Source: an optimization exercise on an open RTL-to-GDS flow (aim: small area, a short achievable clock period and few clock cycles). Production flows keep margins and buffers that such runs may drop. Where RTL was checked, it was by simulation tests only, not by an equivalence proof against the original. The series may have gaps, and a smaller design here may also do less where the tests do not look. For runs 2 to 5, only the layout was checked, not whether the RTL still works. No activity file was given, so power comes from the tool's default toggle rates.

==> flow/run.sh <==
#!/bin/bash
# synth_recipe.tcl (not shown) runs the flow's synth.tcl, then flattens the netlist and writes it again
# the make line also repeats each setting of config.mk as NAME=value (left out here)
make -C /OpenROAD-flow-scripts/flow DESIGN_CONFIG=/design/flow/config.mk WORK_HOME=/design/flow/orfs CLKGATE_MAP_FILE= SYNTH_SCRIPT=/design/flow/synth_recipe.tcl finish
==> flow/config.mk <==
export PLATFORM = sky130hd
export DESIGN_NAME = pipeline_top
export DESIGN_NICKNAME = pipeline_top
export VERILOG_FILES = /design/flow/design.v
export SDC_FILE = /design/flow/constraint.sdc
export NUM_CORES = 8
export LEC_CHECK = 0
export CAP_MARGIN = 20
export CORE_MARGIN = 2
export CORE_UTILIZATION = 40
export SLEW_MARGIN = 20
==> flow/design.v <==
module alu (
    A, B, aluControl, result, Z, V, N, C
);
    input [31:0] A, B;
    input [2:0] aluControl;
    output [31:0] result;
    output Z, V, N, C;
    wire [31:0] a_and_b, a_or_b, not_b, mux_1, sum, mux_2, slt;
    wire carry_out;
    assign a_and_b = A & B;           
    assign a_or_b = A | B;            
    assign not_b = ~B;                
    assign mux_1 = (aluControl[0] == 1'b0) ? B : not_b;
    assign {carry_out, sum} = A + mux_1 + aluControl[0];           
    assign slt = {{31{1'b0}}, sum[31]};   
    assign mux_2 = (aluControl[2:0] == 3'b000) ? sum :
                   (aluControl[2:0] == 3'b001) ? sum :
                   (aluControl[2:0] == 3'b010) ? a_and_b :
                   (aluControl[2:0] == 3'b011) ? a_or_b :
                   (aluControl[2:0] == 3'b101) ? slt : 32'h00000000;
    assign result = mux_2;
    assign Z = &(~result);                
    assign N = result[31];                
    assign C = carry_out & ~aluControl[1]; 
    assign V = (~aluControl[1]) & (A[31] ^ sum[31]) & (~(aluControl[0] ^ A[31] ^ B[31]));  
endmodule
module alu_decoder(ALUOp, op5, funct7_5, funct3, aluControl);
    input [1:0] ALUOp;
    input op5;                
    input funct7_5;          
    input [2:0] funct3;      
    output [2:0] aluControl;
    wire [1:0] op5_funct7_5;
    assign op5_funct7_5 = {op5, funct7_5};
    assign aluControl = (ALUOp == 2'b00) ? 3'b000 :                      
                        (ALUOp == 2'b01) ? 3'b001 :                      
                        (ALUOp == 2'b10 && funct3 == 3'b010) ? 3'b101 :  
                        (ALUOp == 2'b10 && funct3 == 3'b110) ? 3'b011 :  
                        (ALUOp == 2'b10 && funct3 == 3'b111) ? 3'b010 :  
                        (ALUOp == 2'b10 && funct3 == 3'b000 && op5_funct7_5 == 2'b11) ? 3'b001 :  
                        (ALUOp == 2'b10 && funct3 == 3'b000 && op5_funct7_5 != 2'b11) ? 3'b000 :  
                        3'b000;  
endmodule                            
module main_decoder(op, RegWrite, MemWrite, ResultSrc, ALUSrc, ImmSrc, ALUOp, Branch);
    input  [6:0] op;
    output       RegWrite, MemWrite, ResultSrc, ALUSrc, Branch;
    output [1:0] ImmSrc, ALUOp;
    wire is_r   = (op == 7'b0110011);
    wire is_lw  = (op == 7'b0000011);
    wire is_sw  = (op == 7'b0100011);
    wire is_beq = (op == 7'b1100011);
    assign RegWrite  = is_r | is_lw;
    assign MemWrite  = is_sw;
    assign ResultSrc = is_lw;
    assign ALUSrc    = is_lw | is_sw;
    assign Branch    = is_beq;
    assign ImmSrc = is_sw ? 2'b01 :
                    is_beq ? 2'b10 :
                             2'b00;
    assign ALUOp = is_beq ? 2'b01 :
                   is_r   ? 2'b10 :
                            2'b00;
endmodule
module Control_Unit_Top (
    input  [6:0] opcode, funct7,
    input  [2:0] funct3,
    output       RegWrite, MemWrite, Branch, ALUSrc, ResultSrc,
    output [1:0] ImmSrc,
    output [2:0] ALUControl
);
    wire [1:0] ALUOp;
    wire       op5      = opcode[5];
    wire       funct7_5 = funct7[5];
    main_decoder u_main_decoder (
        .op(opcode),
        .RegWrite(RegWrite),
        .MemWrite(MemWrite),
        .ResultSrc(ResultSrc),
        .ALUSrc(ALUSrc),
        .ImmSrc(ImmSrc),
        .ALUOp(ALUOp),
        .Branch(Branch)
    );
    alu_decoder u_alu_decoder (
        .ALUOp(ALUOp),
        .op5(op5),
        .funct7_5(funct7_5),
        .funct3(funct3),
        .aluControl(ALUControl)
    );
endmodule
module Mux (a,b,s,c);
    input [31:0] a, b;
    input s;
    output [31:0] c;
    assign c = (~s) ? a : b;
endmodule
module PC_Adder(c, a, b);
    input [31:0] a, b;           
    output [31:0] c;             
    assign c = a + b;            
endmodule
module P_C(clk, rst, EN, PC, PC_NEXT);
    input clk, rst, EN;
    input [31:0] PC_NEXT;
    output reg [31:0] PC;
    always @(posedge clk or negedge rst) begin
        if (!rst) begin
            PC <= 32'h00000000;  
        end else if (!EN) begin  
            PC <= PC_NEXT;       
        end
    end
endmodule
module register_file(clk, rst, WE3, A1, A2, A3, WD3, RD1, RD2);
    input clk, rst;                
    input WE3;                     
    input [4:0] A1, A2, A3;       
    input [31:0] WD3;             
    output [31:0] RD1, RD2;       
    reg [31:0] reg_file [31:0];
    assign RD1 = (!rst) ? 32'b0 :
                 (WE3 && (A1 == A3) && (A3 != 5'd0)) ? WD3 : reg_file[A1];
    assign RD2 = (!rst) ? 32'b0 :
                 (WE3 && (A2 == A3) && (A3 != 5'd0)) ? WD3 : reg_file[A2];
    always @(posedge clk or negedge rst) begin
        if (!rst) begin
            integer i;
            for (i = 0; i < 32; i = i + 1) begin
                reg_file[i] <= 32'b0;
            end
        end else if (WE3 && A3 != 5'd0) begin
            reg_file[A3] <= WD3;  
        end
    end
endmodule
module sign_extend(In, ImmExt, ImmSrc);
    input [31:0] In;
    input [1:0] ImmSrc;
    output reg [31:0] ImmExt;
    always @(*) begin
        case (ImmSrc)
            2'b00: ImmExt = {{20{In[31]}}, In[31:20]};                
            2'b01: ImmExt = {{20{In[31]}}, In[31:25], In[11:7]};     
            2'b10: ImmExt = {{19{In[31]}}, In[31], In[7], In[30:25], In[11:8], 1'b0};  
            default: ImmExt = 32'b0;  
        endcase
    end
endmodule
module hazard_unit (
    output reg stallF, stallD, flushD, flushE,
    output reg [1:0] ForwardAE, ForwardBE,
    input [4:0] RS1D, RS2D, RS1E, RS2E, RDE, RDM, RDW,
    input PCSrcE, ResultSrcE,
    input RegWriteM, RegWriteW
);
    reg lwStall;
    always @(*) begin
        ForwardAE = 2'b00;
        ForwardBE = 2'b00;
        stallF    = 1'b0;
        stallD    = 1'b0;
        flushD    = 1'b0;
        flushE    = 1'b0;
        lwStall   = 1'b0;
        if ((RS1E == RDM) && RegWriteM && (RS1E != 5'b0))
            ForwardAE = 2'b10;
        else if ((RS1E == RDW) && RegWriteW && (RS1E != 5'b0))
            ForwardAE = 2'b01;
        if ((RS2E == RDM) && RegWriteM && (RS2E != 5'b0))
            ForwardBE = 2'b10;
        else if ((RS2E == RDW) && RegWriteW && (RS2E != 5'b0))
            ForwardBE = 2'b01;
        lwStall = ResultSrcE && ((RS1D == RDE) || (RS2D == RDE));
        stallF = lwStall;
        stallD = lwStall;
        flushD = PCSrcE;
        flushE = lwStall | PCSrcE;
    end
endmodule 
module fetch_cycle (clk, rst, stallF, EN, flushD, InstrD, PCPlus4D, PCD, PCSrcE, PCTargetE, PCF, InstrF);
    input clk, rst;
    input stallF, EN, flushD;
    input PCSrcE;
    input [31:0] PCTargetE;
    output [31:0] InstrD, PCPlus4D, PCD;
    output [31:0] PCF;            
    input  [31:0] InstrF;         
    wire [31:0] PCNextF, PCPlus4_F;
    reg  [31:0] InstrF_reg, PCF_reg, PCPlus4F_reg;
    Mux PC_Mux (
        .a(PCPlus4_F),
        .b(PCTargetE),
        .s(PCSrcE),
        .c(PCNextF)
    );
    P_C Program_Counter (
        .clk(clk),
        .rst(rst),
        .EN(stallF),
        .PC(PCF),
        .PC_NEXT(PCNextF)
    );
    PC_Adder PCadder_F (
        .c(PCPlus4_F),
        .a(PCF),
        .b(32'd4)
    );
    always @(posedge clk or negedge rst) begin
        if(!rst) begin
            InstrF_reg    <= 32'b0;
            PCF_reg       <= 32'b0;
            PCPlus4F_reg  <= 32'b0;
        end else if (flushD) begin
            InstrF_reg    <= 32'b0;
            PCF_reg       <= 32'b0;
            PCPlus4F_reg  <= 32'b0;
        end else if (!EN) begin
            InstrF_reg    <= InstrF;
            PCF_reg       <= PCF;
            PCPlus4F_reg  <= PCPlus4_F;
        end
    end
    assign InstrD    = InstrF_reg;
    assign PCD       = PCF_reg;
    assign PCPlus4D  = PCPlus4F_reg;
endmodule
module decode_cycle(clk, rst, flushE,
                    InstrD, PCD, PCPlus4D, RS1D, RS2D,
                    RegWriteW, RDW, ResultW, RS1E, RS2E, RD1E, RD2E, ImmExtE, PCPlus4E, RDE, PCE,
                    RegWriteE, ResultSrcE, MemWriteE, BranchE, ALUControlE, ALUSrcE);
    input clk, rst;
    input [31:0] InstrD, PCD, PCPlus4D;
    input RegWriteW;
    input [4:0] RDW;
    input [31:0] ResultW;
    input flushE;
    output [4:0] RS1D, RS2D;
    output [4:0] RS1E, RS2E;
    output [31:0] RD1E, RD2E, ImmExtE, PCPlus4E;
    output [4:0] RDE;
    output [31:0] PCE;
    output RegWriteE, ResultSrcE, MemWriteE, BranchE;
    output [2:0] ALUControlE;
    output ALUSrcE;
    wire RegWriteD, ResultSrcD, MemWriteD, BranchD, ALUSrcD;
    wire [2:0] ALUControlD;
    wire [31:0] RD1D, RD2D, ImmExtD;
    wire [1:0]  ImmSrcD;
    assign RS1D = InstrD[19:15];
    assign RS2D = InstrD[24:20];
    reg RegWriteE_r, ResultSrcE_r, MemWriteE_r, BranchE_r, ALUSrcE_r;
    reg [2:0] ALUControlE_r;
    reg [31:0] RD1E_r, RD2E_r, ImmExtE_r, PCPlus4E_r, PCE_r;
    reg [4:0] RDE_r, RS1E_r, RS2E_r;
    register_file u_register_file (
        .clk(clk),
        .rst(rst),
        .WE3(RegWriteW),
        .A1(InstrD[19:15]),
        .A2(InstrD[24:20]),
        .A3(RDW),
        .WD3(ResultW),
        .RD1(RD1D),
        .RD2(RD2D)
    );
    sign_extend u_sign_extend (
        .In(InstrD),
        .ImmExt(ImmExtD),
        .ImmSrc(ImmSrcD)
    );
    Control_Unit_Top u_cut (
        .opcode(InstrD[6:0]),
        .funct7(InstrD[31:25]),
        .funct3(InstrD[14:12]),
        .RegWrite(RegWriteD),
        .MemWrite(MemWriteD),
        .Branch(BranchD),
        .ALUSrc(ALUSrcD),
        .ResultSrc(ResultSrcD),
        .ImmSrc(ImmSrcD),
        .ALUControl(ALUControlD)
    );
    always @(posedge clk or negedge rst) begin
        if (!rst) begin
            RegWriteE_r   <= 1'b0;
            ResultSrcE_r  <= 1'b0;
            MemWriteE_r   <= 1'b0;
            BranchE_r     <= 1'b0;
            ALUSrcE_r     <= 1'b0;
            ALUControlE_r <= 3'b0;
            RD1E_r        <= 32'b0;
            RD2E_r        <= 32'b0;
            ImmExtE_r     <= 32'b0;
            PCPlus4E_r    <= 32'b0;
            PCE_r         <= 32'b0;
            RDE_r         <= 5'b0;
            RS1E_r        <= 5'b0;
            RS2E_r        <= 5'b0;
        end else if (flushE) begin
            RegWriteE_r   <= 1'b0;
            ResultSrcE_r  <= 1'b0;
            MemWriteE_r   <= 1'b0;
            BranchE_r     <= 1'b0;
            ALUSrcE_r     <= 1'b0;
            ALUControlE_r <= 3'b0;
            RD1E_r        <= 32'b0;
            RD2E_r        <= 32'b0;
            ImmExtE_r     <= 32'b0;
            PCPlus4E_r    <= 32'b0;
            PCE_r         <= 32'b0;
            RDE_r         <= 5'b0;
            RS1E_r        <= 5'b0;
            RS2E_r        <= 5'b0;
        end else begin
            RegWriteE_r   <= RegWriteD;
            ResultSrcE_r  <= ResultSrcD;
            MemWriteE_r   <= MemWriteD;
            BranchE_r     <= BranchD;
            ALUSrcE_r     <= ALUSrcD;
            ALUControlE_r <= ALUControlD;
            RD1E_r        <= RD1D;
            RD2E_r        <= RD2D;
            ImmExtE_r     <= ImmExtD;
            PCPlus4E_r    <= PCPlus4D;
            PCE_r         <= PCD;
            RDE_r         <= InstrD[11:7];
            RS1E_r        <= RS1D;
            RS2E_r        <= RS2D;
        end
    end
    assign RS1E       = RS1E_r;
    assign RS2E       = RS2E_r;
    assign RD1E       = RD1E_r;
    assign RD2E       = RD2E_r;
    assign ImmExtE    = ImmExtE_r;
    assign PCPlus4E   = PCPlus4E_r;
    assign PCE        = PCE_r;
    assign RDE        = RDE_r;
    assign RegWriteE  = RegWriteE_r;
    assign ResultSrcE = ResultSrcE_r;
    assign MemWriteE  = MemWriteE_r;
    assign BranchE    = BranchE_r;
    assign ALUControlE= ALUControlE_r;
    assign ALUSrcE    = ALUSrcE_r;
endmodule
module execute_cycle(clk, rst,
                    RD1E, RD2E, ImmExtE, PCPlus4E, RDE, PCE, ForwardAE, ForwardBE, ResultW,
                    RegWriteE, ResultSrcE, MemWriteE, BranchE, ALUControlE, ALUSrcE,
                    RegWriteM, ResultSrcM, MemWriteM, ALUResultM, WriteDataM, RDM, PCPlus4M, PCTargetE, PCSrcE);
        input clk, rst;
        input [31:0] RD1E, RD2E, ImmExtE, PCPlus4E, PCE, ResultW;
        input [4:0] RDE;
        input RegWriteE, ResultSrcE, MemWriteE, BranchE;
        input [1:0] ForwardAE, ForwardBE;
        input [2:0] ALUControlE;
        input ALUSrcE;
        output RegWriteM, ResultSrcM, MemWriteM;
        output [31:0] ALUResultM, WriteDataM, PCPlus4M;
        output [4:0] RDM;
        output [31:0] PCTargetE;
        output PCSrcE;
        wire [31:0] SrcBE, SrcAE, ALUResultE, SrcB_mux;
        wire zeroE;
        reg RegWriteE_r, ResultSrcE_r, MemWriteE_r;
        reg [31:0] ALUResultE_r, WriteDataE_r, PCPlus4E_r;
        reg [4:0] RDE_r;
        assign SrcAE = (ForwardAE == 2'b00) ? RD1E :
                        (ForwardAE == 2'b01) ? ResultW :
                        (ForwardAE == 2'b10) ? ALUResultM : 32'b0;
        assign SrcB_mux = (ForwardBE == 2'b00) ? RD2E :
                            (ForwardBE == 2'b01) ? ResultW :
                            (ForwardBE == 2'b10) ? ALUResultM : 32'b0;
        Mux u_alu_src_mux (
            .a(SrcB_mux),
            .b(ImmExtE),
            .s(ALUSrcE),
            .c(SrcBE)
        );
        alu u_alu (
            .A(SrcAE), .B(SrcBE), .aluControl(ALUControlE), .result(ALUResultE), .Z(zeroE), .V(), .N(), .C()
        );
        PC_Adder u_pc_adder (
            .c(PCTargetE), .a(PCE), .b(ImmExtE)
        );
        always @(posedge clk or negedge rst) begin
            if(!rst) begin
                RegWriteE_r   <= 1'b0;
                ResultSrcE_r  <= 1'b0;
                MemWriteE_r   <= 1'b0;
                ALUResultE_r  <= 32'b0;
                WriteDataE_r  <= 32'b0;
                PCPlus4E_r    <= 32'b0;
                RDE_r         <= 5'b0;
            end else begin
                RegWriteE_r   <= RegWriteE;
                ResultSrcE_r  <= ResultSrcE;
                MemWriteE_r   <= MemWriteE;
                ALUResultE_r  <= ALUResultE;
                WriteDataE_r  <= SrcB_mux;    
                PCPlus4E_r    <= PCPlus4E;
                RDE_r         <= RDE;
            end
        end
        assign PCSrcE = BranchE & zeroE;
        assign RegWriteM = RegWriteE_r;
        assign ResultSrcM = ResultSrcE_r;
        assign MemWriteM = MemWriteE_r;
        assign ALUResultM = ALUResultE_r;
        assign WriteDataM = WriteDataE_r;
        assign PCPlus4M = PCPlus4E_r;
        assign RDM = RDE_r;
endmodule
module writeback_cycle(clk, rst, ResultSrcW, ReadDataW, ALUResultW, ResultW);
    input clk, rst;
    input ResultSrcW;
    input [31:0] ReadDataW, ALUResultW;
    output [31:0] ResultW;
    Mux result_mux (.a(ALUResultW), .b(ReadDataW), .s(ResultSrcW), .c(ResultW));
endmodule
module datamem_cycle (clk, rst, RegWriteM, ResultSrcM, MemWriteM, ALUResultM, WriteDataM, RDM, PCPlus4M, ReadDataM,
                    RegWriteW, ResultSrcW, ReadDataW, RDW, PCPlus4W, ALUResultW);
    input clk, rst;
    input RegWriteM, ResultSrcM, MemWriteM;
    input [31:0] ALUResultM, WriteDataM, PCPlus4M;
    input [4:0] RDM;
    output RegWriteW, ResultSrcW;
    output [31:0] ReadDataW, PCPlus4W, ALUResultW;
    output [4:0] RDW;
    input [31:0] ReadDataM;       
    reg RegWriteM_r, ResultSrcM_r;
    reg [31:0] ALUResultM_r, ReadDataM_r, PCPlus4M_r;
    reg [4:0] RDM_r;
    always @(posedge clk or negedge rst) begin
        if(!rst) begin
            RegWriteM_r    <= 1'b0;
            ResultSrcM_r   <= 1'b0;
            ALUResultM_r   <= 32'b0;
            ReadDataM_r    <= 32'b0;
            PCPlus4M_r     <= 32'b0;
            RDM_r          <= 5'b0;
        end else begin
            RegWriteM_r    <= RegWriteM;
            ResultSrcM_r   <= ResultSrcM;
            ALUResultM_r   <= ALUResultM;
            ReadDataM_r    <= ReadDataM;
            PCPlus4M_r     <= PCPlus4M;
            RDM_r          <= RDM;
        end
    end
    assign RegWriteW = RegWriteM_r;
    assign ResultSrcW = ResultSrcM_r;
    assign ReadDataW = ReadDataM_r;
    assign PCPlus4W = PCPlus4M_r;
    assign RDW = RDM_r;
    assign ALUResultW = ALUResultM_r;
endmodule
module pipeline_top (clk, rst, imem_addr, imem_rdata, dmem_addr, dmem_wdata, dmem_we, dmem_rdata);
    input clk, rst;
    output [31:0] imem_addr;
    input  [31:0] imem_rdata;
    output [31:0] dmem_addr;
    output [31:0] dmem_wdata;
    output        dmem_we;
    input  [31:0] dmem_rdata;
    wire stallF, stallD, flushD, PCSrcE, flushE, RegWriteW, RegWriteE, ResultSrcE, MemWriteE, BranchE, ALUSrcE, RegWriteM, ResultSrcM, MemWriteM, ResultSrcW;
    wire [31:0] PCTargetE, InstrD, PCPlus4D, PCD, RD1E, RD2E, ImmExtE, PCPlus4E, ResultW, PCE, ALUResultM, WriteDataM, PCPlus4M, ReadDataW, PCPlus4W, ALUResultW;
    wire [4:0] RDW, RS1E, RS2E, RDE, RS1D, RS2D, RDM;
    wire [2:0] ALUControlE;
    wire [1:0] ForwardAE, ForwardBE;
    fetch_cycle FETCH (
        .clk(clk),
        .rst(rst),
        .EN(stallD),
        .flushD(flushD),
        .stallF(stallF),
        .InstrD(InstrD),
        .PCPlus4D(PCPlus4D),
        .PCD(PCD),
        .PCSrcE(PCSrcE),
        .PCTargetE(PCTargetE),
        .PCF(imem_addr),
        .InstrF(imem_rdata)
    );
    decode_cycle DECODE (
        .clk(clk), .rst(rst), .flushE(flushE),
        .InstrD(InstrD), .PCD(PCD), .PCPlus4D(PCPlus4D), .RS1D(RS1D), .RS2D(RS2D),
        .RegWriteW(RegWriteW), .RDW(RDW), .ResultW(ResultW), .RS1E(RS1E), .RS2E(RS2E), .RD1E(RD1E), .RD2E(RD2E), .ImmExtE(ImmExtE), .PCPlus4E(PCPlus4E), .RDE(RDE), .PCE(PCE),
        .RegWriteE(RegWriteE), .ResultSrcE(ResultSrcE), .MemWriteE(MemWriteE), .BranchE(BranchE), .ALUControlE(ALUControlE), .ALUSrcE(ALUSrcE)
    );
    execute_cycle EXECUTE (
        .clk(clk), .rst(rst),
        .RD1E(RD1E), .RD2E(RD2E), .ImmExtE(ImmExtE), .PCPlus4E(PCPlus4E), .RDE(RDE), .PCE(PCE), .ForwardAE(ForwardAE), .ForwardBE(ForwardBE), .ResultW(ResultW),
        .RegWriteE(RegWriteE), .ResultSrcE(ResultSrcE), .MemWriteE(MemWriteE), .BranchE(BranchE), .ALUControlE(ALUControlE), .ALUSrcE(ALUSrcE),
        .RegWriteM(RegWriteM), .ResultSrcM(ResultSrcM), .MemWriteM(MemWriteM), .ALUResultM(ALUResultM), .WriteDataM(WriteDataM), .RDM(RDM), .PCPlus4M(PCPlus4M), .PCTargetE(PCTargetE), .PCSrcE(PCSrcE)
    );
    datamem_cycle MEM (
        .clk(clk), .rst(rst), .RegWriteM(RegWriteM), .ResultSrcM(ResultSrcM), .MemWriteM(MemWriteM), .ALUResultM(ALUResultM), .WriteDataM(WriteDataM), .RDM(RDM), .PCPlus4M(PCPlus4M), .ReadDataM(dmem_rdata),
        .RegWriteW(RegWriteW), .ResultSrcW(ResultSrcW), .ReadDataW(ReadDataW), .RDW(RDW), .PCPlus4W(PCPlus4W), .ALUResultW(ALUResultW)
    );
    writeback_cycle WB(
        .clk(clk), .rst(rst), .ResultSrcW(ResultSrcW), .ReadDataW(ReadDataW), .ALUResultW(ALUResultW), .ResultW(ResultW)
    );
    assign dmem_addr  = ALUResultM;
    assign dmem_wdata = WriteDataM;
    assign dmem_we    = MemWriteM;
    hazard_unit HAZARD (
        .stallF(stallF), .stallD(stallD), .flushD(flushD), .flushE(flushE),
        .ForwardAE(ForwardAE), .ForwardBE(ForwardBE),
        .RS1D(RS1D), .RS2D(RS2D), .RS1E(RS1E), .RS2E(RS2E), .RDE(RDE), .RDM(RDM), .RDW(RDW),
        .PCSrcE(PCSrcE), .ResultSrcE(ResultSrcE),
        .RegWriteM(RegWriteM), .RegWriteW(RegWriteW)
    );
endmodule
==> flow/constraint.sdc <==
create_clock -name core_clock -period 8.0 [get_ports {clk}]
set_input_delay 1.6000 -clock core_clock [delete_from_list [all_inputs] [get_ports {clk}]]
set_output_delay 1.6000 -clock core_clock [all_outputs]
set_load 0.01 [all_outputs]
==> impl_metrics.yaml, run 1 <==
status:
  run_status: "finished clean"
clock_network:
  cts_htree_levels: 4
  cts-buffers-inserted: 154
  post-cts-setup-buffers: 0
  clock_tree_from_tritoncts: "yes"
  insertion_delay_ns: 0.82
  holdBufCountCts: 0
  clock_tree.root_cell: "sky130_fd_sc_hd__clkbuf_16"
  clock_path_buffers: 3
  cts-resized-gates: 0
worst_setup_path:
  critical_path.top_delay_family: "simple AND/OR/NAND/NOR gates"
  cp-start-kind: "flip-flop"
  rr_worst_depth: 22
  critical-path-slowest-cell: "sky130_fd_sc_hd__or4_1"
  critPathCapture: "FETCH.Program_Counter.PC[1]"
  reg2reg_to: "FETCH.Program_Counter.PC[1]"
  critical_path_buf_inv_count: 1
  arrival_ns: 8.17
  reg2reg_from: "DECODE.RS1E_r[1]"
  cp.required_ns: 8.68
  critical_path.max_stage_delay_ns: 0.58
  reg2reg_setup_slack_ns: 0.51
  crit_fanout: 84
logic_synthesis:
  synth_top_area_share: 0.517
  count_of_synthesis_stage_warnings_from_yosys: 9
  synthesis.area_um2: 67600
  synth-edff-count: 0
  syn_inst: 7210
  synth_area_leader: "sky130_fd_sc_hd__dfrtp_1"
  postSynthAreaPerCell_um2: 9.37
  ys_dominant_reg_cell: "sky130_fd_sc_hd__dfrtp_1"
  synth_mux_area_frac: 0.0168
  postSynthRegisterBits: 1395
  yosysSeqAreaShare: 0.517
  async_set_reset_flop_share_out_of_synthesis: 1.00
  synth_top_family_by_area: "compound AO/OA/AOI/OAI gates"
  post_synthesis_xor_xnor_area_fraction: 0.0146
  yosysUniqueCellTypes: 87
power:
  pg_clk_mw: 7.44
  power.group.top: "sequential cells"
  power.share.sequential: 0.461
  comb_cell_power_mw: 1.38
  post-layout-total-power_mw: 16.3
  cell_internal_pwr_mw: 12.1
  worst_ir_drop_vdd_mv: 0.176
  power_per_cell_area_nw_per_um2: 211
global_route:
  antenna_found_initial: 22
  grtUsageTotal: 0.376
  grt_overflow: 0
  globalRoute.busiestLayer: "met2"
  grt_pass1_vias: 61400
  grt_max_degree: 161
min_path:
  hp-class: "reg2reg"
  worst_hold_path.endpoint: "EXECUTE.RegWriteE_r"
  min-delay-start: "DECODE.RegWriteE_r"
  worst_hold_path.num_cells: 0
timing:
  grt_setup_unrepaired: "no"
  timing.final.crit_period_ns: 7.49
  finalHoldViolCount: 0
  max_slew.worst_pin.slew_ns: 1.37
  max_slew_margin: 0.0818
  fmax_mhz: 134
  hold-worst-slack_ns: 0.339
  layout_worst_path_cycle_share: 0.936
cells_and_area:
  number_of_flip_flops_in_the_largest_register: 1024
  layout.buffer.nonclock.area_share: 0.0476
  area_share_clock_buf_inv: 0.0671
  multi_input_area_share: 0.397
  fin_nets: 7221
  layout.cells.most_common_list: "sky130_fd_sc_hd__dfrtp_1, sky130_fd_sc_hd__a21oi_1, sky130_fd_sc_hd__nor2_1"
floorplan:
  boundaryPins: 163
  die_area_um2: 172000
placed_design:
  dpl.hpwl_um: 194000
  port-buffer-count: 162
  placed_cells: 9131
route:
  detail_route.drc_violations: 0
  routed_wirelength_um: 331000
  route.detailed.vias_per_inst: 6.85
  met3WireLength_um: 48400
  routed.top_layer: "met5"
  met2WireLength_um: 132000
Testbench counts for the RTL of run 1, summed over its fixed seeds: cycles 17,570.
## run 1: worst reg2reg max path, cell delays in order, from the launching register on
cell and delay (ns):
sky130_fd_sc_hd__dfrtp_1 0.41, sky130_fd_sc_hd__or4_1 0.58, sky130_fd_sc_hd__o211a_1 0.34, sky130_fd_sc_hd__and2_2 0.24, sky130_fd_sc_hd__o31ai_1 0.54, sky130_fd_sc_hd__o21ba_4 0.26, sky130_fd_sc_hd__or2_2 0.29, sky130_fd_sc_hd__fa_1 0.44
sky130_fd_sc_hd__nand2b_1 0.22, sky130_fd_sc_hd__a21oi_1 0.31, sky130_fd_sc_hd__o211ai_1 0.27, sky130_fd_sc_hd__nand3_1 0.21, sky130_fd_sc_hd__nand3_1 0.17, sky130_fd_sc_hd__a211oi_2 0.45, sky130_fd_sc_hd__o211ai_1 0.17, sky130_fd_sc_hd__a211o_1 0.30
sky130_fd_sc_hd__nand3b_1 0.17, sky130_fd_sc_hd__nor4_1 0.43, sky130_fd_sc_hd__nand4_4 0.32, sky130_fd_sc_hd__nor2_4 0.26, sky130_fd_sc_hd__buf_12 0.36, sky130_fd_sc_hd__nand2_1 0.29, sky130_fd_sc_hd__mux2_2 0.34
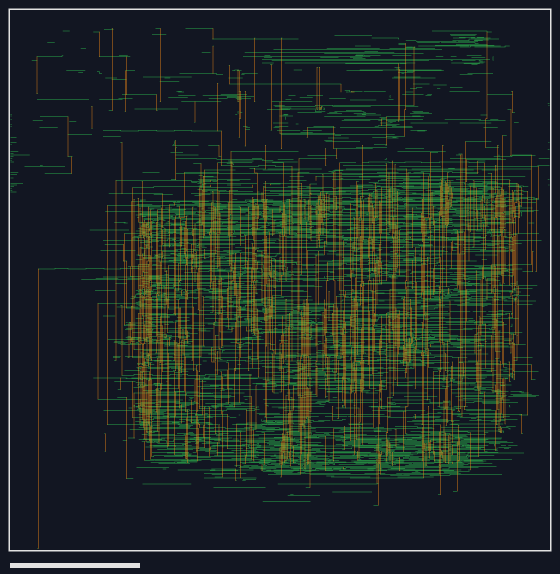
Run 1: routed metal, one color a layer
Scale bar: 100 µm. Two of the layers only.
| layer | color | wire length |
|---|---|---|
| M4 | orange | 26.6 mm |
| M3 | green | 48.4 mm |

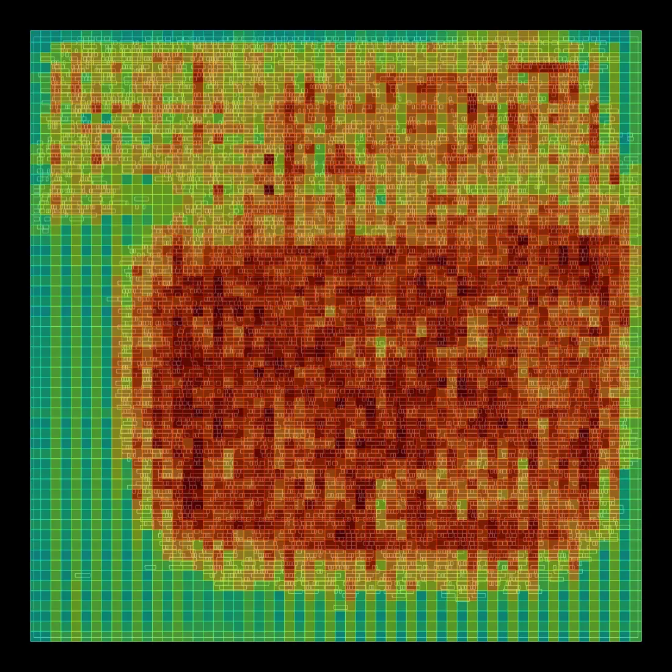
Run 1: routing congestion map
Util after Layout: 0.464
Routed wire per std cell: 35.1 µm
met3 GRT Util: 0.155
met2 track demand over resource: 0.516
met1 Use GR: 0.486

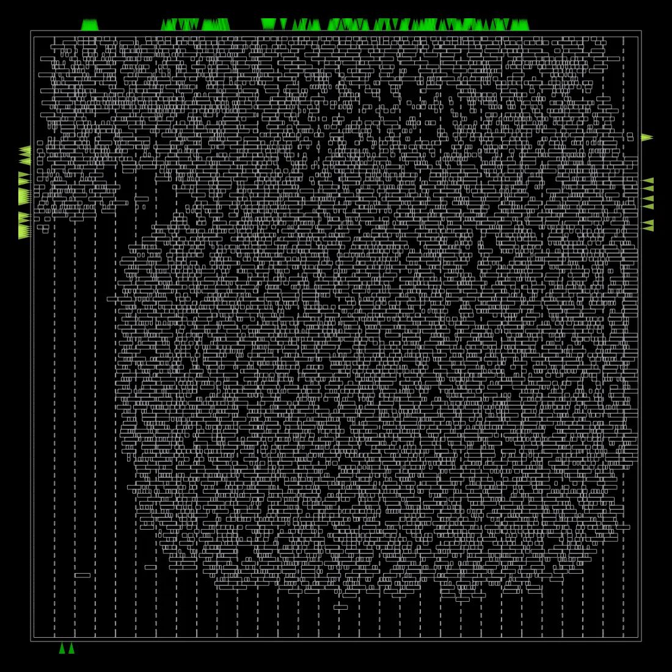
Run 1: placed standard cells
count of standard-cell rows: 150
post-layout instance count excluding filler cells: 9431
Seq cells: 1395
tapcells inserted: 2204
sequential portion of the cell area: 0.450

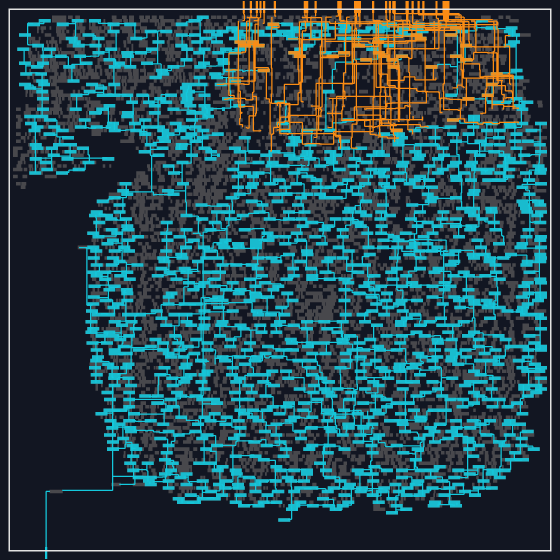
Run 1: I/O nets highlighted
| port | color | direction | edge | end cells | wire |
|---|---|---|---|---|---|
| rst | cyan | input | bottom | 1397 | 11700 µm |
| dmem_addr | orange | output | top | 32 | 5480 µm |

--- run 2 (changed files replaced; the others as in run 1) ---
==> flow/design.v <==
module register_file (clk, rst, we, wa, wd, ra1, ra2, rd1, rd2);
    input clk, rst;
    input we;                    
    input [4:0] wa, ra1, ra2;
    input [31:0] wd;
    output [31:0] rd1, rd2;
    reg  [31:1] vld;
    wire [32*32-1:0] q;          
    assign q[31:0] = 32'b0;
    genvar i;
    generate
        for (i = 1; i < 32; i = i + 1) begin : g_reg
            reg [31:0] r;
            wire wsel = we & (wa == i);
            always @(posedge clk or negedge rst) begin
                if (!rst)
                    vld[i] <= 1'b0;
                else if (wsel)
                    vld[i] <= 1'b1;
            end
            always @(posedge clk) begin
                if (wsel)
                    r <= wd;
            end
            assign q[32*i +: 32] = r;
        end
    endgenerate
    reg [31:0] o1, o2;
    integer k;
    always @(*) begin
        o1 = 32'b0;
        o2 = 32'b0;
        for (k = 1; k < 32; k = k + 1) begin
            o1 = o1 | ({32{vld[k] & (ra1 == k)}} & q[32*k +: 32]);
            o2 = o2 | ({32{vld[k] & (ra2 == k)}} & q[32*k +: 32]);
        end
    end
    assign rd1 = o1;
    assign rd2 = o2;
endmodule
module pipeline_top (clk, rst, imem_addr, imem_rdata, dmem_addr, dmem_wdata, dmem_we, dmem_rdata);
    input clk, rst;
    output [31:0] imem_addr;
    input  [31:0] imem_rdata;
    output [31:0] dmem_addr;
    output [31:0] dmem_wdata;
    output        dmem_we;
    input  [31:0] dmem_rdata;
    reg [31:0] pc;
    reg        e_wen, e_st, e_br;    
    reg        e_ld, e_sub;
    reg [1:0]  e_fn;                 
    reg [4:0]  e_rd;
    reg        e_fa, e_fb, e_ft;     
    reg [31:0] e_a, e_b, e_t;        
    reg        w_wen, w_st;          
    reg        w_ld;
    reg [4:0]  w_rd;
    reg [31:0] w_res, w_wd;          
    wire [31:0] res = w_ld ? dmem_rdata : w_res;
    assign dmem_addr  = w_res;
    assign dmem_wdata = w_wd;
    assign dmem_we    = w_st;
    wire [31:0] a = e_fa ? res : e_a;
    wire [31:0] b = e_fb ? (res ^ {32{e_sub}}) : e_b;
    wire [31:0] t = e_ft ? res : e_t;
    wire [32:0] sum_x = {a, e_sub} + {b, e_sub};
    wire [31:0] sum   = sum_x[32:1];
    reg  [31:0] alu;
    always @(*) begin
        case (e_fn)
            2'd0: alu = sum;
            2'd1: alu = {31'b0, sum[31]};
            2'd2: alu = a | b;
            default: alu = a & b;
        endcase
    end
    wire taken = e_br & (a == b);
    wire [31:0] ins = imem_rdata;
    wire [6:0]  op  = ins[6:0];
    wire [2:0]  f3  = ins[14:12];
    wire [4:0]  rs1 = ins[19:15];
    wire [4:0]  rs2 = ins[24:20];
    wire [4:0]  rd  = ins[11:7];
    wire is_r  = (op == 7'b0110011);
    wire is_lw = (op == 7'b0000011);
    wire is_sw = (op == 7'b0100011);
    wire is_br = (op == 7'b1100011);
    wire jmp   = is_br & (rs1 == rs2);      
    wire [31:0] immI = {{20{ins[31]}}, ins[31:20]};
    wire [31:0] immS = {{20{ins[31]}}, ins[31:25], ins[11:7]};
    wire [31:0] immB = {{20{ins[31]}}, ins[7], ins[30:25], ins[11:8], 1'b0};
    wire [31:0] pc_br = pc + immB;
    wire [31:0] pc_4  = pc + 32'd4;
    wire [31:0] rf1, rf2;
    register_file u_rf (
        .clk(clk), .rst(rst),
        .we(w_wen), .wa(w_rd), .wd(res),
        .ra1(rs1), .ra2(rs2), .rd1(rf1), .rd2(rf2)
    );
    wire [31:0] v1 = (w_wen && w_rd == rs1) ? res : rf1;
    wire [31:0] v2 = (w_wen && w_rd == rs2) ? res : rf2;
    wire m1 = e_wen && (e_rd == rs1);
    wire m2 = e_wen && (e_rd == rs2);
    wire sub = is_r & (((f3 == 3'b000) & ins[30]) | (f3 == 3'b010));
    wire [1:0] fn = !is_r          ? 2'd0 :
                    (f3 == 3'b010) ? 2'd1 :
                    (f3 == 3'b110) ? 2'd2 :
                    (f3 == 3'b111) ? 2'd3 : 2'd0;
    wire [31:0] b_next = is_lw ? immI :
                         is_sw ? immS :
                         sub   ? ~v2  : v2;
    wire [31:0] t_next = is_br ? pc_br : v2;
    always @(posedge clk or negedge rst) begin
        if (!rst) begin
            pc    <= 32'b0;
            e_wen <= 1'b0;
            e_st  <= 1'b0;
            e_br  <= 1'b0;
            w_wen <= 1'b0;
            w_st  <= 1'b0;
        end else begin
            pc    <= taken ? e_t : (jmp ? pc_br : pc_4);
            e_wen <= ~taken & (is_r | is_lw) & (rd != 5'd0);
            e_st  <= ~taken & is_sw;
            e_br  <= ~taken & is_br & ~jmp;
            w_wen <= e_wen;
            w_st  <= e_st;
        end
    end
    always @(posedge clk) begin
        e_ld  <= is_lw;
        e_sub <= sub;
        e_fn  <= fn;
        e_rd  <= rd;
        e_fa  <= m1;
        e_fb  <= m2 & ~(is_lw | is_sw);
        e_ft  <= m2 & is_sw;
        e_a   <= v1;
        e_b   <= b_next;
        e_t   <= t_next;
        w_ld  <= e_ld;
        w_rd  <= e_rd;
        w_res <= alu;
        w_wd  <= t;
    end
    assign imem_addr = pc;
endmodule
==> flow/config.mk <==
export PLATFORM = sky130hd
export DESIGN_NAME = pipeline_top
export DESIGN_NICKNAME = pipeline_top
export VERILOG_FILES = /design/flow/design.v
export SDC_FILE = /design/flow/constraint.sdc
export NUM_CORES = 8
export LEC_CHECK = 0
export CAP_MARGIN = 20
export CORE_MARGIN = 2
export CORE_UTILIZATION = 40
export SETUP_SLACK_MARGIN = 4.5
export SLEW_MARGIN = 20
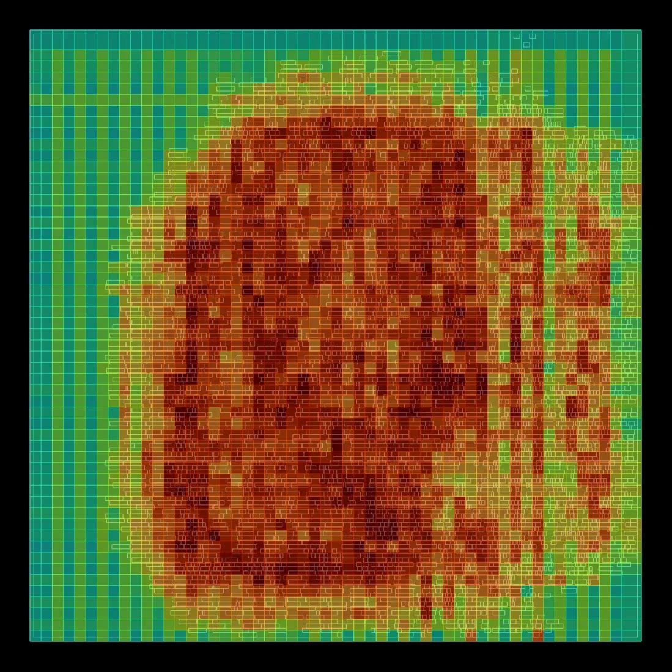
Run 2: routing congestion map
overall global routing resource usage: 0.361
met2 track demand over resource: 0.518
busiest layer in global routing: met2
Util after Layout: 0.494
Routed wire per std cell: 40.3 µm

==> run 2 against run 1 <==
Final area fell by 12%; synthesized cell count down 39%; worst hold slack worse by 0.0014 ns; sequential share of layout area increased by 6.2 points; global-route usage is 1.5 points lower; final cell count decreased by 30%; power is 9.6% lower; combinational power decreased by 5%; largest power group unchanged.
==> impl_metrics.yaml, run 2 <==
status:
  run_status: "finished clean"
logic_synthesis:
  synthesis.area_um2: 55900
  yosysSeqAreaShare: 0.627
  async_set_reset_flop_share_out_of_synthesis: 0.0549
  synth_mux_area_frac: 0.0183
  synth_top_family_by_area: "compound AO/OA/AOI/OAI gates"
  synth_area_leader: "sky130_fd_sc_hd__edfxtp_1"
  yosysUniqueCellTypes: 75
  ys_dominant_reg_cell: "sky130_fd_sc_hd__edfxtp_1"
  postSynthRegisterBits: 1238
  synth_top_area_share: 0.533
global_route:
  grt_overflow: 0
  antenna_found_initial: 15
  grt_pass1_vias: 45000
route:
  route.detailed.vias_per_inst: 7.27
  detail_route.drc_violations: 0
worst_setup_path:
  reg2reg_from: "e_sub"
  critical_path.max_stage_delay_ns: 0.45
  cp-start-kind: "input port"
  reg2reg_setup_slack_ns: 4.03
  reg2reg_to: "w_res[0]"
  arrival_ns: 4.81
  critPathCapture: "w_res[0]"
cells_and_area:
  layout.cells.most_common_list: "sky130_fd_sc_hd__edfxtp_1, sky130_fd_sc_hd__a22oi_1, sky130_fd_sc_hd__a22o_1"
  fin_nets: 4806
  multi_input_area_share: 0.316
floorplan:
  well_tap_count: 1876
  boundaryPins: 163
  die_area_um2: 143000
power:
  cell_internal_pwr_mw: 11.2
  pg_clk_mw: 6.30
  power.share.sequential: 0.485
  power.group.top: "sequential cells"
min_path:
  worst_hold_path.num_cells: 0
  hp-class: "reg2reg"
placed_design:
  dpl.hpwl_um: 148000
timing:
  max_slew_margin: 0.172
  max_slew.worst_pin.slew_ns: 1.24
  layout_worst_path_cycle_share: 0.519
  hold-worst-slack_ns: 0.338
clock_network:
  cts-buffers-inserted: 131
  cts_htree_levels: 4
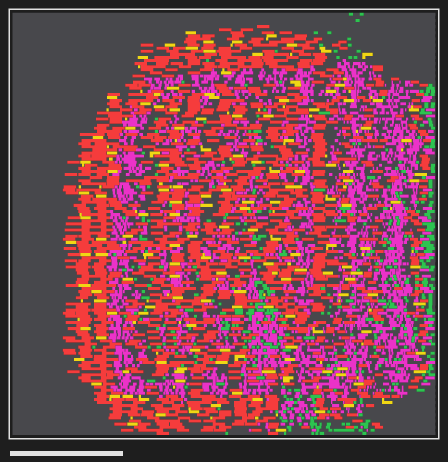
Run 2: cells colored by class
Scale bar: 100 µm. Fill, decap, tap and diode cells in gray.
| class | color | cells |
|---|---|---|
| clock drivers and dummy loads | yellow | 238 |
| registers | red | 1238 |
| remaining logic cells | magenta | 2788 |
| remaining buffers and delay cells | green | 484 |
Std-Cell Core Area: 139000 µm²
count of standard-cell rows: 137
sequential portion of the cell area: 0.512

[run 2: repair_timing]
item,CTS,global route
pin swaps,75,89
gates resized for setup,401,163
hold buffers,0,0
gates cloned,2,4
endpoints found under the setup margin,172,161
setup buffers,110,54
[run 2: per-stage QoR]
stage	area (µm²)	cells
finish	68600	6637
CTS	67200	6560
detailed placement	60600	6210
global route	68600	6624
floorplan	56700	4368
global placement	60600	6210
[run 2: critical path, delay by kind of cell]
kind	cells	cell delay (ns)
simple gates	2	0.51
fa+ha+maj	1	0.38
xor+xnor	2	0.28
compound gates	5	1.06
mux	3	0.84
buf+inv	2	0.14
[run 2: cell families (layout without fill, tap and decap cells)]
logic type	count (synthesis)	after routing
xor gates and xnor gates	171	171
other	0	13
adders and majority gates	97	97
muxes	95	95
AOI/OAI and AO/OA	1400	1400
and+or+nand+nor	895	901
DFF	1238	1238
buffers and inverters	472	846
[run 2: layer usage]
| layer | vias to the layer above | share of wire | global-route usage |
|---|---|---|---|
| met5 | - | 0.00078 | 0.00858 |
| met4 | 18 | 0.094 | 0.233 |
| met3 | 1795 | 0.18 | 0.167 |
| met2 | 5567 | 0.40 | 0.518 |
| met1 | 22900 | 0.33 | 0.434 |
| li1 | 18000 | - | - |
==> run 2 -> run 3 <==
--- a/flow/design.v
+++ b/flow/design.v
@@ -1 +1,25 @@
+module alu (e_a, e_b, res, fa, fb, sub, fn, y, eq);
+    input  [31:0] e_a, e_b;      
+    input  [31:0] res;           
+    input         fa, fb;        
+    input         sub;           
+    input  [1:0]  fn;            
+    output [31:0] y;
+    output        eq;            
+    wire [31:0] a = fa ? res : e_a;
+    wire [31:0] b = fb ? (res ^ {32{sub}}) : e_b;
+    wire [32:0] sum_x = {a, sub} + {b, sub};
+    wire [31:0] sum   = sum_x[32:1];
+    reg [31:0] r;
+    always @(*) begin
+        case (fn)
+            2'd0: r = sum;
+            2'd1: r = {31'b0, sum[31]};
+            2'd2: r = a | b;
+            default: r = a & b;
+        endcase
+    end
+    assign y  = r;
+    assign eq = (a == b);
+endmodule
 module register_file (clk, rst, we, wa, wd, ra1, ra2, rd1, rd2);
@@ -27,14 +51,25 @@
     endgenerate
-    reg [31:0] o1, o2;
-    integer k;
-    always @(*) begin
-        o1 = 32'b0;
-        o2 = 32'b0;
-        for (k = 1; k < 32; k = k + 1) begin
-            o1 = o1 | ({32{vld[k] & (ra1 == k)}} & q[32*k +: 32]);
-            o2 = o2 | ({32{vld[k] & (ra2 == k)}} & q[32*k +: 32]);
+    wire [31:1] s1, s2;
+    generate
+        for (i = 1; i < 32; i = i + 1) begin : g_sel
+            assign s1[i] = vld[i] & (ra1 == i);
+            assign s2[i] = vld[i] & (ra2 == i);
         end
-    end
-    assign rd1 = o1;
-    assign rd2 = o2;
+    endgenerate
+    genvar b;
+    generate
+        for (b = 0; b < 32; b = b + 1) begin : g_rd
+            wire [31:1] d;
+            for (i = 1; i < 32; i = i + 1) begin : g_d
+                assign d[i] = q[32*i + b];
+            end
+            rf_read_bit u_rd1 (.s(s1), .d(d), .o(rd1[b]));
+            rf_read_bit u_rd2 (.s(s2), .d(d), .o(rd2[b]));
+        end
+    endgenerate
+endmodule
+module rf_read_bit (s, d, o);
+    input  [31:1] s, d;
+    output o;
+    assign o = |(s & d);
 endmodule
@@ -63,17 +98,10 @@
     assign dmem_we    = w_st;
-    wire [31:0] a = e_fa ? res : e_a;
-    wire [31:0] b = e_fb ? (res ^ {32{e_sub}}) : e_b;
+    wire [31:0] alu;
+    wire        eq;
+    alu u_alu (
+        .e_a(e_a), .e_b(e_b), .res(res), .fa(e_fa), .fb(e_fb),
+        .sub(e_sub), .fn(e_fn), .y(alu), .eq(eq)
+    );
     wire [31:0] t = e_ft ? res : e_t;
-    wire [32:0] sum_x = {a, e_sub} + {b, e_sub};
-    wire [31:0] sum   = sum_x[32:1];
-    reg  [31:0] alu;
-    always @(*) begin
-        case (e_fn)
-            2'd0: alu = sum;
-            2'd1: alu = {31'b0, sum[31]};
-            2'd2: alu = a | b;
-            default: alu = a & b;
-        endcase
-    end
-    wire taken = e_br & (a == b);
+    wire taken = e_br & eq;
     wire [31:0] ins = imem_rdata;
==> flow/flow/run.sh (new file) <==
#!/bin/bash
# Layout flow: the standard flow, except that synthesis maps the ALU
# module with a delay-driven ABC script and without ORFS's full-adder
# extraction (see synth_custom.tcl). Everything after synthesis is
# standard.sh unchanged. Each step's output goes to a log file here.
set -euo pipefail
W=$PWD
export FAST_MODULES=alu
make -C "$FLOW_HOME" DESIGN_CONFIG="$FLOW_CONFIG" WORK_HOME="$W/orfs" CLKGATE_MAP_FILE= \
    SYNTH_SCRIPT="$W/flow/synth_custom.tcl" ADDER_MAP_FILE= FAST_MODULES=alu synth \
    > "$W/run_synth.log" 2>&1
bash "$W/standard.sh" finish > "$W/run_layout.log" 2>&1
==> flow/flow/abc_fast.script (new file) <==
strash
dch
map -D 500
topo
buffer -c
upsize -c -D 500
dnsize -c -D 500
==> flow/flow/synth_custom.tcl (new file) <==
set ::custom_synth_file [info script]
# The standard flow's synthesis (synth_recipe.tcl), except that ABC maps the modules named
# in FAST_MODULES with a delay-driven script (abc_fast.script beside this file).
proc synth {args} { yosys synth -nofsm -noshare {*}$args }

proc abc {args} {
  set here [file dirname $::custom_synth_file]
  set fast_script [file join $here abc_fast.script]
  set i [lsearch -exact $args -script]
  set fast_args [lreplace $args [expr {$i + 1}] [expr {$i + 1}] $fast_script]
  set sel "*"
  foreach m $::env(FAST_MODULES) {
    puts "custom abc: fast mapping of module $m"
    yosys abc {*}$fast_args $m
    append sel " $m %d"
  }
  yosys abc {*}$args {*}$sel
}
source $::env(SCRIPTS_DIR)/synth.tcl
# left out here: clear keep_hierarchy, flatten, clean up, hide names made inside functions, write 1_2_yosys.v
==> flow/standard.sh (new file) <==
#!/bin/bash
# synth_recipe.tcl (not shown) runs the flow's synth.tcl, then flattens the netlist and writes it again
# the make line also repeats each setting of config.mk as NAME=value (left out here)
make -C /OpenROAD-flow-scripts/flow DESIGN_CONFIG=/design/flow/config.mk WORK_HOME=/design/flow/orfs CLKGATE_MAP_FILE= SYNTH_SCRIPT=/design/flow/synth_recipe.tcl "${@:-finish}"
--- a/flow/config.mk
+++ b/flow/config.mk
@@ -12 +12,2 @@
 export SLEW_MARGIN = 20
+export SYNTH_HIERARCHICAL = 1
removed: flow/run.sh
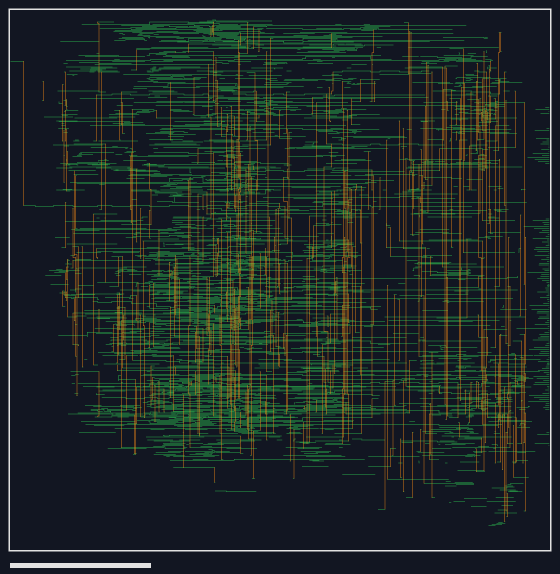
Run 3: routed metal, one color a layer
Scale bar: 100 µm. Two of the layers only.
overall global routing resource usage: 0.363
via count: 51600
post-detailed-routing wire length: 278000 µm
Routed wire per std cell: 37.3 µm

==> run 3 against run 2 <==
Power increased by 0.67%; combinational power increased by 27%; sequential share of layout area decreased by 4.6 points; routed wire length increased by 3.9%; clock-buffer cell count increased by 24; critical path type unchanged; largest power group unchanged.
==> impl_metrics.yaml, run 3 <==
status:
  run_status: "finished clean"
logic_synthesis:
  ys_dominant_reg_cell: "sky130_fd_sc_hd__edfxtp_1"
  async_set_reset_flop_share_out_of_synthesis: 0.0549
  synthesis.area_um2: 57200
  synth_mux_area_frac: 0.00969
  yosysSeqAreaShare: 0.613
  postSynthRegisterBits: 1238
  synth_area_leader: "sky130_fd_sc_hd__edfxtp_1"
  yosysUniqueCellTypes: 118
floorplan:
  boundaryPins: 163
  rows: 138
  die_area_um2: 146000
  design.core.area_um2: 142000
route:
  route.detailed.vias_per_inst: 6.91
  routed.top_layer: "met5"
  detail_route.drc_violations: 0
  met3WireLength_um: 38900
worst_setup_path:
  arrival_ns: 4.58
  critical_path.top_delay_family: "simple AND/OR/NAND/NOR gates"
  critical_path_buf_inv_count: 6
  critical_path.max_stage_delay_ns: 0.60
  cp-start-kind: "input port"
  critPathCapture: "pc[29]"
  reg2reg_from: "w_ld"
  reg2reg_setup_slack_ns: 4.20
power:
  pg_clk_mw: 6.07
  power.group.top: "sequential cells"
  power.share.sequential: 0.480
  cell_internal_pwr_mw: 11.0
timing:
  layout_worst_path_cycle_share: 0.488
  max_slew.worst_pin.slew_ns: 1.05
clock_network:
  cts-resized-gates: 775
  post-cts-setup-buffers: 328
  holdBufCountCts: 0
cells_and_area:
  layout.cells.most_common: "sky130_fd_sc_hd__edfxtp_1"
  finalNonFillerCells: 7459
  layout.cells.most_common_list: "sky130_fd_sc_hd__edfxtp_1, sky130_fd_sc_hd__a22oi_1, sky130_fd_sc_hd__buf_4"
  fin_nets: 5526
placed_design:
  dpl.hpwl_um: 157000
  placed_cells: 6701
global_route:
  grt_pass1_vias: 47600
  grt_overflow: 0
  antenna_found_initial: 16
job:
  drv.max_cap_violation_count: 0
min_path:
  hp-class: "reg2reg"
  worst_hold_path.num_cells: 0
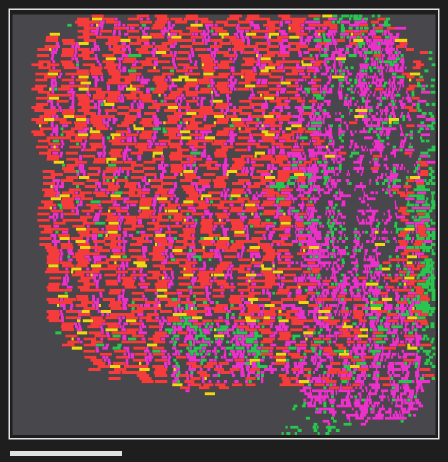
Run 3: cells colored by class
Scale bar: 100 µm. Fill, decap, tap and diode cells in gray.
| class | color | cells |
|---|---|---|
| clock drivers and dummy loads | yellow | 245 |
| remaining logic cells | magenta | 3334 |
| registers | red | 1238 |
| remaining buffers and delay cells | green | 750 |

run 3: final cells by class:
| type | instances | area, µm² |
|---|---|---|
| Antenna cell | 2 | 5.00 |
| Clock buffer | 181 | 3710 |
| Clock inverter | 64 | 485 |
| Fill cell | 11900 | 66400 |
| Inverter | 100 | 776 |
| Multi-Input combinational cell | 3204 | 25200 |
| Sequential cell | 1238 | 35100 |
| Tap cell | 1890 | 2360 |
| Timing Repair Buffer | 750 | 7510 |
| Timing Repair inverter | 30 | 230 |
run 3: routing by layer:
layer,track usage,up-vias
met4,0.202,12
li1,-,20700
met5,0.00827,-
met1,0.449,25700
met2,0.545,4169
met3,0.136,949
run 3: per-stage QoR:
| step | hold WS (ns) | power [mW] | util | cell area (µm²) |
|---|---|---|---|---|
| 2_1_floorplan | 0.310 | 7.96 | - | 58100 |
| 3_3_place_gp | 0.312 | 8.41 | 0.441 | 62500 |
| 3_5_place_dp | 0.312 | 8.42 | 0.441 | 62500 |
| 4_1_cts | 0.324 | 14.7 | 0.514 | 72800 |
| 5_1_grt | 0.339 | 15.2 | 0.531 | 75300 |
| 6_report | 0.324 | 14.9 | 0.531 | 75300 |
--- run 4 (changed files replaced; the others as in run 3) ---
removed: flow/flow/abc_fast.script
==> flow/design.v <==
module opsel (e_a, e_b, e_t, w_res, x_res, res,
              a_w, a_x, a_e, b_w, b_wi, b_x, b_xi, b_e, b_ei, b_t, c_w, c_x, c_e,
              a, b, c, sd);
    input  [31:0] e_a, e_b;      
    input  [31:0] e_t;           
    input  [31:0] w_res;         
    input  [31:0] x_res;         
    input  [31:0] res;           
    input         a_w, a_x, a_e;                        
    input         b_w, b_wi, b_x, b_xi, b_e, b_ei, b_t;  
    input         c_w, c_x, c_e;                        
    output [31:0] a, b;          
    output [31:0] c;             
    output [31:0] sd;            
    assign a  = ({32{a_w}} & w_res) | ({32{a_x}} & x_res) | ({32{a_e}} & e_a);
    assign b  = ({32{b_w}} & w_res) | ({32{b_wi}} & ~w_res) |
                ({32{b_x}} & x_res) | ({32{b_xi}} & ~x_res) |
                ({32{b_e}} & e_b)   | ({32{b_ei}} & ~e_b)   | ({32{b_t}} & e_t);
    assign c  = ({32{c_w}} & w_res) | ({32{c_x}} & x_res) | ({32{c_e}} & e_b);
    assign sd = ({32{c_w}} & res)   | ({32{c_x}} & x_res) | ({32{c_e}} & e_b);
endmodule
module alu (a, b, cin, fn, y);
    input  [31:0] a, b;          
    input         cin;           
    input  [1:0]  fn;            
    output [31:0] y;
    wire [32:0] sum_x = {a, cin} + {b, cin};
    wire [31:0] sum   = sum_x[32:1];
    reg [31:0] r;
    always @(*) begin
        case (fn)
            2'd0: r = sum;
            2'd1: r = {31'b0, sum[31]};
            2'd2: r = a | b;
            default: r = a & b;
        endcase
    end
    assign y = r;
endmodule
module cmp (a, c, eq);
    input  [31:0] a, c;
    output        eq;
    assign eq = (a == c);
endmodule
module PC_Adder (pc, imm, pc_br, pc_4);
    input  [31:0] pc;
    input  [12:0] imm;           
    output [31:0] pc_br, pc_4;
    wire [18:0] hi     = pc[31:13];
    wire [18:0] hi_inc = hi + 19'd1;
    wire [18:0] hi_dec = hi - 19'd1;
    wire [13:0] lo = {1'b0, pc[12:0]} + {1'b0, imm};
    wire        c  = lo[13];
    wire        s  = imm[12];
    assign pc_br = {(c & ~s) ? hi_inc : (~c & s) ? hi_dec : hi, lo[12:0]};
    wire [11:0] lo4 = {1'b0, pc[12:2]} + 12'd1;
    assign pc_4 = {lo4[11] ? hi_inc : hi, lo4[10:0], pc[1:0]};
endmodule
module register_file (clk, rst, we, wa, wd, ra1, ra2, rd1, rd2);
    input clk, rst;
    input we;                    
    input [4:0] wa, ra1, ra2;
    input [31:0] wd;
    output [31:0] rd1, rd2;
    reg  [31:1] vld;
    wire [32*32-1:0] q;          
    assign q[31:0] = 32'b0;
    genvar i;
    generate
        for (i = 1; i < 32; i = i + 1) begin : g_reg
            reg [31:0] r;
            wire wsel = we & (wa == i);
            always @(posedge clk or negedge rst) begin
                if (!rst)
                    vld[i] <= 1'b0;
                else if (wsel)
                    vld[i] <= 1'b1;
            end
            always @(posedge clk) begin
                if (wsel)
                    r <= wd;
            end
            assign q[32*i +: 32] = r;
        end
    endgenerate
    wire [31:1] s1, s2;
    generate
        for (i = 1; i < 32; i = i + 1) begin : g_sel
            assign s1[i] = vld[i] & (ra1 == i);
            assign s2[i] = vld[i] & (ra2 == i);
        end
    endgenerate
    genvar b;
    generate
        for (b = 0; b < 32; b = b + 1) begin : g_rd
            wire [31:1] d;
            for (i = 1; i < 32; i = i + 1) begin : g_d
                assign d[i] = q[32*i + b];
            end
            rf_read_bit u_rd1 (.s(s1), .d(d), .o(rd1[b]));
            rf_read_bit u_rd2 (.s(s2), .d(d), .o(rd2[b]));
        end
    endgenerate
endmodule
module rf_read_bit (s, d, o);
    input  [31:1] s, d;
    output o;
    assign o = |(s & d);
endmodule
module pipeline_top (clk, rst, imem_addr, imem_rdata, dmem_addr, dmem_wdata, dmem_we, dmem_rdata);
    input clk, rst;
    output [31:0] imem_addr;
    input  [31:0] imem_rdata;
    output [31:0] dmem_addr;
    output [31:0] dmem_wdata;
    output        dmem_we;
    input  [31:0] dmem_rdata;
    reg [31:0] pc;
    reg        e_wen, e_st, e_br;    
    reg        e_hz;                 
    reg        a_w, a_x, a_e;        
    reg        b_w, b_wi, b_x, b_xi, b_e, b_ei, b_t;
    reg        c_w, c_x, c_e;
    reg        e_ld, e_sub;
    reg [1:0]  e_fn;                 
    reg [4:0]  e_rd;
    reg [31:0] e_a, e_b;             
    reg [31:0] e_t;                  
    reg        w_wen, w_st, w_ld;    
    reg [4:0]  w_rd;
    reg [31:0] w_res, w_wd;          
    reg [31:0] x_res;
    wire [31:0] res = w_ld ? dmem_rdata : w_res;
    assign dmem_addr  = w_res;
    assign dmem_wdata = w_wd;
    assign dmem_we    = w_st;
    wire stall = w_ld & e_hz;
    wire [31:0] a, b, c, sd, alu;
    wire        eq;
    opsel u_opsel (
        .e_a(e_a), .e_b(e_b), .e_t(e_t), .w_res(w_res), .x_res(x_res), .res(res),
        .a_w(a_w), .a_x(a_x), .a_e(a_e),
        .b_w(b_w), .b_wi(b_wi), .b_x(b_x), .b_xi(b_xi), .b_e(b_e), .b_ei(b_ei), .b_t(b_t),
        .c_w(c_w), .c_x(c_x), .c_e(c_e),
        .a(a), .b(b), .c(c), .sd(sd)
    );
    alu u_alu (.a(a), .b(b), .cin(e_sub), .fn(e_fn), .y(alu));
    cmp u_cmp (.a(a), .c(c), .eq(eq));
    wire taken = e_br & eq & ~stall;
    wire [31:0] ins = imem_rdata;
    wire [6:0]  op  = ins[6:0];
    wire [2:0]  f3  = ins[14:12];
    wire [4:0]  rs1 = ins[19:15];
    wire [4:0]  rs2 = ins[24:20];
    wire [4:0]  rd  = ins[11:7];
    wire is_r  = (op == 7'b0110011);
    wire is_lw = (op == 7'b0000011);
    wire is_sw = (op == 7'b0100011);
    wire is_br = (op == 7'b1100011);
    wire jmp   = is_br & (rs1 == rs2);      
    wire [31:0] immI = {{20{ins[31]}}, ins[31:20]};
    wire [31:0] immS = {{20{ins[31]}}, ins[31:25], ins[11:7]};
    wire [12:0] immB = {ins[31], ins[7], ins[30:25], ins[11:8], 1'b0};
    wire [31:0] pc_br, pc_4;
    PC_Adder u_pc_add (.pc(pc), .imm(immB), .pc_br(pc_br), .pc_4(pc_4));
    wire [31:0] rf1, rf2;
    register_file u_rf (
        .clk(clk), .rst(rst),
        .we(w_wen), .wa(w_rd), .wd(res),
        .ra1(rs1), .ra2(rs2), .rd1(rf1), .rd2(rf2)
    );
    wire m1 = e_wen && (e_rd == rs1);
    wire m2 = e_wen && (e_rd == rs2);
    wire n1 = w_wen && (w_rd == rs1);
    wire n2 = w_wen && (w_rd == rs2);
    wire sub = is_r & (((f3 == 3'b000) & ins[30]) | (f3 == 3'b010));
    wire [1:0] fn = !is_r          ? 2'd0 :
                    (f3 == 3'b010) ? 2'd1 :
                    (f3 == 3'b110) ? 2'd2 :
                    (f3 == 3'b111) ? 2'd3 : 2'd0;
    wire [31:0] t_next = is_br ? pc_br : is_sw ? immS : immI;
    wire br   = is_br & ~jmp;               
    wire use1 = is_r | is_lw | is_sw | br;
    wire sa_w = m1;
    wire sa_x = ~m1 & n1;
    wire sa_e = ~m1 & ~n1;
    wire sb_w = m2;
    wire sb_x = ~m2 & n2;
    wire sb_e = ~m2 & ~n2;
    always @(posedge clk or negedge rst) begin
        if (!rst) begin
            pc    <= 32'b0;
            e_wen <= 1'b0;
            e_st  <= 1'b0;
            e_br  <= 1'b0;
            e_hz  <= 1'b0;
            w_wen <= 1'b0;
            w_st  <= 1'b0;
            w_ld  <= 1'b0;
        end else begin
            if (!stall) begin
                pc    <= taken ? e_t : (jmp ? pc_br : pc_4);
                e_wen <= ~taken & (is_r | is_lw) & (rd != 5'd0);
                e_st  <= ~taken & is_sw;
                e_br  <= ~taken & br;
                e_hz  <= ~taken & ((m1 & use1) | (m2 & (is_r | br)));
            end
            w_wen <= e_wen & ~stall;
            w_st  <= e_st & ~stall;
            w_ld  <= e_ld & ~stall;
        end
    end
    always @(posedge clk) begin
        if (!stall) begin
            a_w   <= sa_w;
            a_x   <= sa_x;
            a_e   <= sa_e;
            b_w   <= is_r & sb_w & ~sub;
            b_wi  <= is_r & sb_w & sub;
            b_x   <= is_r & sb_x & ~sub;
            b_xi  <= is_r & sb_x & sub;
            b_e   <= is_r & sb_e & ~sub;
            b_ei  <= is_r & sb_e & sub;
            b_t   <= ~is_r;
            c_w   <= sb_w;
            c_x   <= sb_x;
            c_e   <= sb_e;
            e_ld  <= is_lw;
            e_sub <= sub;
            e_fn  <= fn;
            e_rd  <= rd;
            e_a   <= rf1;
            e_b   <= rf2;
            e_t   <= t_next;
            x_res <= res;
        end
        w_res <= stall ? dmem_rdata : alu;
        w_rd  <= e_rd;
        w_wd  <= sd;
    end
    assign imem_addr = pc;
endmodule
==> flow/flow/run.sh <==
#!/bin/bash
# Layout flow: the standard flow, except for synthesis, where ABC maps
# the operand selection, the ALU, the branch comparison, the register-file
# read slices and the fetch-address adders each
# on its own with a delay-driven script, and ORFS's full-adder extraction is
# off (see synth_custom.tcl). Everything after synthesis is standard.sh
# unchanged. Each step's output goes to a log file here.
set -euo pipefail
W=$PWD
export FAST_MODULES="opsel:400 alu:1200 cmp:500 rf_read_bit:600 PC_Adder:1000"
make -C "$FLOW_HOME" DESIGN_CONFIG="$FLOW_CONFIG" WORK_HOME="$W/orfs" CLKGATE_MAP_FILE= \
    SYNTH_SCRIPT="$W/flow/synth_custom.tcl" ADDER_MAP_FILE= synth \
    > "$W/run_synth.log" 2>&1
bash "$W/standard.sh" finish > "$W/run_layout.log" 2>&1
==> flow/flow/synth_custom.tcl <==
set ::custom_synth_file [info script]
# The standard flow's synthesis (synth_recipe.tcl), except that ABC maps each module named
# in FAST_MODULES (entries NAME:DELAY_PS) with a delay-driven script aiming at
# that delay; the rest of the design is mapped as ORFS does.
proc synth {args} { yosys synth -nofsm -noshare {*}$args }

proc abc {args} {
  set i [lsearch -exact $args -script]
  set sel "*"
  foreach entry $::env(FAST_MODULES) {
    lassign [split $entry :] m d
    set script [file join $::env(OBJECTS_DIR) abc_fast_$m.script]
    set fp [open $script w]
    puts $fp "strash\ndch\nmap -D $d\ntopo\nbuffer -c\nupsize -c -D $d\ndnsize -c -D $d"
    close $fp
    puts "custom abc: module $m mapped for a delay of $d ps"
    yosys abc {*}[lreplace $args [expr {$i + 1}] [expr {$i + 1}] $script] $m
    append sel " $m %d"
  }
  yosys abc {*}$args {*}$sel
}
source $::env(SCRIPTS_DIR)/synth.tcl
# left out here: clear keep_hierarchy, flatten, clean up, hide names made inside functions, write 1_2_yosys.v
==> flow/config.mk <==
export PLATFORM = sky130hd
export DESIGN_NAME = pipeline_top
export DESIGN_NICKNAME = pipeline_top
export VERILOG_FILES = /design/flow/design.v
export SDC_FILE = /design/flow/constraint.sdc
export NUM_CORES = 8
export LEC_CHECK = 0
export CAP_MARGIN = 20
export CORE_MARGIN = 2
export CORE_UTILIZATION = 40
export SETUP_SLACK_MARGIN = 4.8
export SLEW_MARGIN = 20
export SYNTH_HIERARCHICAL = 1
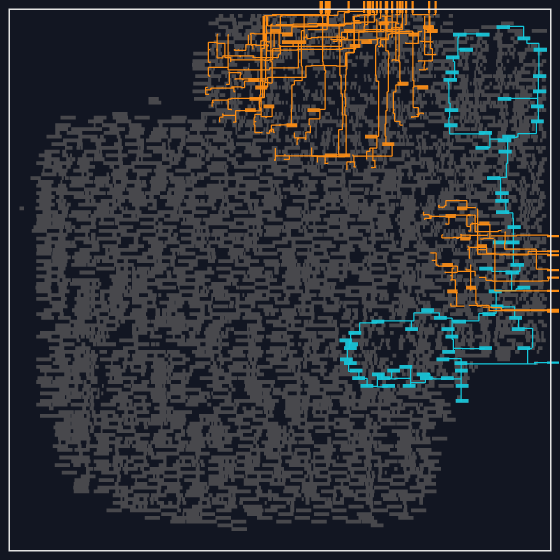
Run 4: I/O nets highlighted
total I/O pin count: 163
number of port buffers: 162

==> run 4 against run 3 <==
Combinational power is 6% lower; fmax up 20%; sequential power increased by 6.9%; global-route usage decreased by 6.4 points; critical path type unchanged; clock power grew 9.2%; sequential cell count increased by 43; register-to-register slack improved by 0.64 ns; routed wire length shrank 15%; highest routed layer unchanged; worst setup slack improved by 0.65 ns; first-iteration DRC count is 20% lower; final area is 7.2% lower; final cell count is 2.4% lower.
==> impl_metrics.yaml, run 4 <==
status:
  run_status: "finished clean"
worst_setup_path:
  critical_path.max_stage_delay_ns: 0.36
  critical_path_buf_inv_count: 2
  arrival_ns: 3.65
  reg2reg_setup_slack_ns: 4.84
  critical_path.top_delay_family: "simple AND/OR/NAND/NOR gates"
  reg2reg_from: "b_ei"
route:
  detail_route.drc_violations: 0
  met3WireLength_um: 29900
  route.detailed.vias_per_inst: 6.67
  dr_total_vias: 48600
  routed.top_layer: "met5"
  routed_wirelength_um: 235000
placed_design:
  placed_cells: 6962
  dpl.hpwl_um: 143000
  placed_cell_area_um2: 63900
clock_network:
  post-cts-setup-buffers: 25
  cts-resized-gates: 336
cells_and_area:
  nNonClkInverters: 217
  fin_nets: 5291
  nonClockBufferCount: 323
  finalNonFillerCells: 7277
  flops_and_latches: 1281
  multi_input_area_share: 0.307
  largestClassByArea: "sequential cells"
  antenna-diode-count: 5
  num-multi-input-gates: 3260
  area_taken_by_multi_input_logic_gates_um2: 21500
  layout.cells.most_common: "sky130_fd_sc_hd__edfxtp_1"
  area_share_clock_buf_inv: 0.0669
  finalInstanceArea_um2: 70000
  num-clock-buffers: 184
  fill_cells: 13100
floorplan:
  well_tap_count: 1930
  die_area_um2: 151000
  rows: 141
  design.core.area_um2: 147000
logic_synthesis:
  synth_area_leader: "sky130_fd_sc_hd__edfxtp_1"
  postSynthRegisterBits: 1281
  async_set_reset_flop_share_out_of_synthesis: 0.0546
  ys_dominant_reg_cell: "sky130_fd_sc_hd__edfxtp_1"
  synthesis.area_um2: 59300
  yosysUniqueCellTypes: 93
  yosysSeqAreaShare: 0.631
  synth_mux_area_frac: 0.0135
power:
  cell_internal_pwr_mw: 11.8
  power.share.sequential: 0.482
min_path:
  hp-class: "reg2reg"
  worst_hold_path.num_cells: 1
timing:
  max_slew.worst_pin.slew_ns: 1.14
  final-max-slew-violation-count: 0
global_route:
  grt_pass1_vias: 45200
  globalRouteMet1Util: 0.406
  grt_use_met3: 0.0742
  grt_overflow: 0
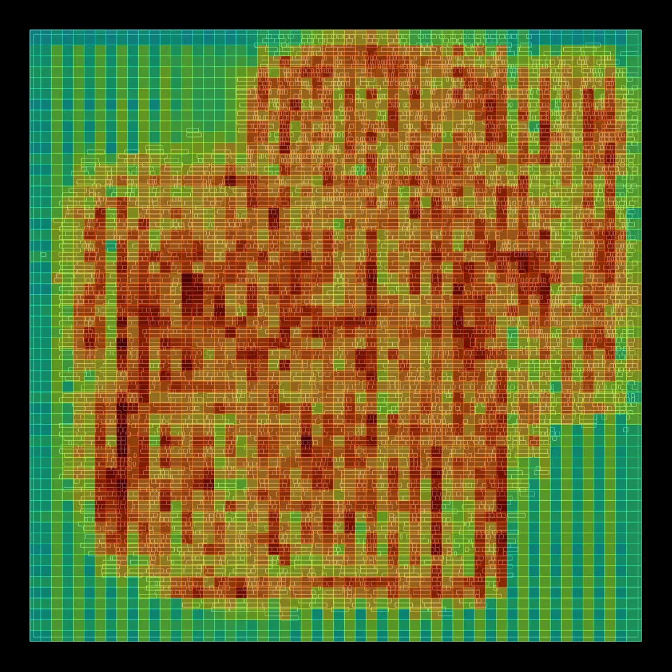
Run 4: routing congestion map
Routed wire per std cell: 32.3 µm
Util after Layout: 0.474
met2 track demand over resource: 0.444
overall global routing resource usage: 0.298

-- run 4: cell count changes after synthesis, moves of 74 or more --
cell,change
sky130_fd_sc_hd__edfxtp_1,+150
sky130_fd_sc_hd__dfxtp_1,-109
sky130_fd_sc_hd__nand2_1,+347
sky130_fd_sc_hd__nand3_1,-133
sky130_fd_sc_hd__inv_1,+98
sky130_fd_sc_hd__a22o_1,+128
sky130_fd_sc_hd__or4_1,-74
sky130_fd_sc_hd__a221oi_1,+124
sky130_fd_sc_hd__o21ai_0,-80
-- run 4: power groups by stage --
stage	Sequential (mW)	Combinational (mW)	Clock, mW
3_5_place_dp	7.79	1.33	0
4_1_cts	7.62	1.45	6.69
2_1_floorplan	7.73	0.820	0
3_3_place_gp	7.79	1.32	0
6_report	7.63	1.56	6.63
5_1_grt	7.63	1.66	6.96
-- run 4: worst max-delay path by stage --
stage	startpoint	endpoint	cells past startpoint
final	imem_rdata[15]	e_a[30]	7
after global routing	b_ei	w_res[0]	16
after CTS	imem_rdata[2]	pc[13]	7
after detailed placement	imem_rdata[21]	e_b[13]	8
after floorplan	imem_rdata[27]	e_t[20]	12
after global placement	imem_rdata[21]	e_b[13]	8
==> run 4 -> run 5 <==
--- a/flow/flow/run.sh
+++ b/flow/flow/run.sh
@@ -5,3 +5,4 @@
 # on its own with a delay-driven script, and ORFS's full-adder extraction is
-# off (see synth_custom.tcl). Everything after synthesis is standard.sh
+# off (see synth_custom.tcl); and the ports are buffered with buf_2 cells
+# (the standard flow picks a delay cell). Everything else is standard.sh
 # unchanged. Each step's output goes to a log file here.
@@ -13,2 +14,2 @@
     > "$W/run_synth.log" 2>&1
-bash "$W/standard.sh" finish > "$W/run_layout.log" 2>&1
+bash "$W/standard.sh" BUFFER_PORTS_ARGS="-buffer_cell sky130_fd_sc_hd__buf_2" finish > "$W/run_layout.log" 2>&1
--- a/flow/config.mk
+++ b/flow/config.mk
@@ -10,2 +10,4 @@
 export CORE_UTILIZATION = 40
+export CTS_CLUSTER_DIAMETER = 80
+export CTS_CLUSTER_SIZE = 30
 export SETUP_SLACK_MARGIN = 4.8
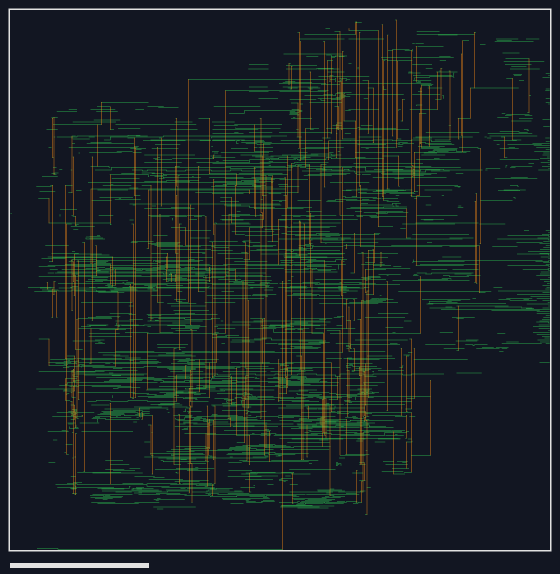
Run 5: routed metal, one color a layer
Scale bar: 100 µm. Two of the layers only.
| layer | color | wire length |
|---|---|---|
| M3 | green | 28.7 mm |
| M4 | orange | 13000 µm |

==> run 5 against run 4 <==
Synthesized cell count stayed put; combinational power is 13% lower; area after synthesis stayed put; critical path type unchanged; critical endpoint is now e_b[0].
==> impl_metrics.yaml, run 5 <==
timing:
  max_slew.worst_pin.slew_ns: 1.20
  grt_setup_unrepaired: "yes"
  final-max-slew-violation-count: 0
  fin_worst_skew_ns: 0.0686
  layout_setup_ws_ns: 4.76
  fmax_mhz: 308
  max_slew_margin: 0.199
  finalHoldViolCount: 0
floorplan:
  die_area_um2: 151000
  dieWidth_um: 389
  boundaryPins: 163
global_route:
  grt_overflow: 0
  grtUsageTotal: 0.301
  antenna_found_initial: 15
  grt_max_degree: 99
  grt_pass1_vias: 45000
min_path:
  hp-class: "reg2reg"
placed_design:
  preCtsSetupSlack_ns: 3.59
  placed_cell_area_um2: 63000
  dpl.hpwl_um: 143000
  port-buffer-count: 162
  placed_cells: 6958
logic_synthesis:
  post_synth_and_or_nand_nor_area_fraction: 0.127
  synth_top_area_share: 0.578
  async_set_reset_flop_share_out_of_synthesis: 0.0546
  synth_adder_area_share: 0
  synth-edff-count: 1142
  yosysUniqueCellTypes: 93
  yosysSeqAreaShare: 0.631
  synth_compound_area_frac: 0.194
  synth_area_leader: "sky130_fd_sc_hd__edfxtp_1"
  post_synthesis_xor_xnor_area_fraction: 0.00909
  postSynthRegisterBits: 1281
  yosys-top-cells-count: "sky130_fd_sc_hd__edfxtp_1, sky130_fd_sc_hd__a22oi_1, sky130_fd_sc_hd__nand2_1"
  synth_mux_area_frac: 0.0135
  ys_dominant_reg_cell: "sky130_fd_sc_hd__edfxtp_1"
  post-synth-top-count-cell: "sky130_fd_sc_hd__edfxtp_1"
  synthesis.area_um2: 59300
power:
  worst_ir_drop_vdd_mv: 0.149
  static-leakage-power_nw: 23.4
route:
  routed_wirelength_um: 237000
  route.detailed.vias_per_inst: 6.76
  antenna_violating_nets_post_route: 0
  detail_route.drc_violations: 0
  drt-wirelength-per-cell_um: 33.3
  dr_total_vias: 48100
worst_setup_path:
  arrival_ns: 3.71
  critical_path.top_delay_family: "compound AO/OA/AOI/OAI gates"
  critical_path.max_stage_delay_ns: 0.53
  timing.critical_path.cells: "buf_2, and3b_1, and3_1, buf_4, a22o_1, a221oi_1, nand4_1"
  critical_path_class: "in2reg"
  cp-start-kind: "input port"
  critical-path-slowest-cell: "sky130_fd_sc_hd__a221oi_1"
  critical_path_buf_inv_count: 2
  cp-end-kind: "flip-flop"
cells_and_area:
  fin_nets: 5202
  number_of_flip_flops_in_the_largest_register: 992
  layout-drive-gt1-share: 0.150
  final_core_utilization: 0.453
  layout.cells.most_common: "sky130_fd_sc_hd__edfxtp_1"
  finalInstanceArea_um2: 66700
  finalNonFillerCells: 7123
  fill_cells: 13300
  layout.cells.most_common_list: "sky130_fd_sc_hd__edfxtp_1, sky130_fd_sc_hd__a22oi_1, sky130_fd_sc_hd__nand2_1"
clock_network:
  insertion_delay_ns: 0.75
  post-cts-setup-buffers: 4
  clk_pin_slew_worst_paths_ns: 0.10
  cts-buffers-inserted: 71
  clock_tree_from_tritoncts: "yes"
  clock_path_buffers: 3
  cts-resized-gates: 55
  clock_tree.root_cell: "sky130_fd_sc_hd__clkbuf_16"
  cts_htree_levels: 3
job:
  drv.max_cap_violation_count: 0
status:
  run_status: "finished clean"
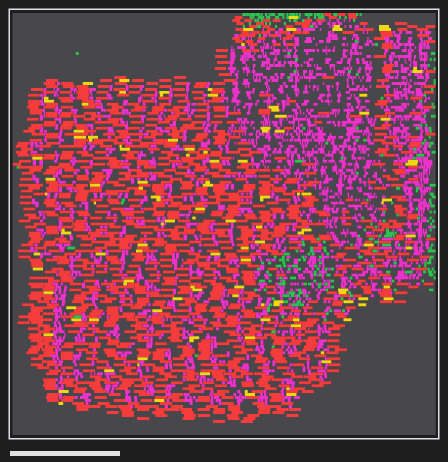
Run 5: cells colored by class
Scale bar: 100 µm. Fill, decap, tap and diode cells in gray.
| class | color | cells |
|---|---|---|
| registers | red | 1281 |
| remaining buffers and delay cells | green | 305 |
| clock drivers and dummy loads | yellow | 125 |
| remaining logic cells | magenta | 3477 |
Std-Cell Core Area: 147000 µm²
count of standard-cell rows: 141

-- run 5: final timing paths --
kind | end | start | cells after the start | slack, ns
max reg2reg | w_res[21] | b_xi | 18 | 4.78
min in group asynchronous | e_st | rst | 1 | 0.95
max | e_b[0] | imem_rdata[23] | 7 | 4.76
min | w_ld | e_ld | 1 | 0.47
max in group asynchronous | pc[23] | rst | 1 | 6.51
min reg2reg | w_ld | e_ld | 1 | 0.47
-- run 5: layer usage --
layer	track usage	part of all wire
met5	0	0.00011
met4	0.142	0.055
met3	0.0667	0.12
met2	0.464	0.45
met1	0.405	0.38
-- run 5: power breakdown --
part           total [mW]  internal, mW  leakage, nW  switching (mW)
clock                4.42          1.92         1.21            2.50
sequential           7.65          7.43         12.1           0.221
combinational        1.36         0.443         10.1           0.917
total                13.4          9.79         23.4            3.64
-- run 5: area by class of cell --
type / count / area, µm² / area share
inverter: 215 / 870 / 0.0130
sequential: 1281 / 37400 / 0.561
timing repair inverter: 3 / 41.3 / 0.000619
antenna: 5 / 12.5 / 0.000187
multi-input combinational: 3259 / 21400 / 0.321
timing repair buffer: 305 / 2040 / 0.0306
clock inverter: 48 / 683 / 0.0102
clock buffer: 77 / 1840 / 0.0276
tap: 1930 / 2410 / 0.0362
==> run 5 -> run 6 <==
--- a/flow/design.v
+++ b/flow/design.v
@@ -119,3 +119,2 @@
     reg        e_wen, e_st, e_br;    
-    reg        e_hz;                 
     reg        a_w, a_x, a_e;        
@@ -128,3 +127,4 @@
     reg [31:0] e_t;                  
-    reg        w_wen, w_st, w_ld;    
+    reg        w_wen, w_st;          
+    reg        w_ld;
     reg [4:0]  w_rd;
@@ -136,3 +136,2 @@
     assign dmem_we    = w_st;
-    wire stall = w_ld & e_hz;
     wire [31:0] a, b, c, sd, alu;
@@ -148,3 +147,3 @@
     cmp u_cmp (.a(a), .c(c), .eq(eq));
-    wire taken = e_br & eq & ~stall;
+    wire taken = e_br & eq;
     wire [31:0] ins = imem_rdata;
@@ -189,2 +188,3 @@
     wire sb_e = ~m2 & ~n2;
+    wire stall = e_ld & ((m1 & use1) | (m2 & (is_r | br)));
     always @(posedge clk or negedge rst) begin
@@ -195,17 +195,12 @@
             e_br  <= 1'b0;
-            e_hz  <= 1'b0;
             w_wen <= 1'b0;
             w_st  <= 1'b0;
-            w_ld  <= 1'b0;
         end else begin
-            if (!stall) begin
-                pc    <= taken ? e_t : (jmp ? pc_br : pc_4);
-                e_wen <= ~taken & (is_r | is_lw) & (rd != 5'd0);
-                e_st  <= ~taken & is_sw;
-                e_br  <= ~taken & br;
-                e_hz  <= ~taken & ((m1 & use1) | (m2 & (is_r | br)));
-            end
-            w_wen <= e_wen & ~stall;
-            w_st  <= e_st & ~stall;
-            w_ld  <= e_ld & ~stall;
+            if (!stall)
+                pc <= taken ? e_t : (jmp ? pc_br : pc_4);
+            e_wen <= ~taken & ~stall & (is_r | is_lw) & (rd != 5'd0);
+            e_st  <= ~taken & ~stall & is_sw;
+            e_br  <= ~taken & ~stall & br;
+            w_wen <= e_wen;
+            w_st  <= e_st;
         end
@@ -213,26 +208,25 @@
     always @(posedge clk) begin
-        if (!stall) begin
-            a_w   <= sa_w;
-            a_x   <= sa_x;
-            a_e   <= sa_e;
-            b_w   <= is_r & sb_w & ~sub;
-            b_wi  <= is_r & sb_w & sub;
-            b_x   <= is_r & sb_x & ~sub;
-            b_xi  <= is_r & sb_x & sub;
-            b_e   <= is_r & sb_e & ~sub;
-            b_ei  <= is_r & sb_e & sub;
-            b_t   <= ~is_r;
-            c_w   <= sb_w;
-            c_x   <= sb_x;
-            c_e   <= sb_e;
-            e_ld  <= is_lw;
-            e_sub <= sub;
-            e_fn  <= fn;
-            e_rd  <= rd;
-            e_a   <= rf1;
-            e_b   <= rf2;
-            e_t   <= t_next;
-            x_res <= res;
-        end
-        w_res <= stall ? dmem_rdata : alu;
+        a_w   <= sa_w;
+        a_x   <= sa_x;
+        a_e   <= sa_e;
+        b_w   <= is_r & sb_w & ~sub;
+        b_wi  <= is_r & sb_w & sub;
+        b_x   <= is_r & sb_x & ~sub;
+        b_xi  <= is_r & sb_x & sub;
+        b_e   <= is_r & sb_e & ~sub;
+        b_ei  <= is_r & sb_e & sub;
+        b_t   <= ~is_r;
+        c_w   <= sb_w;
+        c_x   <= sb_x;
+        c_e   <= sb_e;
+        e_ld  <= is_lw & ~stall;
+        e_sub <= sub;
+        e_fn  <= fn;
+        e_rd  <= rd;
+        e_a   <= rf1;
+        e_b   <= rf2;
+        e_t   <= t_next;
+        x_res <= res;
+        w_ld  <= e_ld;
+        w_res <= alu;
         w_rd  <= e_rd;
--- a/flow/config.mk
+++ b/flow/config.mk
@@ -12,3 +12,3 @@
 export CTS_CLUSTER_SIZE = 30
-export SETUP_SLACK_MARGIN = 4.8
+export SETUP_SLACK_MARGIN = 4.95
 export SLEW_MARGIN = 20
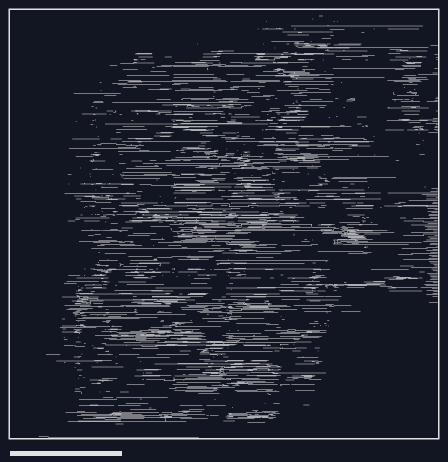
Run 6: met3 routing
Scale bar: 100 µm.
longest straight run: 146 µm
nets with wire on the layer: 765
wire length on this layer: 24.9 mm
share of all routed wire: 11%
main direction: horizontal

==> run 6 against run 5 <==
First-iteration DRC count down 1.9%; area after synthesis down 3.1%; clock-buffer cell count up 1; synthesized cell count down 2.2%; final cell count down 1.7%; sequential cell count down 1; sequential power down 2%; critical path type unchanged; largest power group unchanged.
==> impl_metrics.yaml, run 6 <==
worst_setup_path:
  timing.critical_path.cells: "buf_6, or2_4, nand2_4, nor2_4, nand2_2, nand2_2, a21oi_4, buf_12, nand3_4, buf_12, o211ai_1, o311ai_2, mux2i_1, a21oi_1, mux2_4"
  rr_worst_depth: 15
  startpoint: "imem_rdata[27]"
  cp.required_ns: 8.59
  cp-start-kind: "input port"
  critical_path.max_stage_delay_ns: 0.28
  critical_path.top_delay_family: "compound AO/OA/AOI/OAI gates"
  cp-end-kind: "flip-flop"
  reg2reg_from: "b_ei"
  critical-path-slowest-cell: "sky130_fd_sc_hd__mux2_4"
  critical_path_buf_inv_count: 3
  arrival_ns: 3.71
  critical_path_depth: 15
  critical_path_class: "in2reg"
placed_design:
  preCtsSetupSlack_ns: 3.53
  dpl.hpwl_um: 135000
  port-buffer-count: 162
  placed_cell_area_um2: 61400
  placed_cells: 6835
cells_and_area:
  multi_input_area_share: 0.327
  fin_nets: 5112
  finalNonFillerCells: 7003
  fill_cells: 12800
  layout.buffer.nonclock.area_share: 0.0377
  finalInstanceArea_um2: 65300
  layout.cells.most_common_list: "sky130_fd_sc_hd__edfxtp_1, sky130_fd_sc_hd__a22oi_1, sky130_fd_sc_hd__nand2_1"
  regMostFlops: "u_rf.g.r"
  nonClockBufferCount: 322
  flops_and_latches: 1280
  num-multi-input-gates: 3161
  area_taken_by_multi_input_logic_gates_um2: 21300
  number_of_flip_flops_in_the_largest_register: 992
  storage_cell_area_um2: 36000
  num-clock-buffers: 78
  antenna-diode-count: 4
  final_core_utilization: 0.456
  largestClassByArea: "sequential cells"
  layout-drive-gt1-share: 0.166
clock_network:
  cts-buffers-inserted: 66
  cts_htree_levels: 3
  clk_pin_slew_worst_paths_ns: 0.10
  clock_tree_from_tritoncts: "yes"
  insertion_delay_ns: 0.73
  clock_tree.root_cell: "sky130_fd_sc_hd__clkbuf_16"
logic_synthesis:
  post_synth_and_or_nand_nor_area_fraction: 0.127
  synth_compound_area_frac: 0.195
  synthesis.area_um2: 57500
  ys_dominant_reg_cell: "sky130_fd_sc_hd__edfxtp_1"
  synth-edff-count: 992
  synth_adder_area_share: 0
  synth_area_leader: "sky130_fd_sc_hd__edfxtp_1"
  postSynthRegisterBits: 1280
  post_synthesis_xor_xnor_area_fraction: 0.00892
  synth_mux_area_frac: 0.0202
  yosysUniqueCellTypes: 93
  synth_top_area_share: 0.518
  yosysSeqAreaShare: 0.624
  async_set_reset_flop_share_out_of_synthesis: 0.0531
  post-synth-top-count-cell: "sky130_fd_sc_hd__edfxtp_1"
route:
  firstDrtPassIters: 8
  drt-met1-wl_um: 83900
  detail_route.drc_violations: 0
  drt-wirelength-per-cell_um: 31.7
  met2WireLength_um: 98900
  dr_total_vias: 46000
  routed.top_layer: "met5"
  antenna_violating_nets_post_route: 0
  route.detailed.vias_per_inst: 6.57
  routed_wirelength_um: 222000
  met3WireLength_um: 24900
min_path:
  worst_hold_path.num_cells: 0
  hp-class: "reg2reg"
  min-delay-start: "e_st"
status:
  run_status: "finished clean"
timing:
  fmax_mhz: 320
  max_slew.worst_pin.slew_ns: 0.991
  grt_setup_unrepaired: "yes"
  finalHoldViolCount: 0
  layout_setup_ws_ns: 4.88
  max_slew_margin: 0.339
  fin_worst_skew_ns: 0.0425
  setup-tns-final_ns: 0
  final-max-slew-violation-count: 0
floorplan:
  boundaryPins: 163
  rows: 139
  well_tap_count: 1903
  design.core.area_um2: 143000
  dieWidth_um: 383
  die_area_um2: 147000
global_route:
  grt_max_degree: 69
  grt_util_met2: 0.452
  grt_overflow: 0
  antenna_found_initial: 5
  grt_use_met3: 0.0572
  globalRoute.busiestLayer: "met2"
  grtUsageTotal: 0.292
  globalRouteMet1Util: 0.382
power:
  worst_ir_drop_vdd_mv: 0.235
  static-leakage-power_nw: 22.9
Testbench counts for the RTL of run 6, summed over its fixed seeds: cycles 15,181.
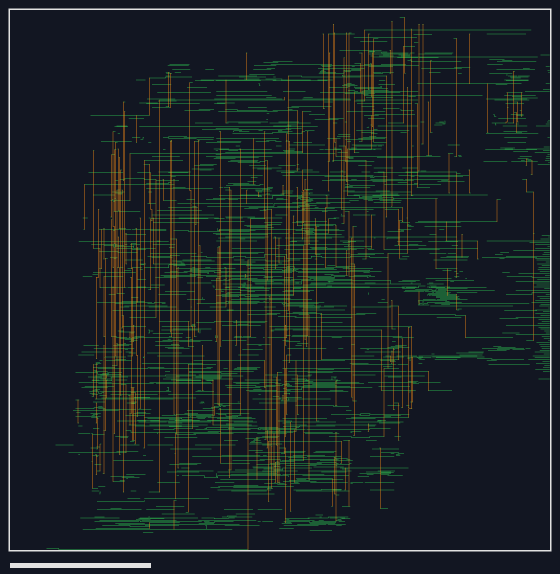
Run 6: routed metal, one color a layer
Scale bar: 100 µm. Two of the layers only.
| layer | color | wire length |
|---|---|---|
| M4 | orange | 14300 µm |
| M3 | green | 24.9 mm |

[run 6: changes by cell type in the layout (fill, tap and decap cells not counted), moves of 15 or more]
cell	before	now
sky130_fd_sc_hd__dfxtp_1	69	188
sky130_fd_sc_hd__dfxtp_2	0	27
sky130_fd_sc_hd__o22ai_1	26	2
sky130_fd_sc_hd__nor2_1	209	245
sky130_fd_sc_hd__a21oi_1	171	151
sky130_fd_sc_hd__edfxtp_1	1142	992
sky130_fd_sc_hd__nand2_1	641	554
sky130_fd_sc_hd__mux2_4	0	21
sky130_fd_sc_hd__o21ai_1	35	20
[run 6: what timing repair did]
action / in CTS / in global routing
hold buffers: 0 / 0
gates cloned: 2 / 2
pin swaps: 15 / 52
endpoints found under the setup margin: 148 / 108
resized for setup: 133 / 159
buffers inserted: 15 / 26
[run 6: worst paths after layout]
kind                             end  slack [ns]
max                           pc[27]        4.88
min                             w_st        0.36
max reg2reg                w_res[21]        5.07
min reg2reg                     w_st        0.36
max in group asynchronous     pc[15]        6.50
min in group asynchronous       w_st        0.84
[run 6: power by group]
| part | internal, mW | switching, mW |
|---|---|---|
| Combinational | 0.565 | 0.901 |
| Sequential | 7.28 | 0.188 |
| Clock | 1.76 | 2.42 |
==> run 6 -> run 7 <==
--- a/flow/config.mk
+++ b/flow/config.mk
@@ -12,3 +12,3 @@
 export CTS_CLUSTER_SIZE = 30
-export SETUP_SLACK_MARGIN = 4.95
+export SETUP_SLACK_MARGIN = 4.8
 export SLEW_MARGIN = 20
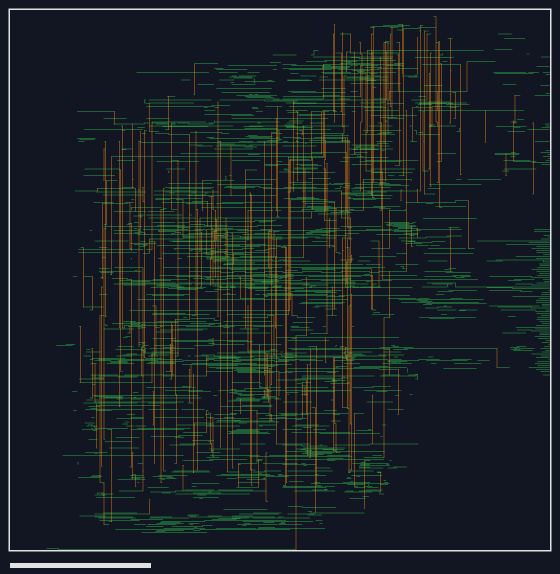
Run 7: routed metal, one color a layer
Scale bar: 100 µm. Two of the layers only.
| layer | color | wire length |
|---|---|---|
| M3 | green | 24.6 mm |
| M4 | orange | 13800 µm |

==> run 7 against run 6 <==
Worst setup slack worse by 0.098 ns; power is 0.69% lower; clock power is 1% higher; critical endpoint is now dmem_addr[27]; highest routed layer unchanged; clock skew is 0.0057 ns higher.
==> impl_metrics.yaml, run 7 <==
logic_synthesis:
  async_set_reset_flop_share_out_of_synthesis: 0.0531
  synthesis.area_um2: 57500
  synth-edff-count: 992
  synth_top_area_share: 0.518
  synth_area_leader: "sky130_fd_sc_hd__edfxtp_1"
  ys_dominant_reg_cell: "sky130_fd_sc_hd__edfxtp_1"
  post-synth-top-count-cell: "sky130_fd_sc_hd__edfxtp_1"
  yosysSeqAreaShare: 0.624
  yosysUniqueCellTypes: 93
route:
  routed.top_layer: "met5"
  routed_wirelength_um: 218000
  route.detailed.vias_per_inst: 6.52
  met2WireLength_um: 96600
  antenna_violating_nets_post_route: 0
  drt-met1-wl_um: 82700
  dr_total_vias: 45600
  firstDrtPassIters: 8
  detail_route.drc_violations: 0
  drt-wirelength-per-cell_um: 31.1
timing:
  grt_setup_unrepaired: "yes"
  finalHoldViolCount: 0
  final-max-slew-violation-count: 0
  layout_setup_ws_ns: 4.78
  max_slew.worst_pin.slew_ns: 1.06
  max_slew_margin: 0.294
  fmax_mhz: 310
  setup-tns-final_ns: 0
  fin_worst_skew_ns: 0.0482
global_route:
  antenna_found_initial: 6
  grt_use_met3: 0.0549
  globalRoute.busiestLayer: "met2"
  grt_util_met2: 0.444
  grtUsageTotal: 0.287
clock_network:
  clock_tree_from_tritoncts: "yes"
  holdBufCountCts: 0
  clk_pin_slew_worst_paths_ns: 0.09
  insertion_delay_ns: 0.73
  cts_htree_levels: 3
  post-cts-setup-buffers: 2
  cts-buffers-inserted: 67
  clock_tree.root_cell: "sky130_fd_sc_hd__clkbuf_16"
cells_and_area:
  layout.cells.most_common_list: "sky130_fd_sc_hd__edfxtp_1, sky130_fd_sc_hd__a22oi_1, sky130_fd_sc_hd__nand2_1"
  finalInstanceArea_um2: 64400
  fin_nets: 5099
  number_of_flip_flops_in_the_largest_register: 992
  layout-drive-gt1-share: 0.148
  fill_cells: 12900
  finalNonFillerCells: 6991
  final_core_utilization: 0.450
  regMostFlops: "u_rf.g.r"
floorplan:
  design.core.area_um2: 143000
  dieWidth_um: 383
  boundaryPins: 163
  rows: 139
  die_area_um2: 147000
placed_design:
  port-buffer-count: 162
  preCtsSetupSlack_ns: 3.53
  dpl.hpwl_um: 136000
  placed_cells: 6841
  placed_cell_area_um2: 61400
worst_setup_path:
  reg2reg_setup_slack_ns: 4.94
  timing.critical_path.cells: "buf_2"
  reg2reg_from: "b_x"
  critical_path.max_stage_delay_ns: 0.67
  critical_path.top_delay_family: "flip-flops"
  rr_worst_depth: 13
  critical_path_class: "reg2out"
  cp-end-kind: "primary output"
  critical_path_buf_inv_count: 1
  critical_path_depth: 1
  critical-path-slowest-cell: "sky130_fd_sc_hd__dfxtp_1"
  arrival_ns: 1.62
  critPathCapture: "dmem_addr[27]"
min_path:
  min-delay-start: "e_st"
  hp-class: "reg2reg"
power:
  p_clk_frac: 0.325
  static-leakage-power_nw: 22.6
  switchingPower_mw: 3.48
  cell_internal_pwr_mw: 9.54
  power.combinational.fraction: 0.102
  power.group.top: "sequential cells"
  worst_ir_drop_vdd_mv: 0.199
status:
  run_status: "finished clean"
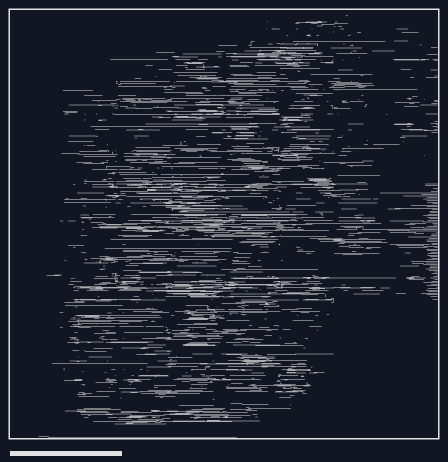
Run 7: met3 routing
Scale bar: 100 µm.
longest straight run: 168 µm
share of all routed wire: 11%
nets with wire on the layer: 739
main direction: horizontal
wire length on this layer: 24.6 mm

[run 7: worst min path at each step]
stage	end	slack, ns	cells after the start
2_1_floorplan	w_st	0.33	0
3_3_place_gp	w_st	0.33	0
4_1_cts	w_ld	0.37	0
3_5_place_dp	w_st	0.35	0
6_report	w_st	0.37	0
5_1_grt	w_st	0.37	0
[run 7: stage by stage]
| step | power, mW | hold slack (ns) |
|---|---|---|
| after floorplan | 8.36 | 0.331 |
| after global placement | 8.77 | 0.333 |
| after detailed placement | 8.78 | 0.351 |
| after CTS | 13.0 | 0.368 |
| after global routing | 13.4 | 0.372 |
| final | 13.0 | 0.366 |
[run 7: layout make-up]
cell class,count,area (µm²),share of cell area
antenna,2,5.00,0.0000777
multi-input combinational,3158,20900,0.324
timing repair buffer,311,2090,0.0324
sequential,1280,35900,0.557
tap,1903,2380,0.0369
clock inverter,42,592,0.00918
clock buffer,80,1790,0.0278
inverter,215,823,0.0128
[run 7: cells by family (layout without fill, tap and decap cells)]
group           count (synthesis)  after routing  synth area share
simple gates                 1511           1512             0.127
compound gates               1480           1480             0.195
flops                        1280           1280             0.624
buf+inv                       319            648            0.0247
mux                           107            107            0.0202
xor+xnor                       57             57           0.00892
other cells                     1              4         0.0000652
==> run 7 -> run 8 <==
--- a/flow/flow/run.sh
+++ b/flow/flow/run.sh
@@ -4,4 +4,5 @@
 # read slices and the fetch-address adders each
-# on its own with a delay-driven script, and ORFS's full-adder extraction is
-# off (see synth_custom.tcl); and the ports are buffered with buf_2 cells
+# on its own with a delay-driven script, ORFS's full-adder extraction is off,
+# and the register-file read slice is the gate-level netlist in
+# rf_read_bit_cells.v (see synth_custom.tcl); and the ports are buffered with buf_2 cells
 # (the standard flow picks a delay cell). Everything else is standard.sh
@@ -11,2 +12,3 @@
 export FAST_MODULES="opsel:400 alu:1200 cmp:500 rf_read_bit:600 PC_Adder:1000"
+export GATE_MODULES="rf_read_bit:rf_read_bit_cells.v"
 make -C "$FLOW_HOME" DESIGN_CONFIG="$FLOW_CONFIG" WORK_HOME="$W/orfs" CLKGATE_MAP_FILE= \
==> flow/flow/rf_read_bit_cells.v (new file) <==
// Gate-level rf_read_bit (o = |(s & d)) used by the layout flow in place of
// ABC's mapping: ten a222oi and a nand2 for the 31 select/data pairs, then
// a nand4-nand4-nand3 / nor3 / inverter tree.
module rf_read_bit (s, d, o);
    input  [31:1] s, d;
    output o;
    wire [10:0] t;
    wire [2:0] u;
    wire on;
    sky130_fd_sc_hd__a222oi_1 g_t0 (.A1(s[1]), .A2(d[1]), .B1(s[2]), .B2(d[2]), .C1(s[3]), .C2(d[3]), .Y(t[0]));
    sky130_fd_sc_hd__a222oi_1 g_t1 (.A1(s[4]), .A2(d[4]), .B1(s[5]), .B2(d[5]), .C1(s[6]), .C2(d[6]), .Y(t[1]));
    sky130_fd_sc_hd__a222oi_1 g_t2 (.A1(s[7]), .A2(d[7]), .B1(s[8]), .B2(d[8]), .C1(s[9]), .C2(d[9]), .Y(t[2]));
    sky130_fd_sc_hd__a222oi_1 g_t3 (.A1(s[10]), .A2(d[10]), .B1(s[11]), .B2(d[11]), .C1(s[12]), .C2(d[12]), .Y(t[3]));
    sky130_fd_sc_hd__a222oi_1 g_t4 (.A1(s[13]), .A2(d[13]), .B1(s[14]), .B2(d[14]), .C1(s[15]), .C2(d[15]), .Y(t[4]));
    sky130_fd_sc_hd__a222oi_1 g_t5 (.A1(s[16]), .A2(d[16]), .B1(s[17]), .B2(d[17]), .C1(s[18]), .C2(d[18]), .Y(t[5]));
    sky130_fd_sc_hd__a222oi_1 g_t6 (.A1(s[19]), .A2(d[19]), .B1(s[20]), .B2(d[20]), .C1(s[21]), .C2(d[21]), .Y(t[6]));
    sky130_fd_sc_hd__a222oi_1 g_t7 (.A1(s[22]), .A2(d[22]), .B1(s[23]), .B2(d[23]), .C1(s[24]), .C2(d[24]), .Y(t[7]));
    sky130_fd_sc_hd__a222oi_1 g_t8 (.A1(s[25]), .A2(d[25]), .B1(s[26]), .B2(d[26]), .C1(s[27]), .C2(d[27]), .Y(t[8]));
    sky130_fd_sc_hd__a222oi_1 g_t9 (.A1(s[28]), .A2(d[28]), .B1(s[29]), .B2(d[29]), .C1(s[30]), .C2(d[30]), .Y(t[9]));
    sky130_fd_sc_hd__nand2_1 g_t10 (.A(s[31]), .B(d[31]), .Y(t[10]));
    sky130_fd_sc_hd__nand4_1 g_u0 (.A(t[0]), .B(t[1]), .C(t[2]), .D(t[3]), .Y(u[0]));
    sky130_fd_sc_hd__nand4_1 g_u1 (.A(t[4]), .B(t[5]), .C(t[6]), .D(t[7]), .Y(u[1]));
    sky130_fd_sc_hd__nand3_1 g_u2 (.A(t[8]), .B(t[9]), .C(t[10]), .Y(u[2]));
    sky130_fd_sc_hd__nor3_1 g_on (.A(u[0]), .B(u[1]), .C(u[2]), .Y(on));
    sky130_fd_sc_hd__inv_1 g_o (.A(on), .Y(o));
endmodule
--- a/flow/flow/synth_custom.tcl
+++ b/flow/flow/synth_custom.tcl
@@ -3,3 +3,5 @@
 # in FAST_MODULES (entries NAME:DELAY_PS) with a delay-driven script aiming at
-# that delay; the rest of the design is mapped as ORFS does.
+# that delay, the rest of the design is mapped as ORFS does, and each module
+# named in GATE_MODULES (entries NAME:FILE, FILE beside this script) is then
+# replaced by the gate-level netlist in FILE.
 proc synth {args} { yosys synth -nofsm -noshare {*}$args }
@@ -22,2 +24,11 @@
 source $::env(SCRIPTS_DIR)/synth.tcl
+if { [info exists ::env(GATE_MODULES)] } {
+  foreach entry $::env(GATE_MODULES) {
+    lassign [split $entry :] m f
+    puts "custom synthesis: module $m from $f"
+    yosys read_verilog -overwrite [file join [file dirname $::custom_synth_file] $f]
+  }
+  yosys hierarchy -check -top $::env(DESIGN_NAME)
+  yosys tee -o $::env(REPORTS_DIR)/synth_stat_gates.txt stat {*}$lib_args
+}
 # left out here: clear keep_hierarchy, flatten, clean up, hide names made inside functions, write 1_2_yosys.v
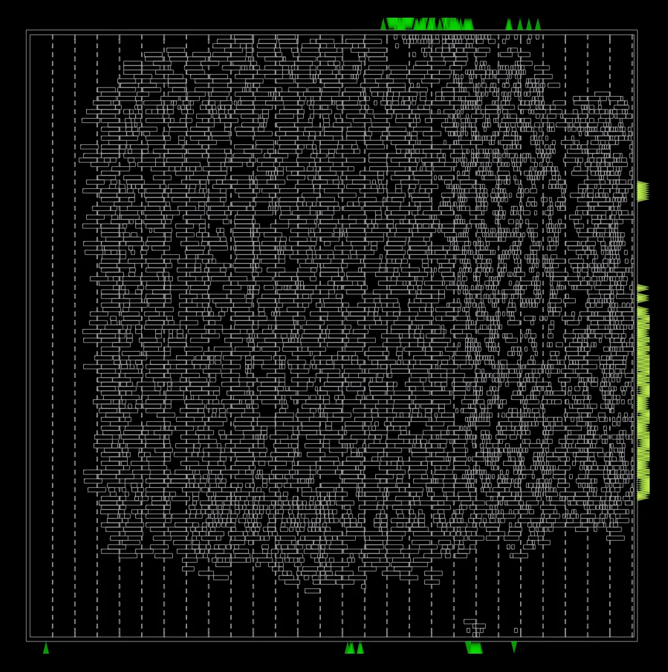
Run 8: placed standard cells
Seq cells: 1280
Std-Cell Core Area: 139000 µm²
post-layout instance count excluding filler cells: 6636
tapcells inserted: 1876
Util after Layout: 0.453

==> run 8 against run 7 <==
Combinational power about the same; register-to-register slack about the same; highest routed layer unchanged; via count shrank 2.8%; critical path depth increased by 7; sequential cell count stayed put; largest cell class unchanged; final cell count is 5.1% lower; synthesized cell count is 6.7% lower; non-clock buffer count shrank 6; still clean.
==> impl_metrics.yaml, run 8 <==
clock_network:
  insertion_delay_ns: 0.78
  cts-buffers-inserted: 61
  clk_pin_slew_worst_paths_ns: 0.12
  clock_tree.root_cell: "sky130_fd_sc_hd__clkbuf_16"
  cts.sinks: 1280
  cts_htree_levels: 2
  clock_tree_from_tritoncts: "yes"
  clock_path_buffers: 3
cells_and_area:
  multi_input_area_share: 0.306
  num-multi-input-gates: 2775
  antenna-diode-count: 5
  layout.buffer.nonclock.area_share: 0.0348
  fin_nets: 4768
  layout.cells.most_common_list: "sky130_fd_sc_hd__edfxtp_1, sky130_fd_sc_hd__a222oi_1, sky130_fd_sc_hd__nand2_1"
  nNonClkInverters: 279
  storage_cell_area_um2: 35900
  number_of_flip_flops_in_the_largest_register: 992
  num-clock-buffers: 81
  area_taken_by_multi_input_logic_gates_um2: 19300
  seq_area_frac: 0.569
  area_share_clock_buf_inv: 0.0364
  syn_to_final_growth_pct: 12.6
  fill_cells: 12600
  layout-drive-gt1-share: 0.152
  nonClockBufferCount: 305
  largestClassByArea: "sequential cells"
  regMostFlops: "u_rf.g.r"
  layout.cells.most_common: "sky130_fd_sc_hd__edfxtp_1"
floorplan:
  die_area_um2: 143000
  starting_density_of_the_core: 0.402
  boundaryPins: 163
  rows: 137
  dieWidth_um: 378
  vertical_extent_of_the_die_um: 378
route:
  detail_route.drc_violations: 0
  dr_total_vias: 44300
  antenna_violating_nets_post_route: 0
  met3WireLength_um: 26700
  route.detailed.vias_per_inst: 6.68
  routed_wirelength_um: 207000
  firstDrtPassIters: 17
  drt-met1-wl_um: 77400
  routed.top_layer: "met5"
  drt_iter0_markers: 9702
  met2WireLength_um: 95300
power:
  power.combinational.fraction: 0.104
  static-leakage-power_nw: 22.8
  power_switching_share: 0.263
  power_per_cell_area_nw_per_um2: 205
  power.group.top: "sequential cells"
  worst_ir_drop_vdd_mv: 0.219
  comb_cell_power_mw: 1.35
  seq_cell_power_mw: 7.46
  p_clk_frac: 0.320
  cell_internal_pwr_mw: 9.54
  power.share.sequential: 0.576
  switchingPower_mw: 3.41
  pg_clk_mw: 4.14
  post-layout-total-power_mw: 13.0
placed_design:
  place.gp.congestion: 0.991
  dpl.hpwl_um: 128000
  port-buffer-count: 162
timing:
  finalHoldViolCount: 0
  grt_setup_unrepaired: "yes"
  layout_worst_path_cycle_share: 0.417
  max_slew.worst_pin.slew_ns: 1.02
  max_slew_margin: 0.318
  finalSetupViolations: 0
  fin_worst_skew_ns: 0.0589
  final-max-slew-violation-count: 0
  timing.final.crit_period_ns: 3.34
  setup-tns-final_ns: 0
  fmax_mhz: 300
worst_setup_path:
  arrival_ns: 3.99
  cp-end-kind: "flip-flop"
  critical_path.max_stage_delay_ns: 0.50
  critical-path-slowest-cell: "sky130_fd_sc_hd__a222oi_1"
  cp.required_ns: 8.65
  timing.critical_path.cells: "buf_4, and3b_2, and3_1, buf_12, a222oi_1, nand4_1, nor3_2, inv_1"
  cp-start-kind: "input port"
  critical_path_class: "in2reg"
  crit_fanout: 32
global_route:
  globalRoute.busiestLayer: "met2"
  grt_pass1_vias: 41600
  antenna_found_initial: 8
  grtUsageTotal: 0.277
  grt_max_degree: 65
logic_synthesis:
  synthesis.area_um2: 56100
  postSynthAreaPerCell_um2: 12.6
  syn_inst: 4435
min_path:
  hp-class: "reg2reg"
status:
  run_status: "finished clean"
job:
  drv.max_cap_violation_count: 0
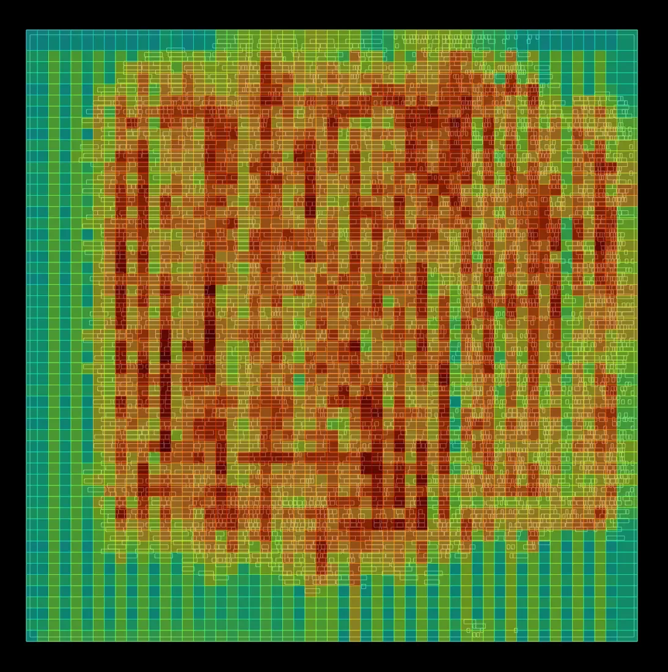
Run 8: routing congestion map
Routed wire per std cell: 31.2 µm
met2 track demand over resource: 0.446
met3 GRT Util: 0.0715
met1 Use GR: 0.359

[run 8: stage by stage]
| stage | area (µm²) | instances | hold WS [ns] | setup slack, ns |
|---|---|---|---|---|
| after CTS | 62400 | 6607 | 0.365 | 4.80 |
| after global routing | 63100 | 6632 | 0.371 | 4.65 |
| after detailed placement | 59900 | 6487 | 0.350 | 3.53 |
| after floorplan | 56200 | 4436 | 0.331 | 4.60 |
| final | 63100 | 6636 | 0.367 | 4.66 |
| after global placement | 59900 | 6487 | 0.349 | 3.55 |
[run 8: path summary, 6_finish.rpt]
path                       cells after the start  slack, ns            from           end
max                                            8       4.66  imem_rdata[24]       e_b[18]
min                                            0       0.37            e_ld          w_ld
max reg2reg                                   13       4.95         e_b[21]        pc[15]
min reg2reg                                    0       0.37            e_ld          w_ld
max in group asynchronous                      2       6.15             rst  u_rf.vld[20]
min in group asynchronous                      1       0.75             rst        pc[30]
[run 8: critical path: cells and delay by family]
kind            cells  cell delay, ns
compound gates      1            0.50
buf+inv             3            0.45
simple gates        4            1.37
[run 8: repair_timing]
item                       CTS  global route
setup endpoints to repair   71            92
gates cloned                 1             3
buffers inserted             3            21
resized for setup           41           115
pin swaps                    9            56
hold buffers                 0             0
==> run 8 -> run 9 <==
--- a/flow/config.mk
+++ b/flow/config.mk
@@ -9,3 +9,3 @@
 export CORE_MARGIN = 2
-export CORE_UTILIZATION = 40
+export CORE_UTILIZATION = 55
 export CTS_CLUSTER_DIAMETER = 80
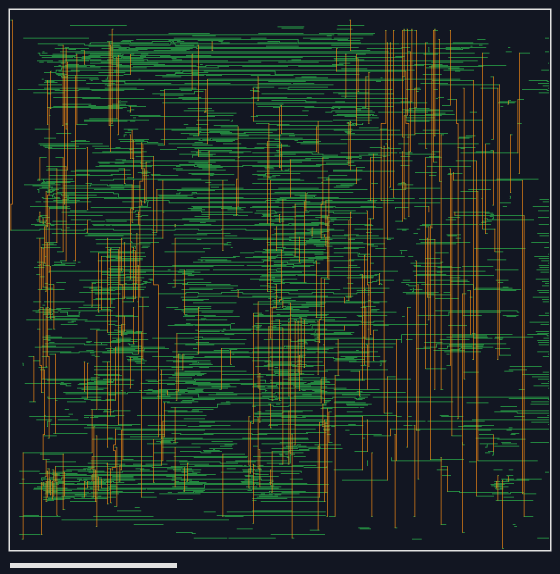
Run 9: routed metal, one color a layer
Scale bar: 100 µm. Two of the layers only.
| layer | color | wire length |
|---|---|---|
| M4 | orange | 13100 µm |
| M3 | green | 31.7 mm |
overall global routing resource usage: 0.399
post-detailed-routing wire length: 217000 µm

==> run 9 against run 8 <==
First-iteration DRC count grew 5.5%; worst hold slack better by 0.0031 ns; non-clock buffer count grew 6; routed wire length rose by 5.0%; largest power group unchanged; area after synthesis unchanged; register-to-register slack got worse by 0.04 ns; sequential share of layout area increased by 0.87 points; synthesized cell count is the same.
==> impl_metrics.yaml, run 9 <==
worst_setup_path:
  critical_path.max_stage_delay_ns: 0.44
  arrival_ns: 3.94
  critical_path_buf_inv_count: 5
  critical_path.top_delay_family: "simple AND/OR/NAND/NOR gates"
  rr_worst_depth: 14
  critical_path_class: "in2reg"
  cp-start-kind: "input port"
  critical_path_depth: 10
  cp-end-kind: "flip-flop"
  critical-path-slowest-cell: "sky130_fd_sc_hd__nand4_1"
  crit_fanout: 13
  timing.critical_path.cells: "buf_6, and3b_2, buf_6, and3_4, buf_12, buf_12, a222oi_1, nand4_1, nor3_1, inv_1"
  cp.required_ns: 8.65
timing:
  finalSetupViolations: 0
  timing.final.crit_period_ns: 3.29
  setup-tns-final_ns: 0
  hold-worst-slack_ns: 0.370
  max_slew_margin: 0.268
  fmax_mhz: 304
  grt_setup_unrepaired: "yes"
  final-max-slew-violation-count: 0
  layout_worst_path_cycle_share: 0.411
  fin_worst_skew_ns: 0.0442
  finalHoldViolCount: 0
  max_slew.worst_pin.slew_ns: 1.09
global_route:
  grt_overflow: 0
  grt_util_met2: 0.609
  grt_pass1_wl_um: 297000
  globalRoute.busiestLayer: "met2"
  grt_pass1_vias: 41300
  antenna_found_initial: 12
  grt_max_degree: 65
  grt_use_met3: 0.115
  globalRouteMet1Util: 0.521
power:
  power_per_cell_area_nw_per_um2: 201
  comb_cell_power_mw: 1.29
  pg_clk_mw: 3.71
  p_clk_frac: 0.297
  post-layout-total-power_mw: 12.5
  power.combinational.fraction: 0.103
  power.group.top: "sequential cells"
  switchingPower_mw: 3.30
  worst_ir_drop_vdd_mv: 0.243
  seq_cell_power_mw: 7.49
  cell_internal_pwr_mw: 9.19
  power_switching_share: 0.264
  static-leakage-power_nw: 22.6
  power.share.sequential: 0.600
floorplan:
  rows: 117
  die_area_um2: 104000
  vertical_extent_of_the_die_um: 323
  starting_density_of_the_core: 0.553
  dieWidth_um: 323
  design.core.area_um2: 101000
  boundaryPins: 163
route:
  route.detailed.vias_per_inst: 7.40
  drt-wirelength-per-cell_um: 35.5
  antenna_violating_nets_post_route: 0
  dr_total_vias: 45400
  firstDrtPassIters: 15
  detail_route.drc_violations: 0
  drt_iter0_markers: 10200
cells_and_area:
  regMostFlops: "u_rf.g.r"
  fin_nets: 4772
  finalNonFillerCells: 6126
  number_of_flip_flops_in_the_largest_register: 992
  layout.cells.most_common: "sky130_fd_sc_hd__edfxtp_1"
  layout.cells.most_common_list: "sky130_fd_sc_hd__edfxtp_1, sky130_fd_sc_hd__a222oi_1, sky130_fd_sc_hd__nand2_1"
  layout-drive-gt1-share: 0.153
  syn_to_final_growth_pct: 11.0
placed_design:
  placed_cell_area_um2: 59200
  port-buffer-count: 162
  dpl.hpwl_um: 136000
  placed_cells: 5970
  place.gp.congestion: 0.957
job:
  drv.max_cap_violation_count: 0
min_path:
  worst_hold_path.num_cells: 0
  hp-class: "reg2reg"
clock_network:
  clk_pin_slew_worst_paths_ns: 0.11
  clock_tree.root_cell: "sky130_fd_sc_hd__clkbuf_16"
  insertion_delay_ns: 0.75
  cts-buffers-inserted: 57
  clock_tree_from_tritoncts: "yes"
  clock_path_buffers: 3
  cts_htree_levels: 2
  cts.sinks: 1280
logic_synthesis:
  count_of_synthesis_stage_warnings_from_yosys: 9
  postSynthAreaPerCell_um2: 12.6
  syn_inst: 4435
  synthesis.area_um2: 56100
status:
  run_status: "finished clean"
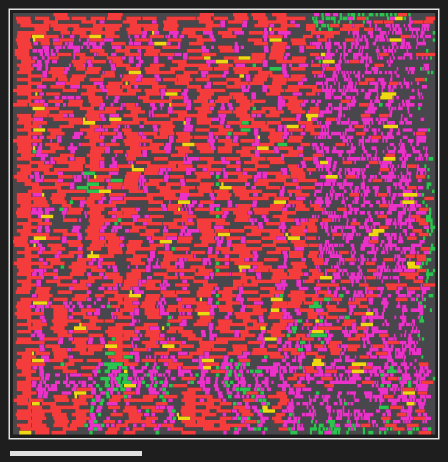
Run 9: cells colored by class
Scale bar: 100 µm. Fill, decap, tap and diode cells in gray.
sequential portion of the cell area: 0.577
post-route standard cell area excluding fillers: 62200 µm²

==> run 9: metrics by stage <==
step | util | worst slack (ns)
finish | 0.613 | 4.71
CTS | 0.606 | 4.69
detailed placement | 0.583 | 3.45
global placement | 0.583 | 3.50
floorplan | - | 4.60
global route | 0.613 | 4.79
==> run 9: path summary, 6_finish.rpt <==
path	slack, ns	from	end
setup / recovery	4.71	imem_rdata[23]	e_b[5]
hold / removal	0.37	e_ld	w_ld
setup reg to reg	4.91	a_x	pc[10]
hold reg to reg	0.37	e_ld	w_ld
max in group asynchronous	6.19	rst	pc[13]
min in group asynchronous	0.68	rst	pc[12]
==> run 9: layer usage <==
layer	wire [µm]	vias to the layer above
li1	-	18800
met1	76100	22100
met2	96400	3731
met3	31700	713
met4	13100	14
met5	99	-
==> run 9: cell type report <==
type	count	area [µm²]
antenna	5	12.5
timing repair buffer	311	2310
sequential	1280	35900
multi-input combinational	2777	19300
inverter	279	1060
clock inverter	25	374
tap	1368	1710
fill	8070	39200
clock buffer	81	1530
==> run 9: timing repair <==
action	in CTS	in global routing
endpoints found under the setup margin	108	100
cloned	1	9
hold buffers	0	0
gates resized for setup	68	118
setup buffers	7	28
pin swaps	25	49
==> run 9 -> run 10 <==
--- a/flow/config.mk
+++ b/flow/config.mk
@@ -12,3 +12,3 @@
 export CTS_CLUSTER_SIZE = 30
-export SETUP_SLACK_MARGIN = 4.8
+export SETUP_SLACK_MARGIN = 4.95
 export SLEW_MARGIN = 20
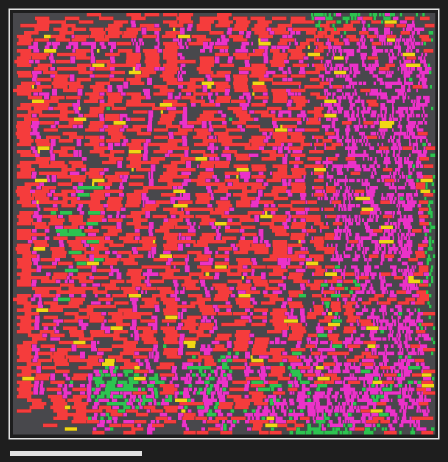
Run 10: cells colored by class
Scale bar: 100 µm. Fill, decap, tap and diode cells in gray.
| class | color | cells |
|---|---|---|
| remaining buffers and delay cells | green | 348 |
| clock drivers and dummy loads | yellow | 103 |
| remaining logic cells | magenta | 3057 |
| registers | red | 1280 |

==> run 10 against run 9 <==
Clock power increased by 2%; final area increased by 2.1%; still clean; core utilization increased by 1.3 points; area after synthesis unchanged; power increased by 1.3%; global-route usage decreased by 1.2 points; critical path type unchanged; sequential power about the same; worst setup slack improved by 0.041 ns; highest routed layer unchanged; critical path depth decreased by 2; worst hold slack improved by 0.0022 ns; register-to-register slack improved by 0.20 ns.
==> impl_metrics.yaml, run 10 <==
status:
  run_status: "finished clean"
timing:
  fin_worst_skew_ns: 0.0432
  setup-tns-final_ns: 0
  layout_worst_path_cycle_share: 0.406
  grt_setup_unrepaired: "yes"
  timing.final.crit_period_ns: 3.25
  finalHoldViolCount: 0
  max_slew_margin: 0.309
  layout_setup_ws_ns: 4.75
  max_slew.worst_pin.slew_ns: 1.03
  final-max-slew-violation-count: 0
  fmax_mhz: 308
  hold-worst-slack_ns: 0.372
power:
  pg_clk_mw: 3.79
  cell_internal_pwr_mw: 9.32
  power_per_cell_area_nw_per_um2: 199
  switchingPower_mw: 3.33
  worst_ir_drop_vdd_mv: 0.221
  power.combinational.fraction: 0.109
  p_clk_frac: 0.299
  power.group.top: "sequential cells"
  power_switching_share: 0.263
  power.share.sequential: 0.591
  seq_cell_power_mw: 7.48
floorplan:
  starting_density_of_the_core: 0.553
  design.core.area_um2: 101000
  well_tap_count: 1368
  dieWidth_um: 323
  rows: 117
  boundaryPins: 163
  die_area_um2: 104000
route:
  route.detailed.vias_per_inst: 7.33
  detail_route.drc_violations: 0
  drt-wirelength-per-cell_um: 34.6
  antenna_violating_nets_post_route: 0
  drt_iter0_markers: 9718
global_route:
  grt_pass1_vias: 41300
  antenna_found_initial: 5
  grt_max_degree: 69
  grt_overflow: 0
  grt_pass1_wl_um: 290000
cells_and_area:
  antenna-diode-count: 3
  nNonClkInverters: 279
  layout.cells.most_common_list: "sky130_fd_sc_hd__edfxtp_1, sky130_fd_sc_hd__a222oi_1, sky130_fd_sc_hd__nand2_1"
  fin_nets: 4811
  flops_and_latches: 1280
  finalNonFillerCells: 6159
  num-clock-buffers: 79
  finalInstanceArea_um2: 63500
  final_core_utilization: 0.626
  syn_to_final_growth_pct: 13.3
  multi_input_area_share: 0.310
  area_taken_by_multi_input_logic_gates_um2: 19700
  regMostFlops: "u_rf.g.r"
  layout.buffer.nonclock.area_share: 0.0495
  largestClassByArea: "sequential cells"
  number_of_flip_flops_in_the_largest_register: 992
  layout.cells.most_common: "sky130_fd_sc_hd__edfxtp_1"
  storage_cell_area_um2: 35900
placed_design:
  placed_cell_area_um2: 59200
  place.gp.congestion: 0.966
  dpl.hpwl_um: 126000
  port-buffer-count: 162
clock_network:
  cts.sinks: 1280
  clock_path_buffers: 3
  cts-buffers-inserted: 58
  cts_htree_levels: 2
  insertion_delay_ns: 0.73
worst_setup_path:
  arrival_ns: 3.84
  critical_path.max_stage_delay_ns: 0.45
  critical_path_class: "in2reg"
  startpoint: "imem_rdata[21]"
  reg2reg_setup_slack_ns: 5.11
  rr_worst_depth: 13
  reg2reg_from: "a_e"
  critical_path.top_delay_family: "simple AND/OR/NAND/NOR gates"
  critical_path_buf_inv_count: 3
  critical_path_depth: 8
  critPathCapture: "e_b[7]"
  cp.required_ns: 8.59
  cp-end-kind: "flip-flop"
  timing.critical_path.cells: "buf_12, and3b_2, and3_4, buf_12, a222oi_1, nand4_1, nor3_2, inv_1"
logic_synthesis:
  count_of_synthesis_stage_warnings_from_yosys: 9
  synthesis.area_um2: 56100
min_path:
  hp-class: "reg2reg"
  worst_hold_path.num_cells: 0
job:
  drv.max_cap_violation_count: 0
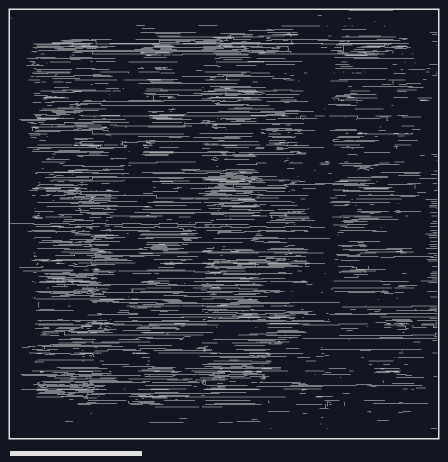
Run 10: met3 routing
Scale bar: 100 µm.
wire length on this layer: 28.7 mm
main direction: horizontal
nets with wire on the layer: 879
via count: 45200
post-detailed-routing wire length: 213000 µm
met3 GRT Util: 0.0903

[run 10: changes by cell type in the layout (fill, tap and decap cells not counted), moves of 7 or more]
cell,before,now
sky130_fd_sc_hd__dfrtp_2,1,10
sky130_fd_sc_hd__nor3_4,7,15
sky130_fd_sc_hd__buf_12,12,35
sky130_fd_sc_hd__nor2_1,223,216
sky130_fd_sc_hd__dfxtp_2,4,11
sky130_fd_sc_hd__nor3_1,60,24
sky130_fd_sc_hd__clkbuf_16,63,72
sky130_fd_sc_hd__dfrtp_1,67,58
sky130_fd_sc_hd__buf_6,17,24
sky130_fd_sc_hd__nor3_2,18,46
[run 10: routing by layer]
layer	GRT usage	vias up	part of all wire
met3	0.0903	594	0.13
met1	0.503	22200	0.36
met2	0.608	3540	0.45
met5	0	-	0.00011
li1	-	18800	-
met4	0.200	4	0.055
[run 10: repair_timing]
action | in CTS | in global routing
pin swaps | 44 | 111
cloned | 7 | 17
buffers inserted | 8 | 47
gates resized for setup | 154 | 201
setup endpoints to repair | 135 | 105
==> run 10 -> run 11 <==
--- a/flow/config.mk
+++ b/flow/config.mk
@@ -9,3 +9,3 @@
 export CORE_MARGIN = 2
-export CORE_UTILIZATION = 55
+export CORE_UTILIZATION = 40
 export CTS_CLUSTER_DIAMETER = 80
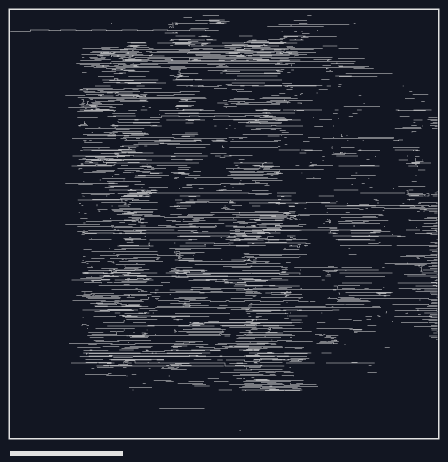
Run 11: met3 routing
Scale bar: 100 µm.
met3 GRT Util: 0.0682
via count: 45100
post-detailed-routing wire length: 218000 µm

==> run 11 against run 10 <==
Die area up 37%; critical endpoint is now e_a[18]; clock-buffer cell count up 7; power grew 0.22%; final area is 1.7% higher; still clean.
==> impl_metrics.yaml, run 11 <==
power:
  seq_cell_power_mw: 7.46
  power.group.top: "sequential cells"
  power_switching_share: 0.261
  power.share.sequential: 0.589
  power.combinational.fraction: 0.115
  cell_internal_pwr_mw: 9.37
  power_per_cell_area_nw_per_um2: 196
  switchingPower_mw: 3.31
  pg_clk_mw: 3.76
  worst_ir_drop_vdd_mv: 0.170
floorplan:
  rows: 137
  boundaryPins: 163
  dieWidth_um: 378
  starting_density_of_the_core: 0.402
  die_area_um2: 143000
  design.core.area_um2: 139000
route:
  route.detailed.vias_per_inst: 6.74
  antenna_violating_nets_post_route: 0
  met2WireLength_um: 101000
  met3WireLength_um: 27400
  detail_route.drc_violations: 0
  drt_iter0_markers: 8890
  routed.top_layer: "met5"
  drt-met1-wl_um: 78900
cells_and_area:
  regMostFlops: "u_rf.g.r"
  storage_cell_area_um2: 35900
  area_taken_by_multi_input_logic_gates_um2: 19700
  layout.cells.most_common: "sky130_fd_sc_hd__edfxtp_1"
  layout.cells.most_common_list: "sky130_fd_sc_hd__edfxtp_1, sky130_fd_sc_hd__a222oi_1, sky130_fd_sc_hd__nand2_1"
  fin_nets: 4831
  finalNonFillerCells: 6693
  finalInstanceArea_um2: 64600
  number_of_flip_flops_in_the_largest_register: 992
global_route:
  grt_pass1_wl_um: 293000
  grt_pass1_vias: 42100
  grt_max_degree: 69
  antenna_found_initial: 4
  grt_overflow: 0
worst_setup_path:
  reg2reg_setup_slack_ns: 5.04
  arrival_ns: 3.78
  timing.critical_path.cells: "buf_12, and3b_2, and3_4, buf_12, a222oi_1, nand4_1, nor3_4, inv_1"
  cp.required_ns: 8.64
  rr_worst_depth: 15
  critical_path.max_stage_delay_ns: 0.47
  crit_top_cell: "sky130_fd_sc_hd__buf_12"
  cp-end-kind: "flip-flop"
  critical_path_class: "in2reg"
  reg2reg_from: "b_xi"
timing:
  max_slew_margin: 0.269
  finalHoldViolCount: 0
  hold-worst-slack_ns: 0.363
  fmax_mhz: 318
  timing.final.crit_period_ns: 3.14
  layout_setup_ws_ns: 4.86
  grt_setup_unrepaired: "yes"
  layout_worst_path_cycle_share: 0.393
  fin_worst_skew_ns: 0.0414
  final-max-slew-violation-count: 0
  max_slew.worst_pin.slew_ns: 1.10
placed_design:
  place.gp.congestion: 0.994
  dpl.hpwl_um: 127000
  port-buffer-count: 162
clock_network:
  clock_path_buffers: 3
  cts-buffers-inserted: 56
  insertion_delay_ns: 0.74
  cts_htree_levels: 2
logic_synthesis:
  count_of_synthesis_stage_warnings_from_yosys: 9
  synthesis.area_um2: 56100
min_path:
  worst_hold_path.num_cells: 0
  hp-class: "reg2reg"
job:
  drv.max_cap_violation_count: 0
status:
  run_status: "finished clean"
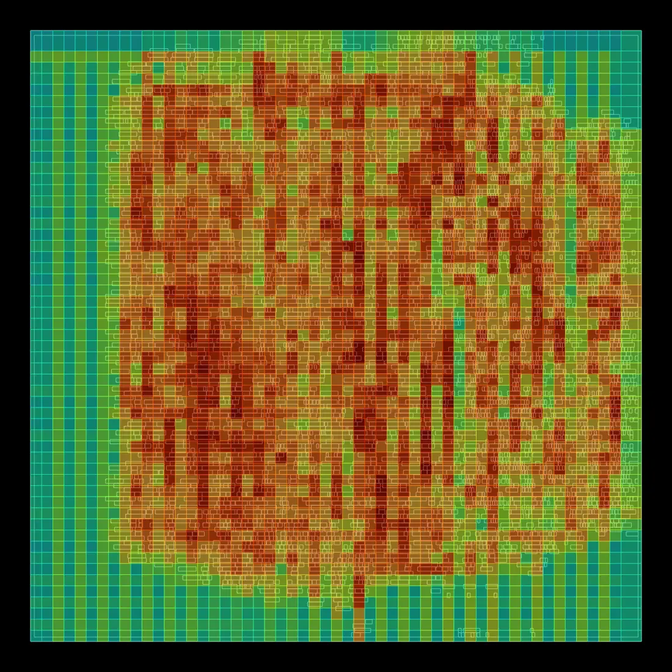
Run 11: routing congestion map
met1 Use GR: 0.358
Util after Layout: 0.464
overall global routing resource usage: 0.280
Routed wire per std cell: 32.5 µm
met2 track demand over resource: 0.456

==> run 11: repair_timing <==
action	CTS	global route
gates resized for setup	139	267
endpoints found under the setup margin	138	120
pin swaps	59	92
gates cloned	3	25
setup buffers	20	48
==> run 11: layout make-up <==
class,count,area share
Clock inverter,20,0.00490
Antenna cell,4,0.000155
Tap cell,1876,0.0363
Clock buffer,86,0.0250
Inverter,279,0.0167
Sequential cell,1280,0.557
Multi-Input combinational cell,2779,0.305
Timing Repair Buffer,369,0.0550
==> run 11: worst max-delay path by stage <==
stage | start | endpoint | cells past startpoint
after floorplan | imem_rdata[27] | pc[20] | 14
after global placement | imem_rdata[31] | pc[29] | 13
after detailed placement | imem_rdata[31] | pc[29] | 13
after CTS | imem_rdata[30] | pc[17] | 14
after global routing | imem_rdata[27] | pc[18] | 16
final | imem_rdata[18] | e_a[18] | 8
==> run 11: worst max-delay path: cells and delay by family <==
family	cells	cell delay, ns
AND/OR/NAND/NOR	4	1.35
buffers and inverters	3	0.37
AO/OA/AOI/OAI	1	0.41

-- re-timing with driven ports --
The results above use ideal ports. As a check the final layouts listed here were re-extracted and re-timed, cells and wires unchanged. Step 1 (the two cells are an assumption about what drives the block):
set clk [get_ports {clk}]
set_driving_cell -lib_cell sky130_fd_sc_hd__clkbuf_16 $clk
set_driving_cell -lib_cell sky130_fd_sc_hd__buf_2 [delete_from_list [all_inputs] $clk]
Step 2 also shifts input and output timing later by t, the mid clock arrival at the registers, as if the neighbouring blocks saw the same clock. a / b / c = ideal ports / drivers / drivers and shift; a / b = the first two.
run	t (ns)	setup WS [ns]	latest minus earliest clock arrival (ns)	worst data-port slew with drivers (ns)	cell pins on the clock port's net
run 1	0.885	0.510 / 0.510 / 0.510	0.043 / 0.043	0.10	1
run 2	0.869	3.850 / 3.900 / 3.032	0.037 / 0.037	0.14	1
run 3	0.883	4.099 / 4.143 / 3.260	0.038 / 0.038	0.25	1
run 4	0.858	4.754 / 4.752 / 3.949	0.032 / 0.032	0.09	1
run 5	0.784	4.756 / 4.782 / 4.023	0.070 / 0.071	0.08	1
run 6	0.791	4.875 / 4.882 / 4.111	0.046 / 0.046	0.09	1
run 7	0.778	4.778 / 4.702 / 4.071	0.053 / 0.053	0.10	1
run 8	0.824	4.662 / 4.681 / 3.858	0.071 / 0.071	0.11	1
run 9	0.801	4.713 / 4.658 / 3.857	0.048 / 0.047	0.14	1
run 10	0.782	4.754 / 4.641 / 3.860	0.049 / 0.049	0.25	1
run 11	0.802	4.860 / 4.850 / 4.048	0.049 / 0.048	0.17	1
After both steps every run listed still meets setup and hold. The setup slack of run 10, which loses most, moves by -0.113 ns with the drivers and by -0.894 ns with both steps.
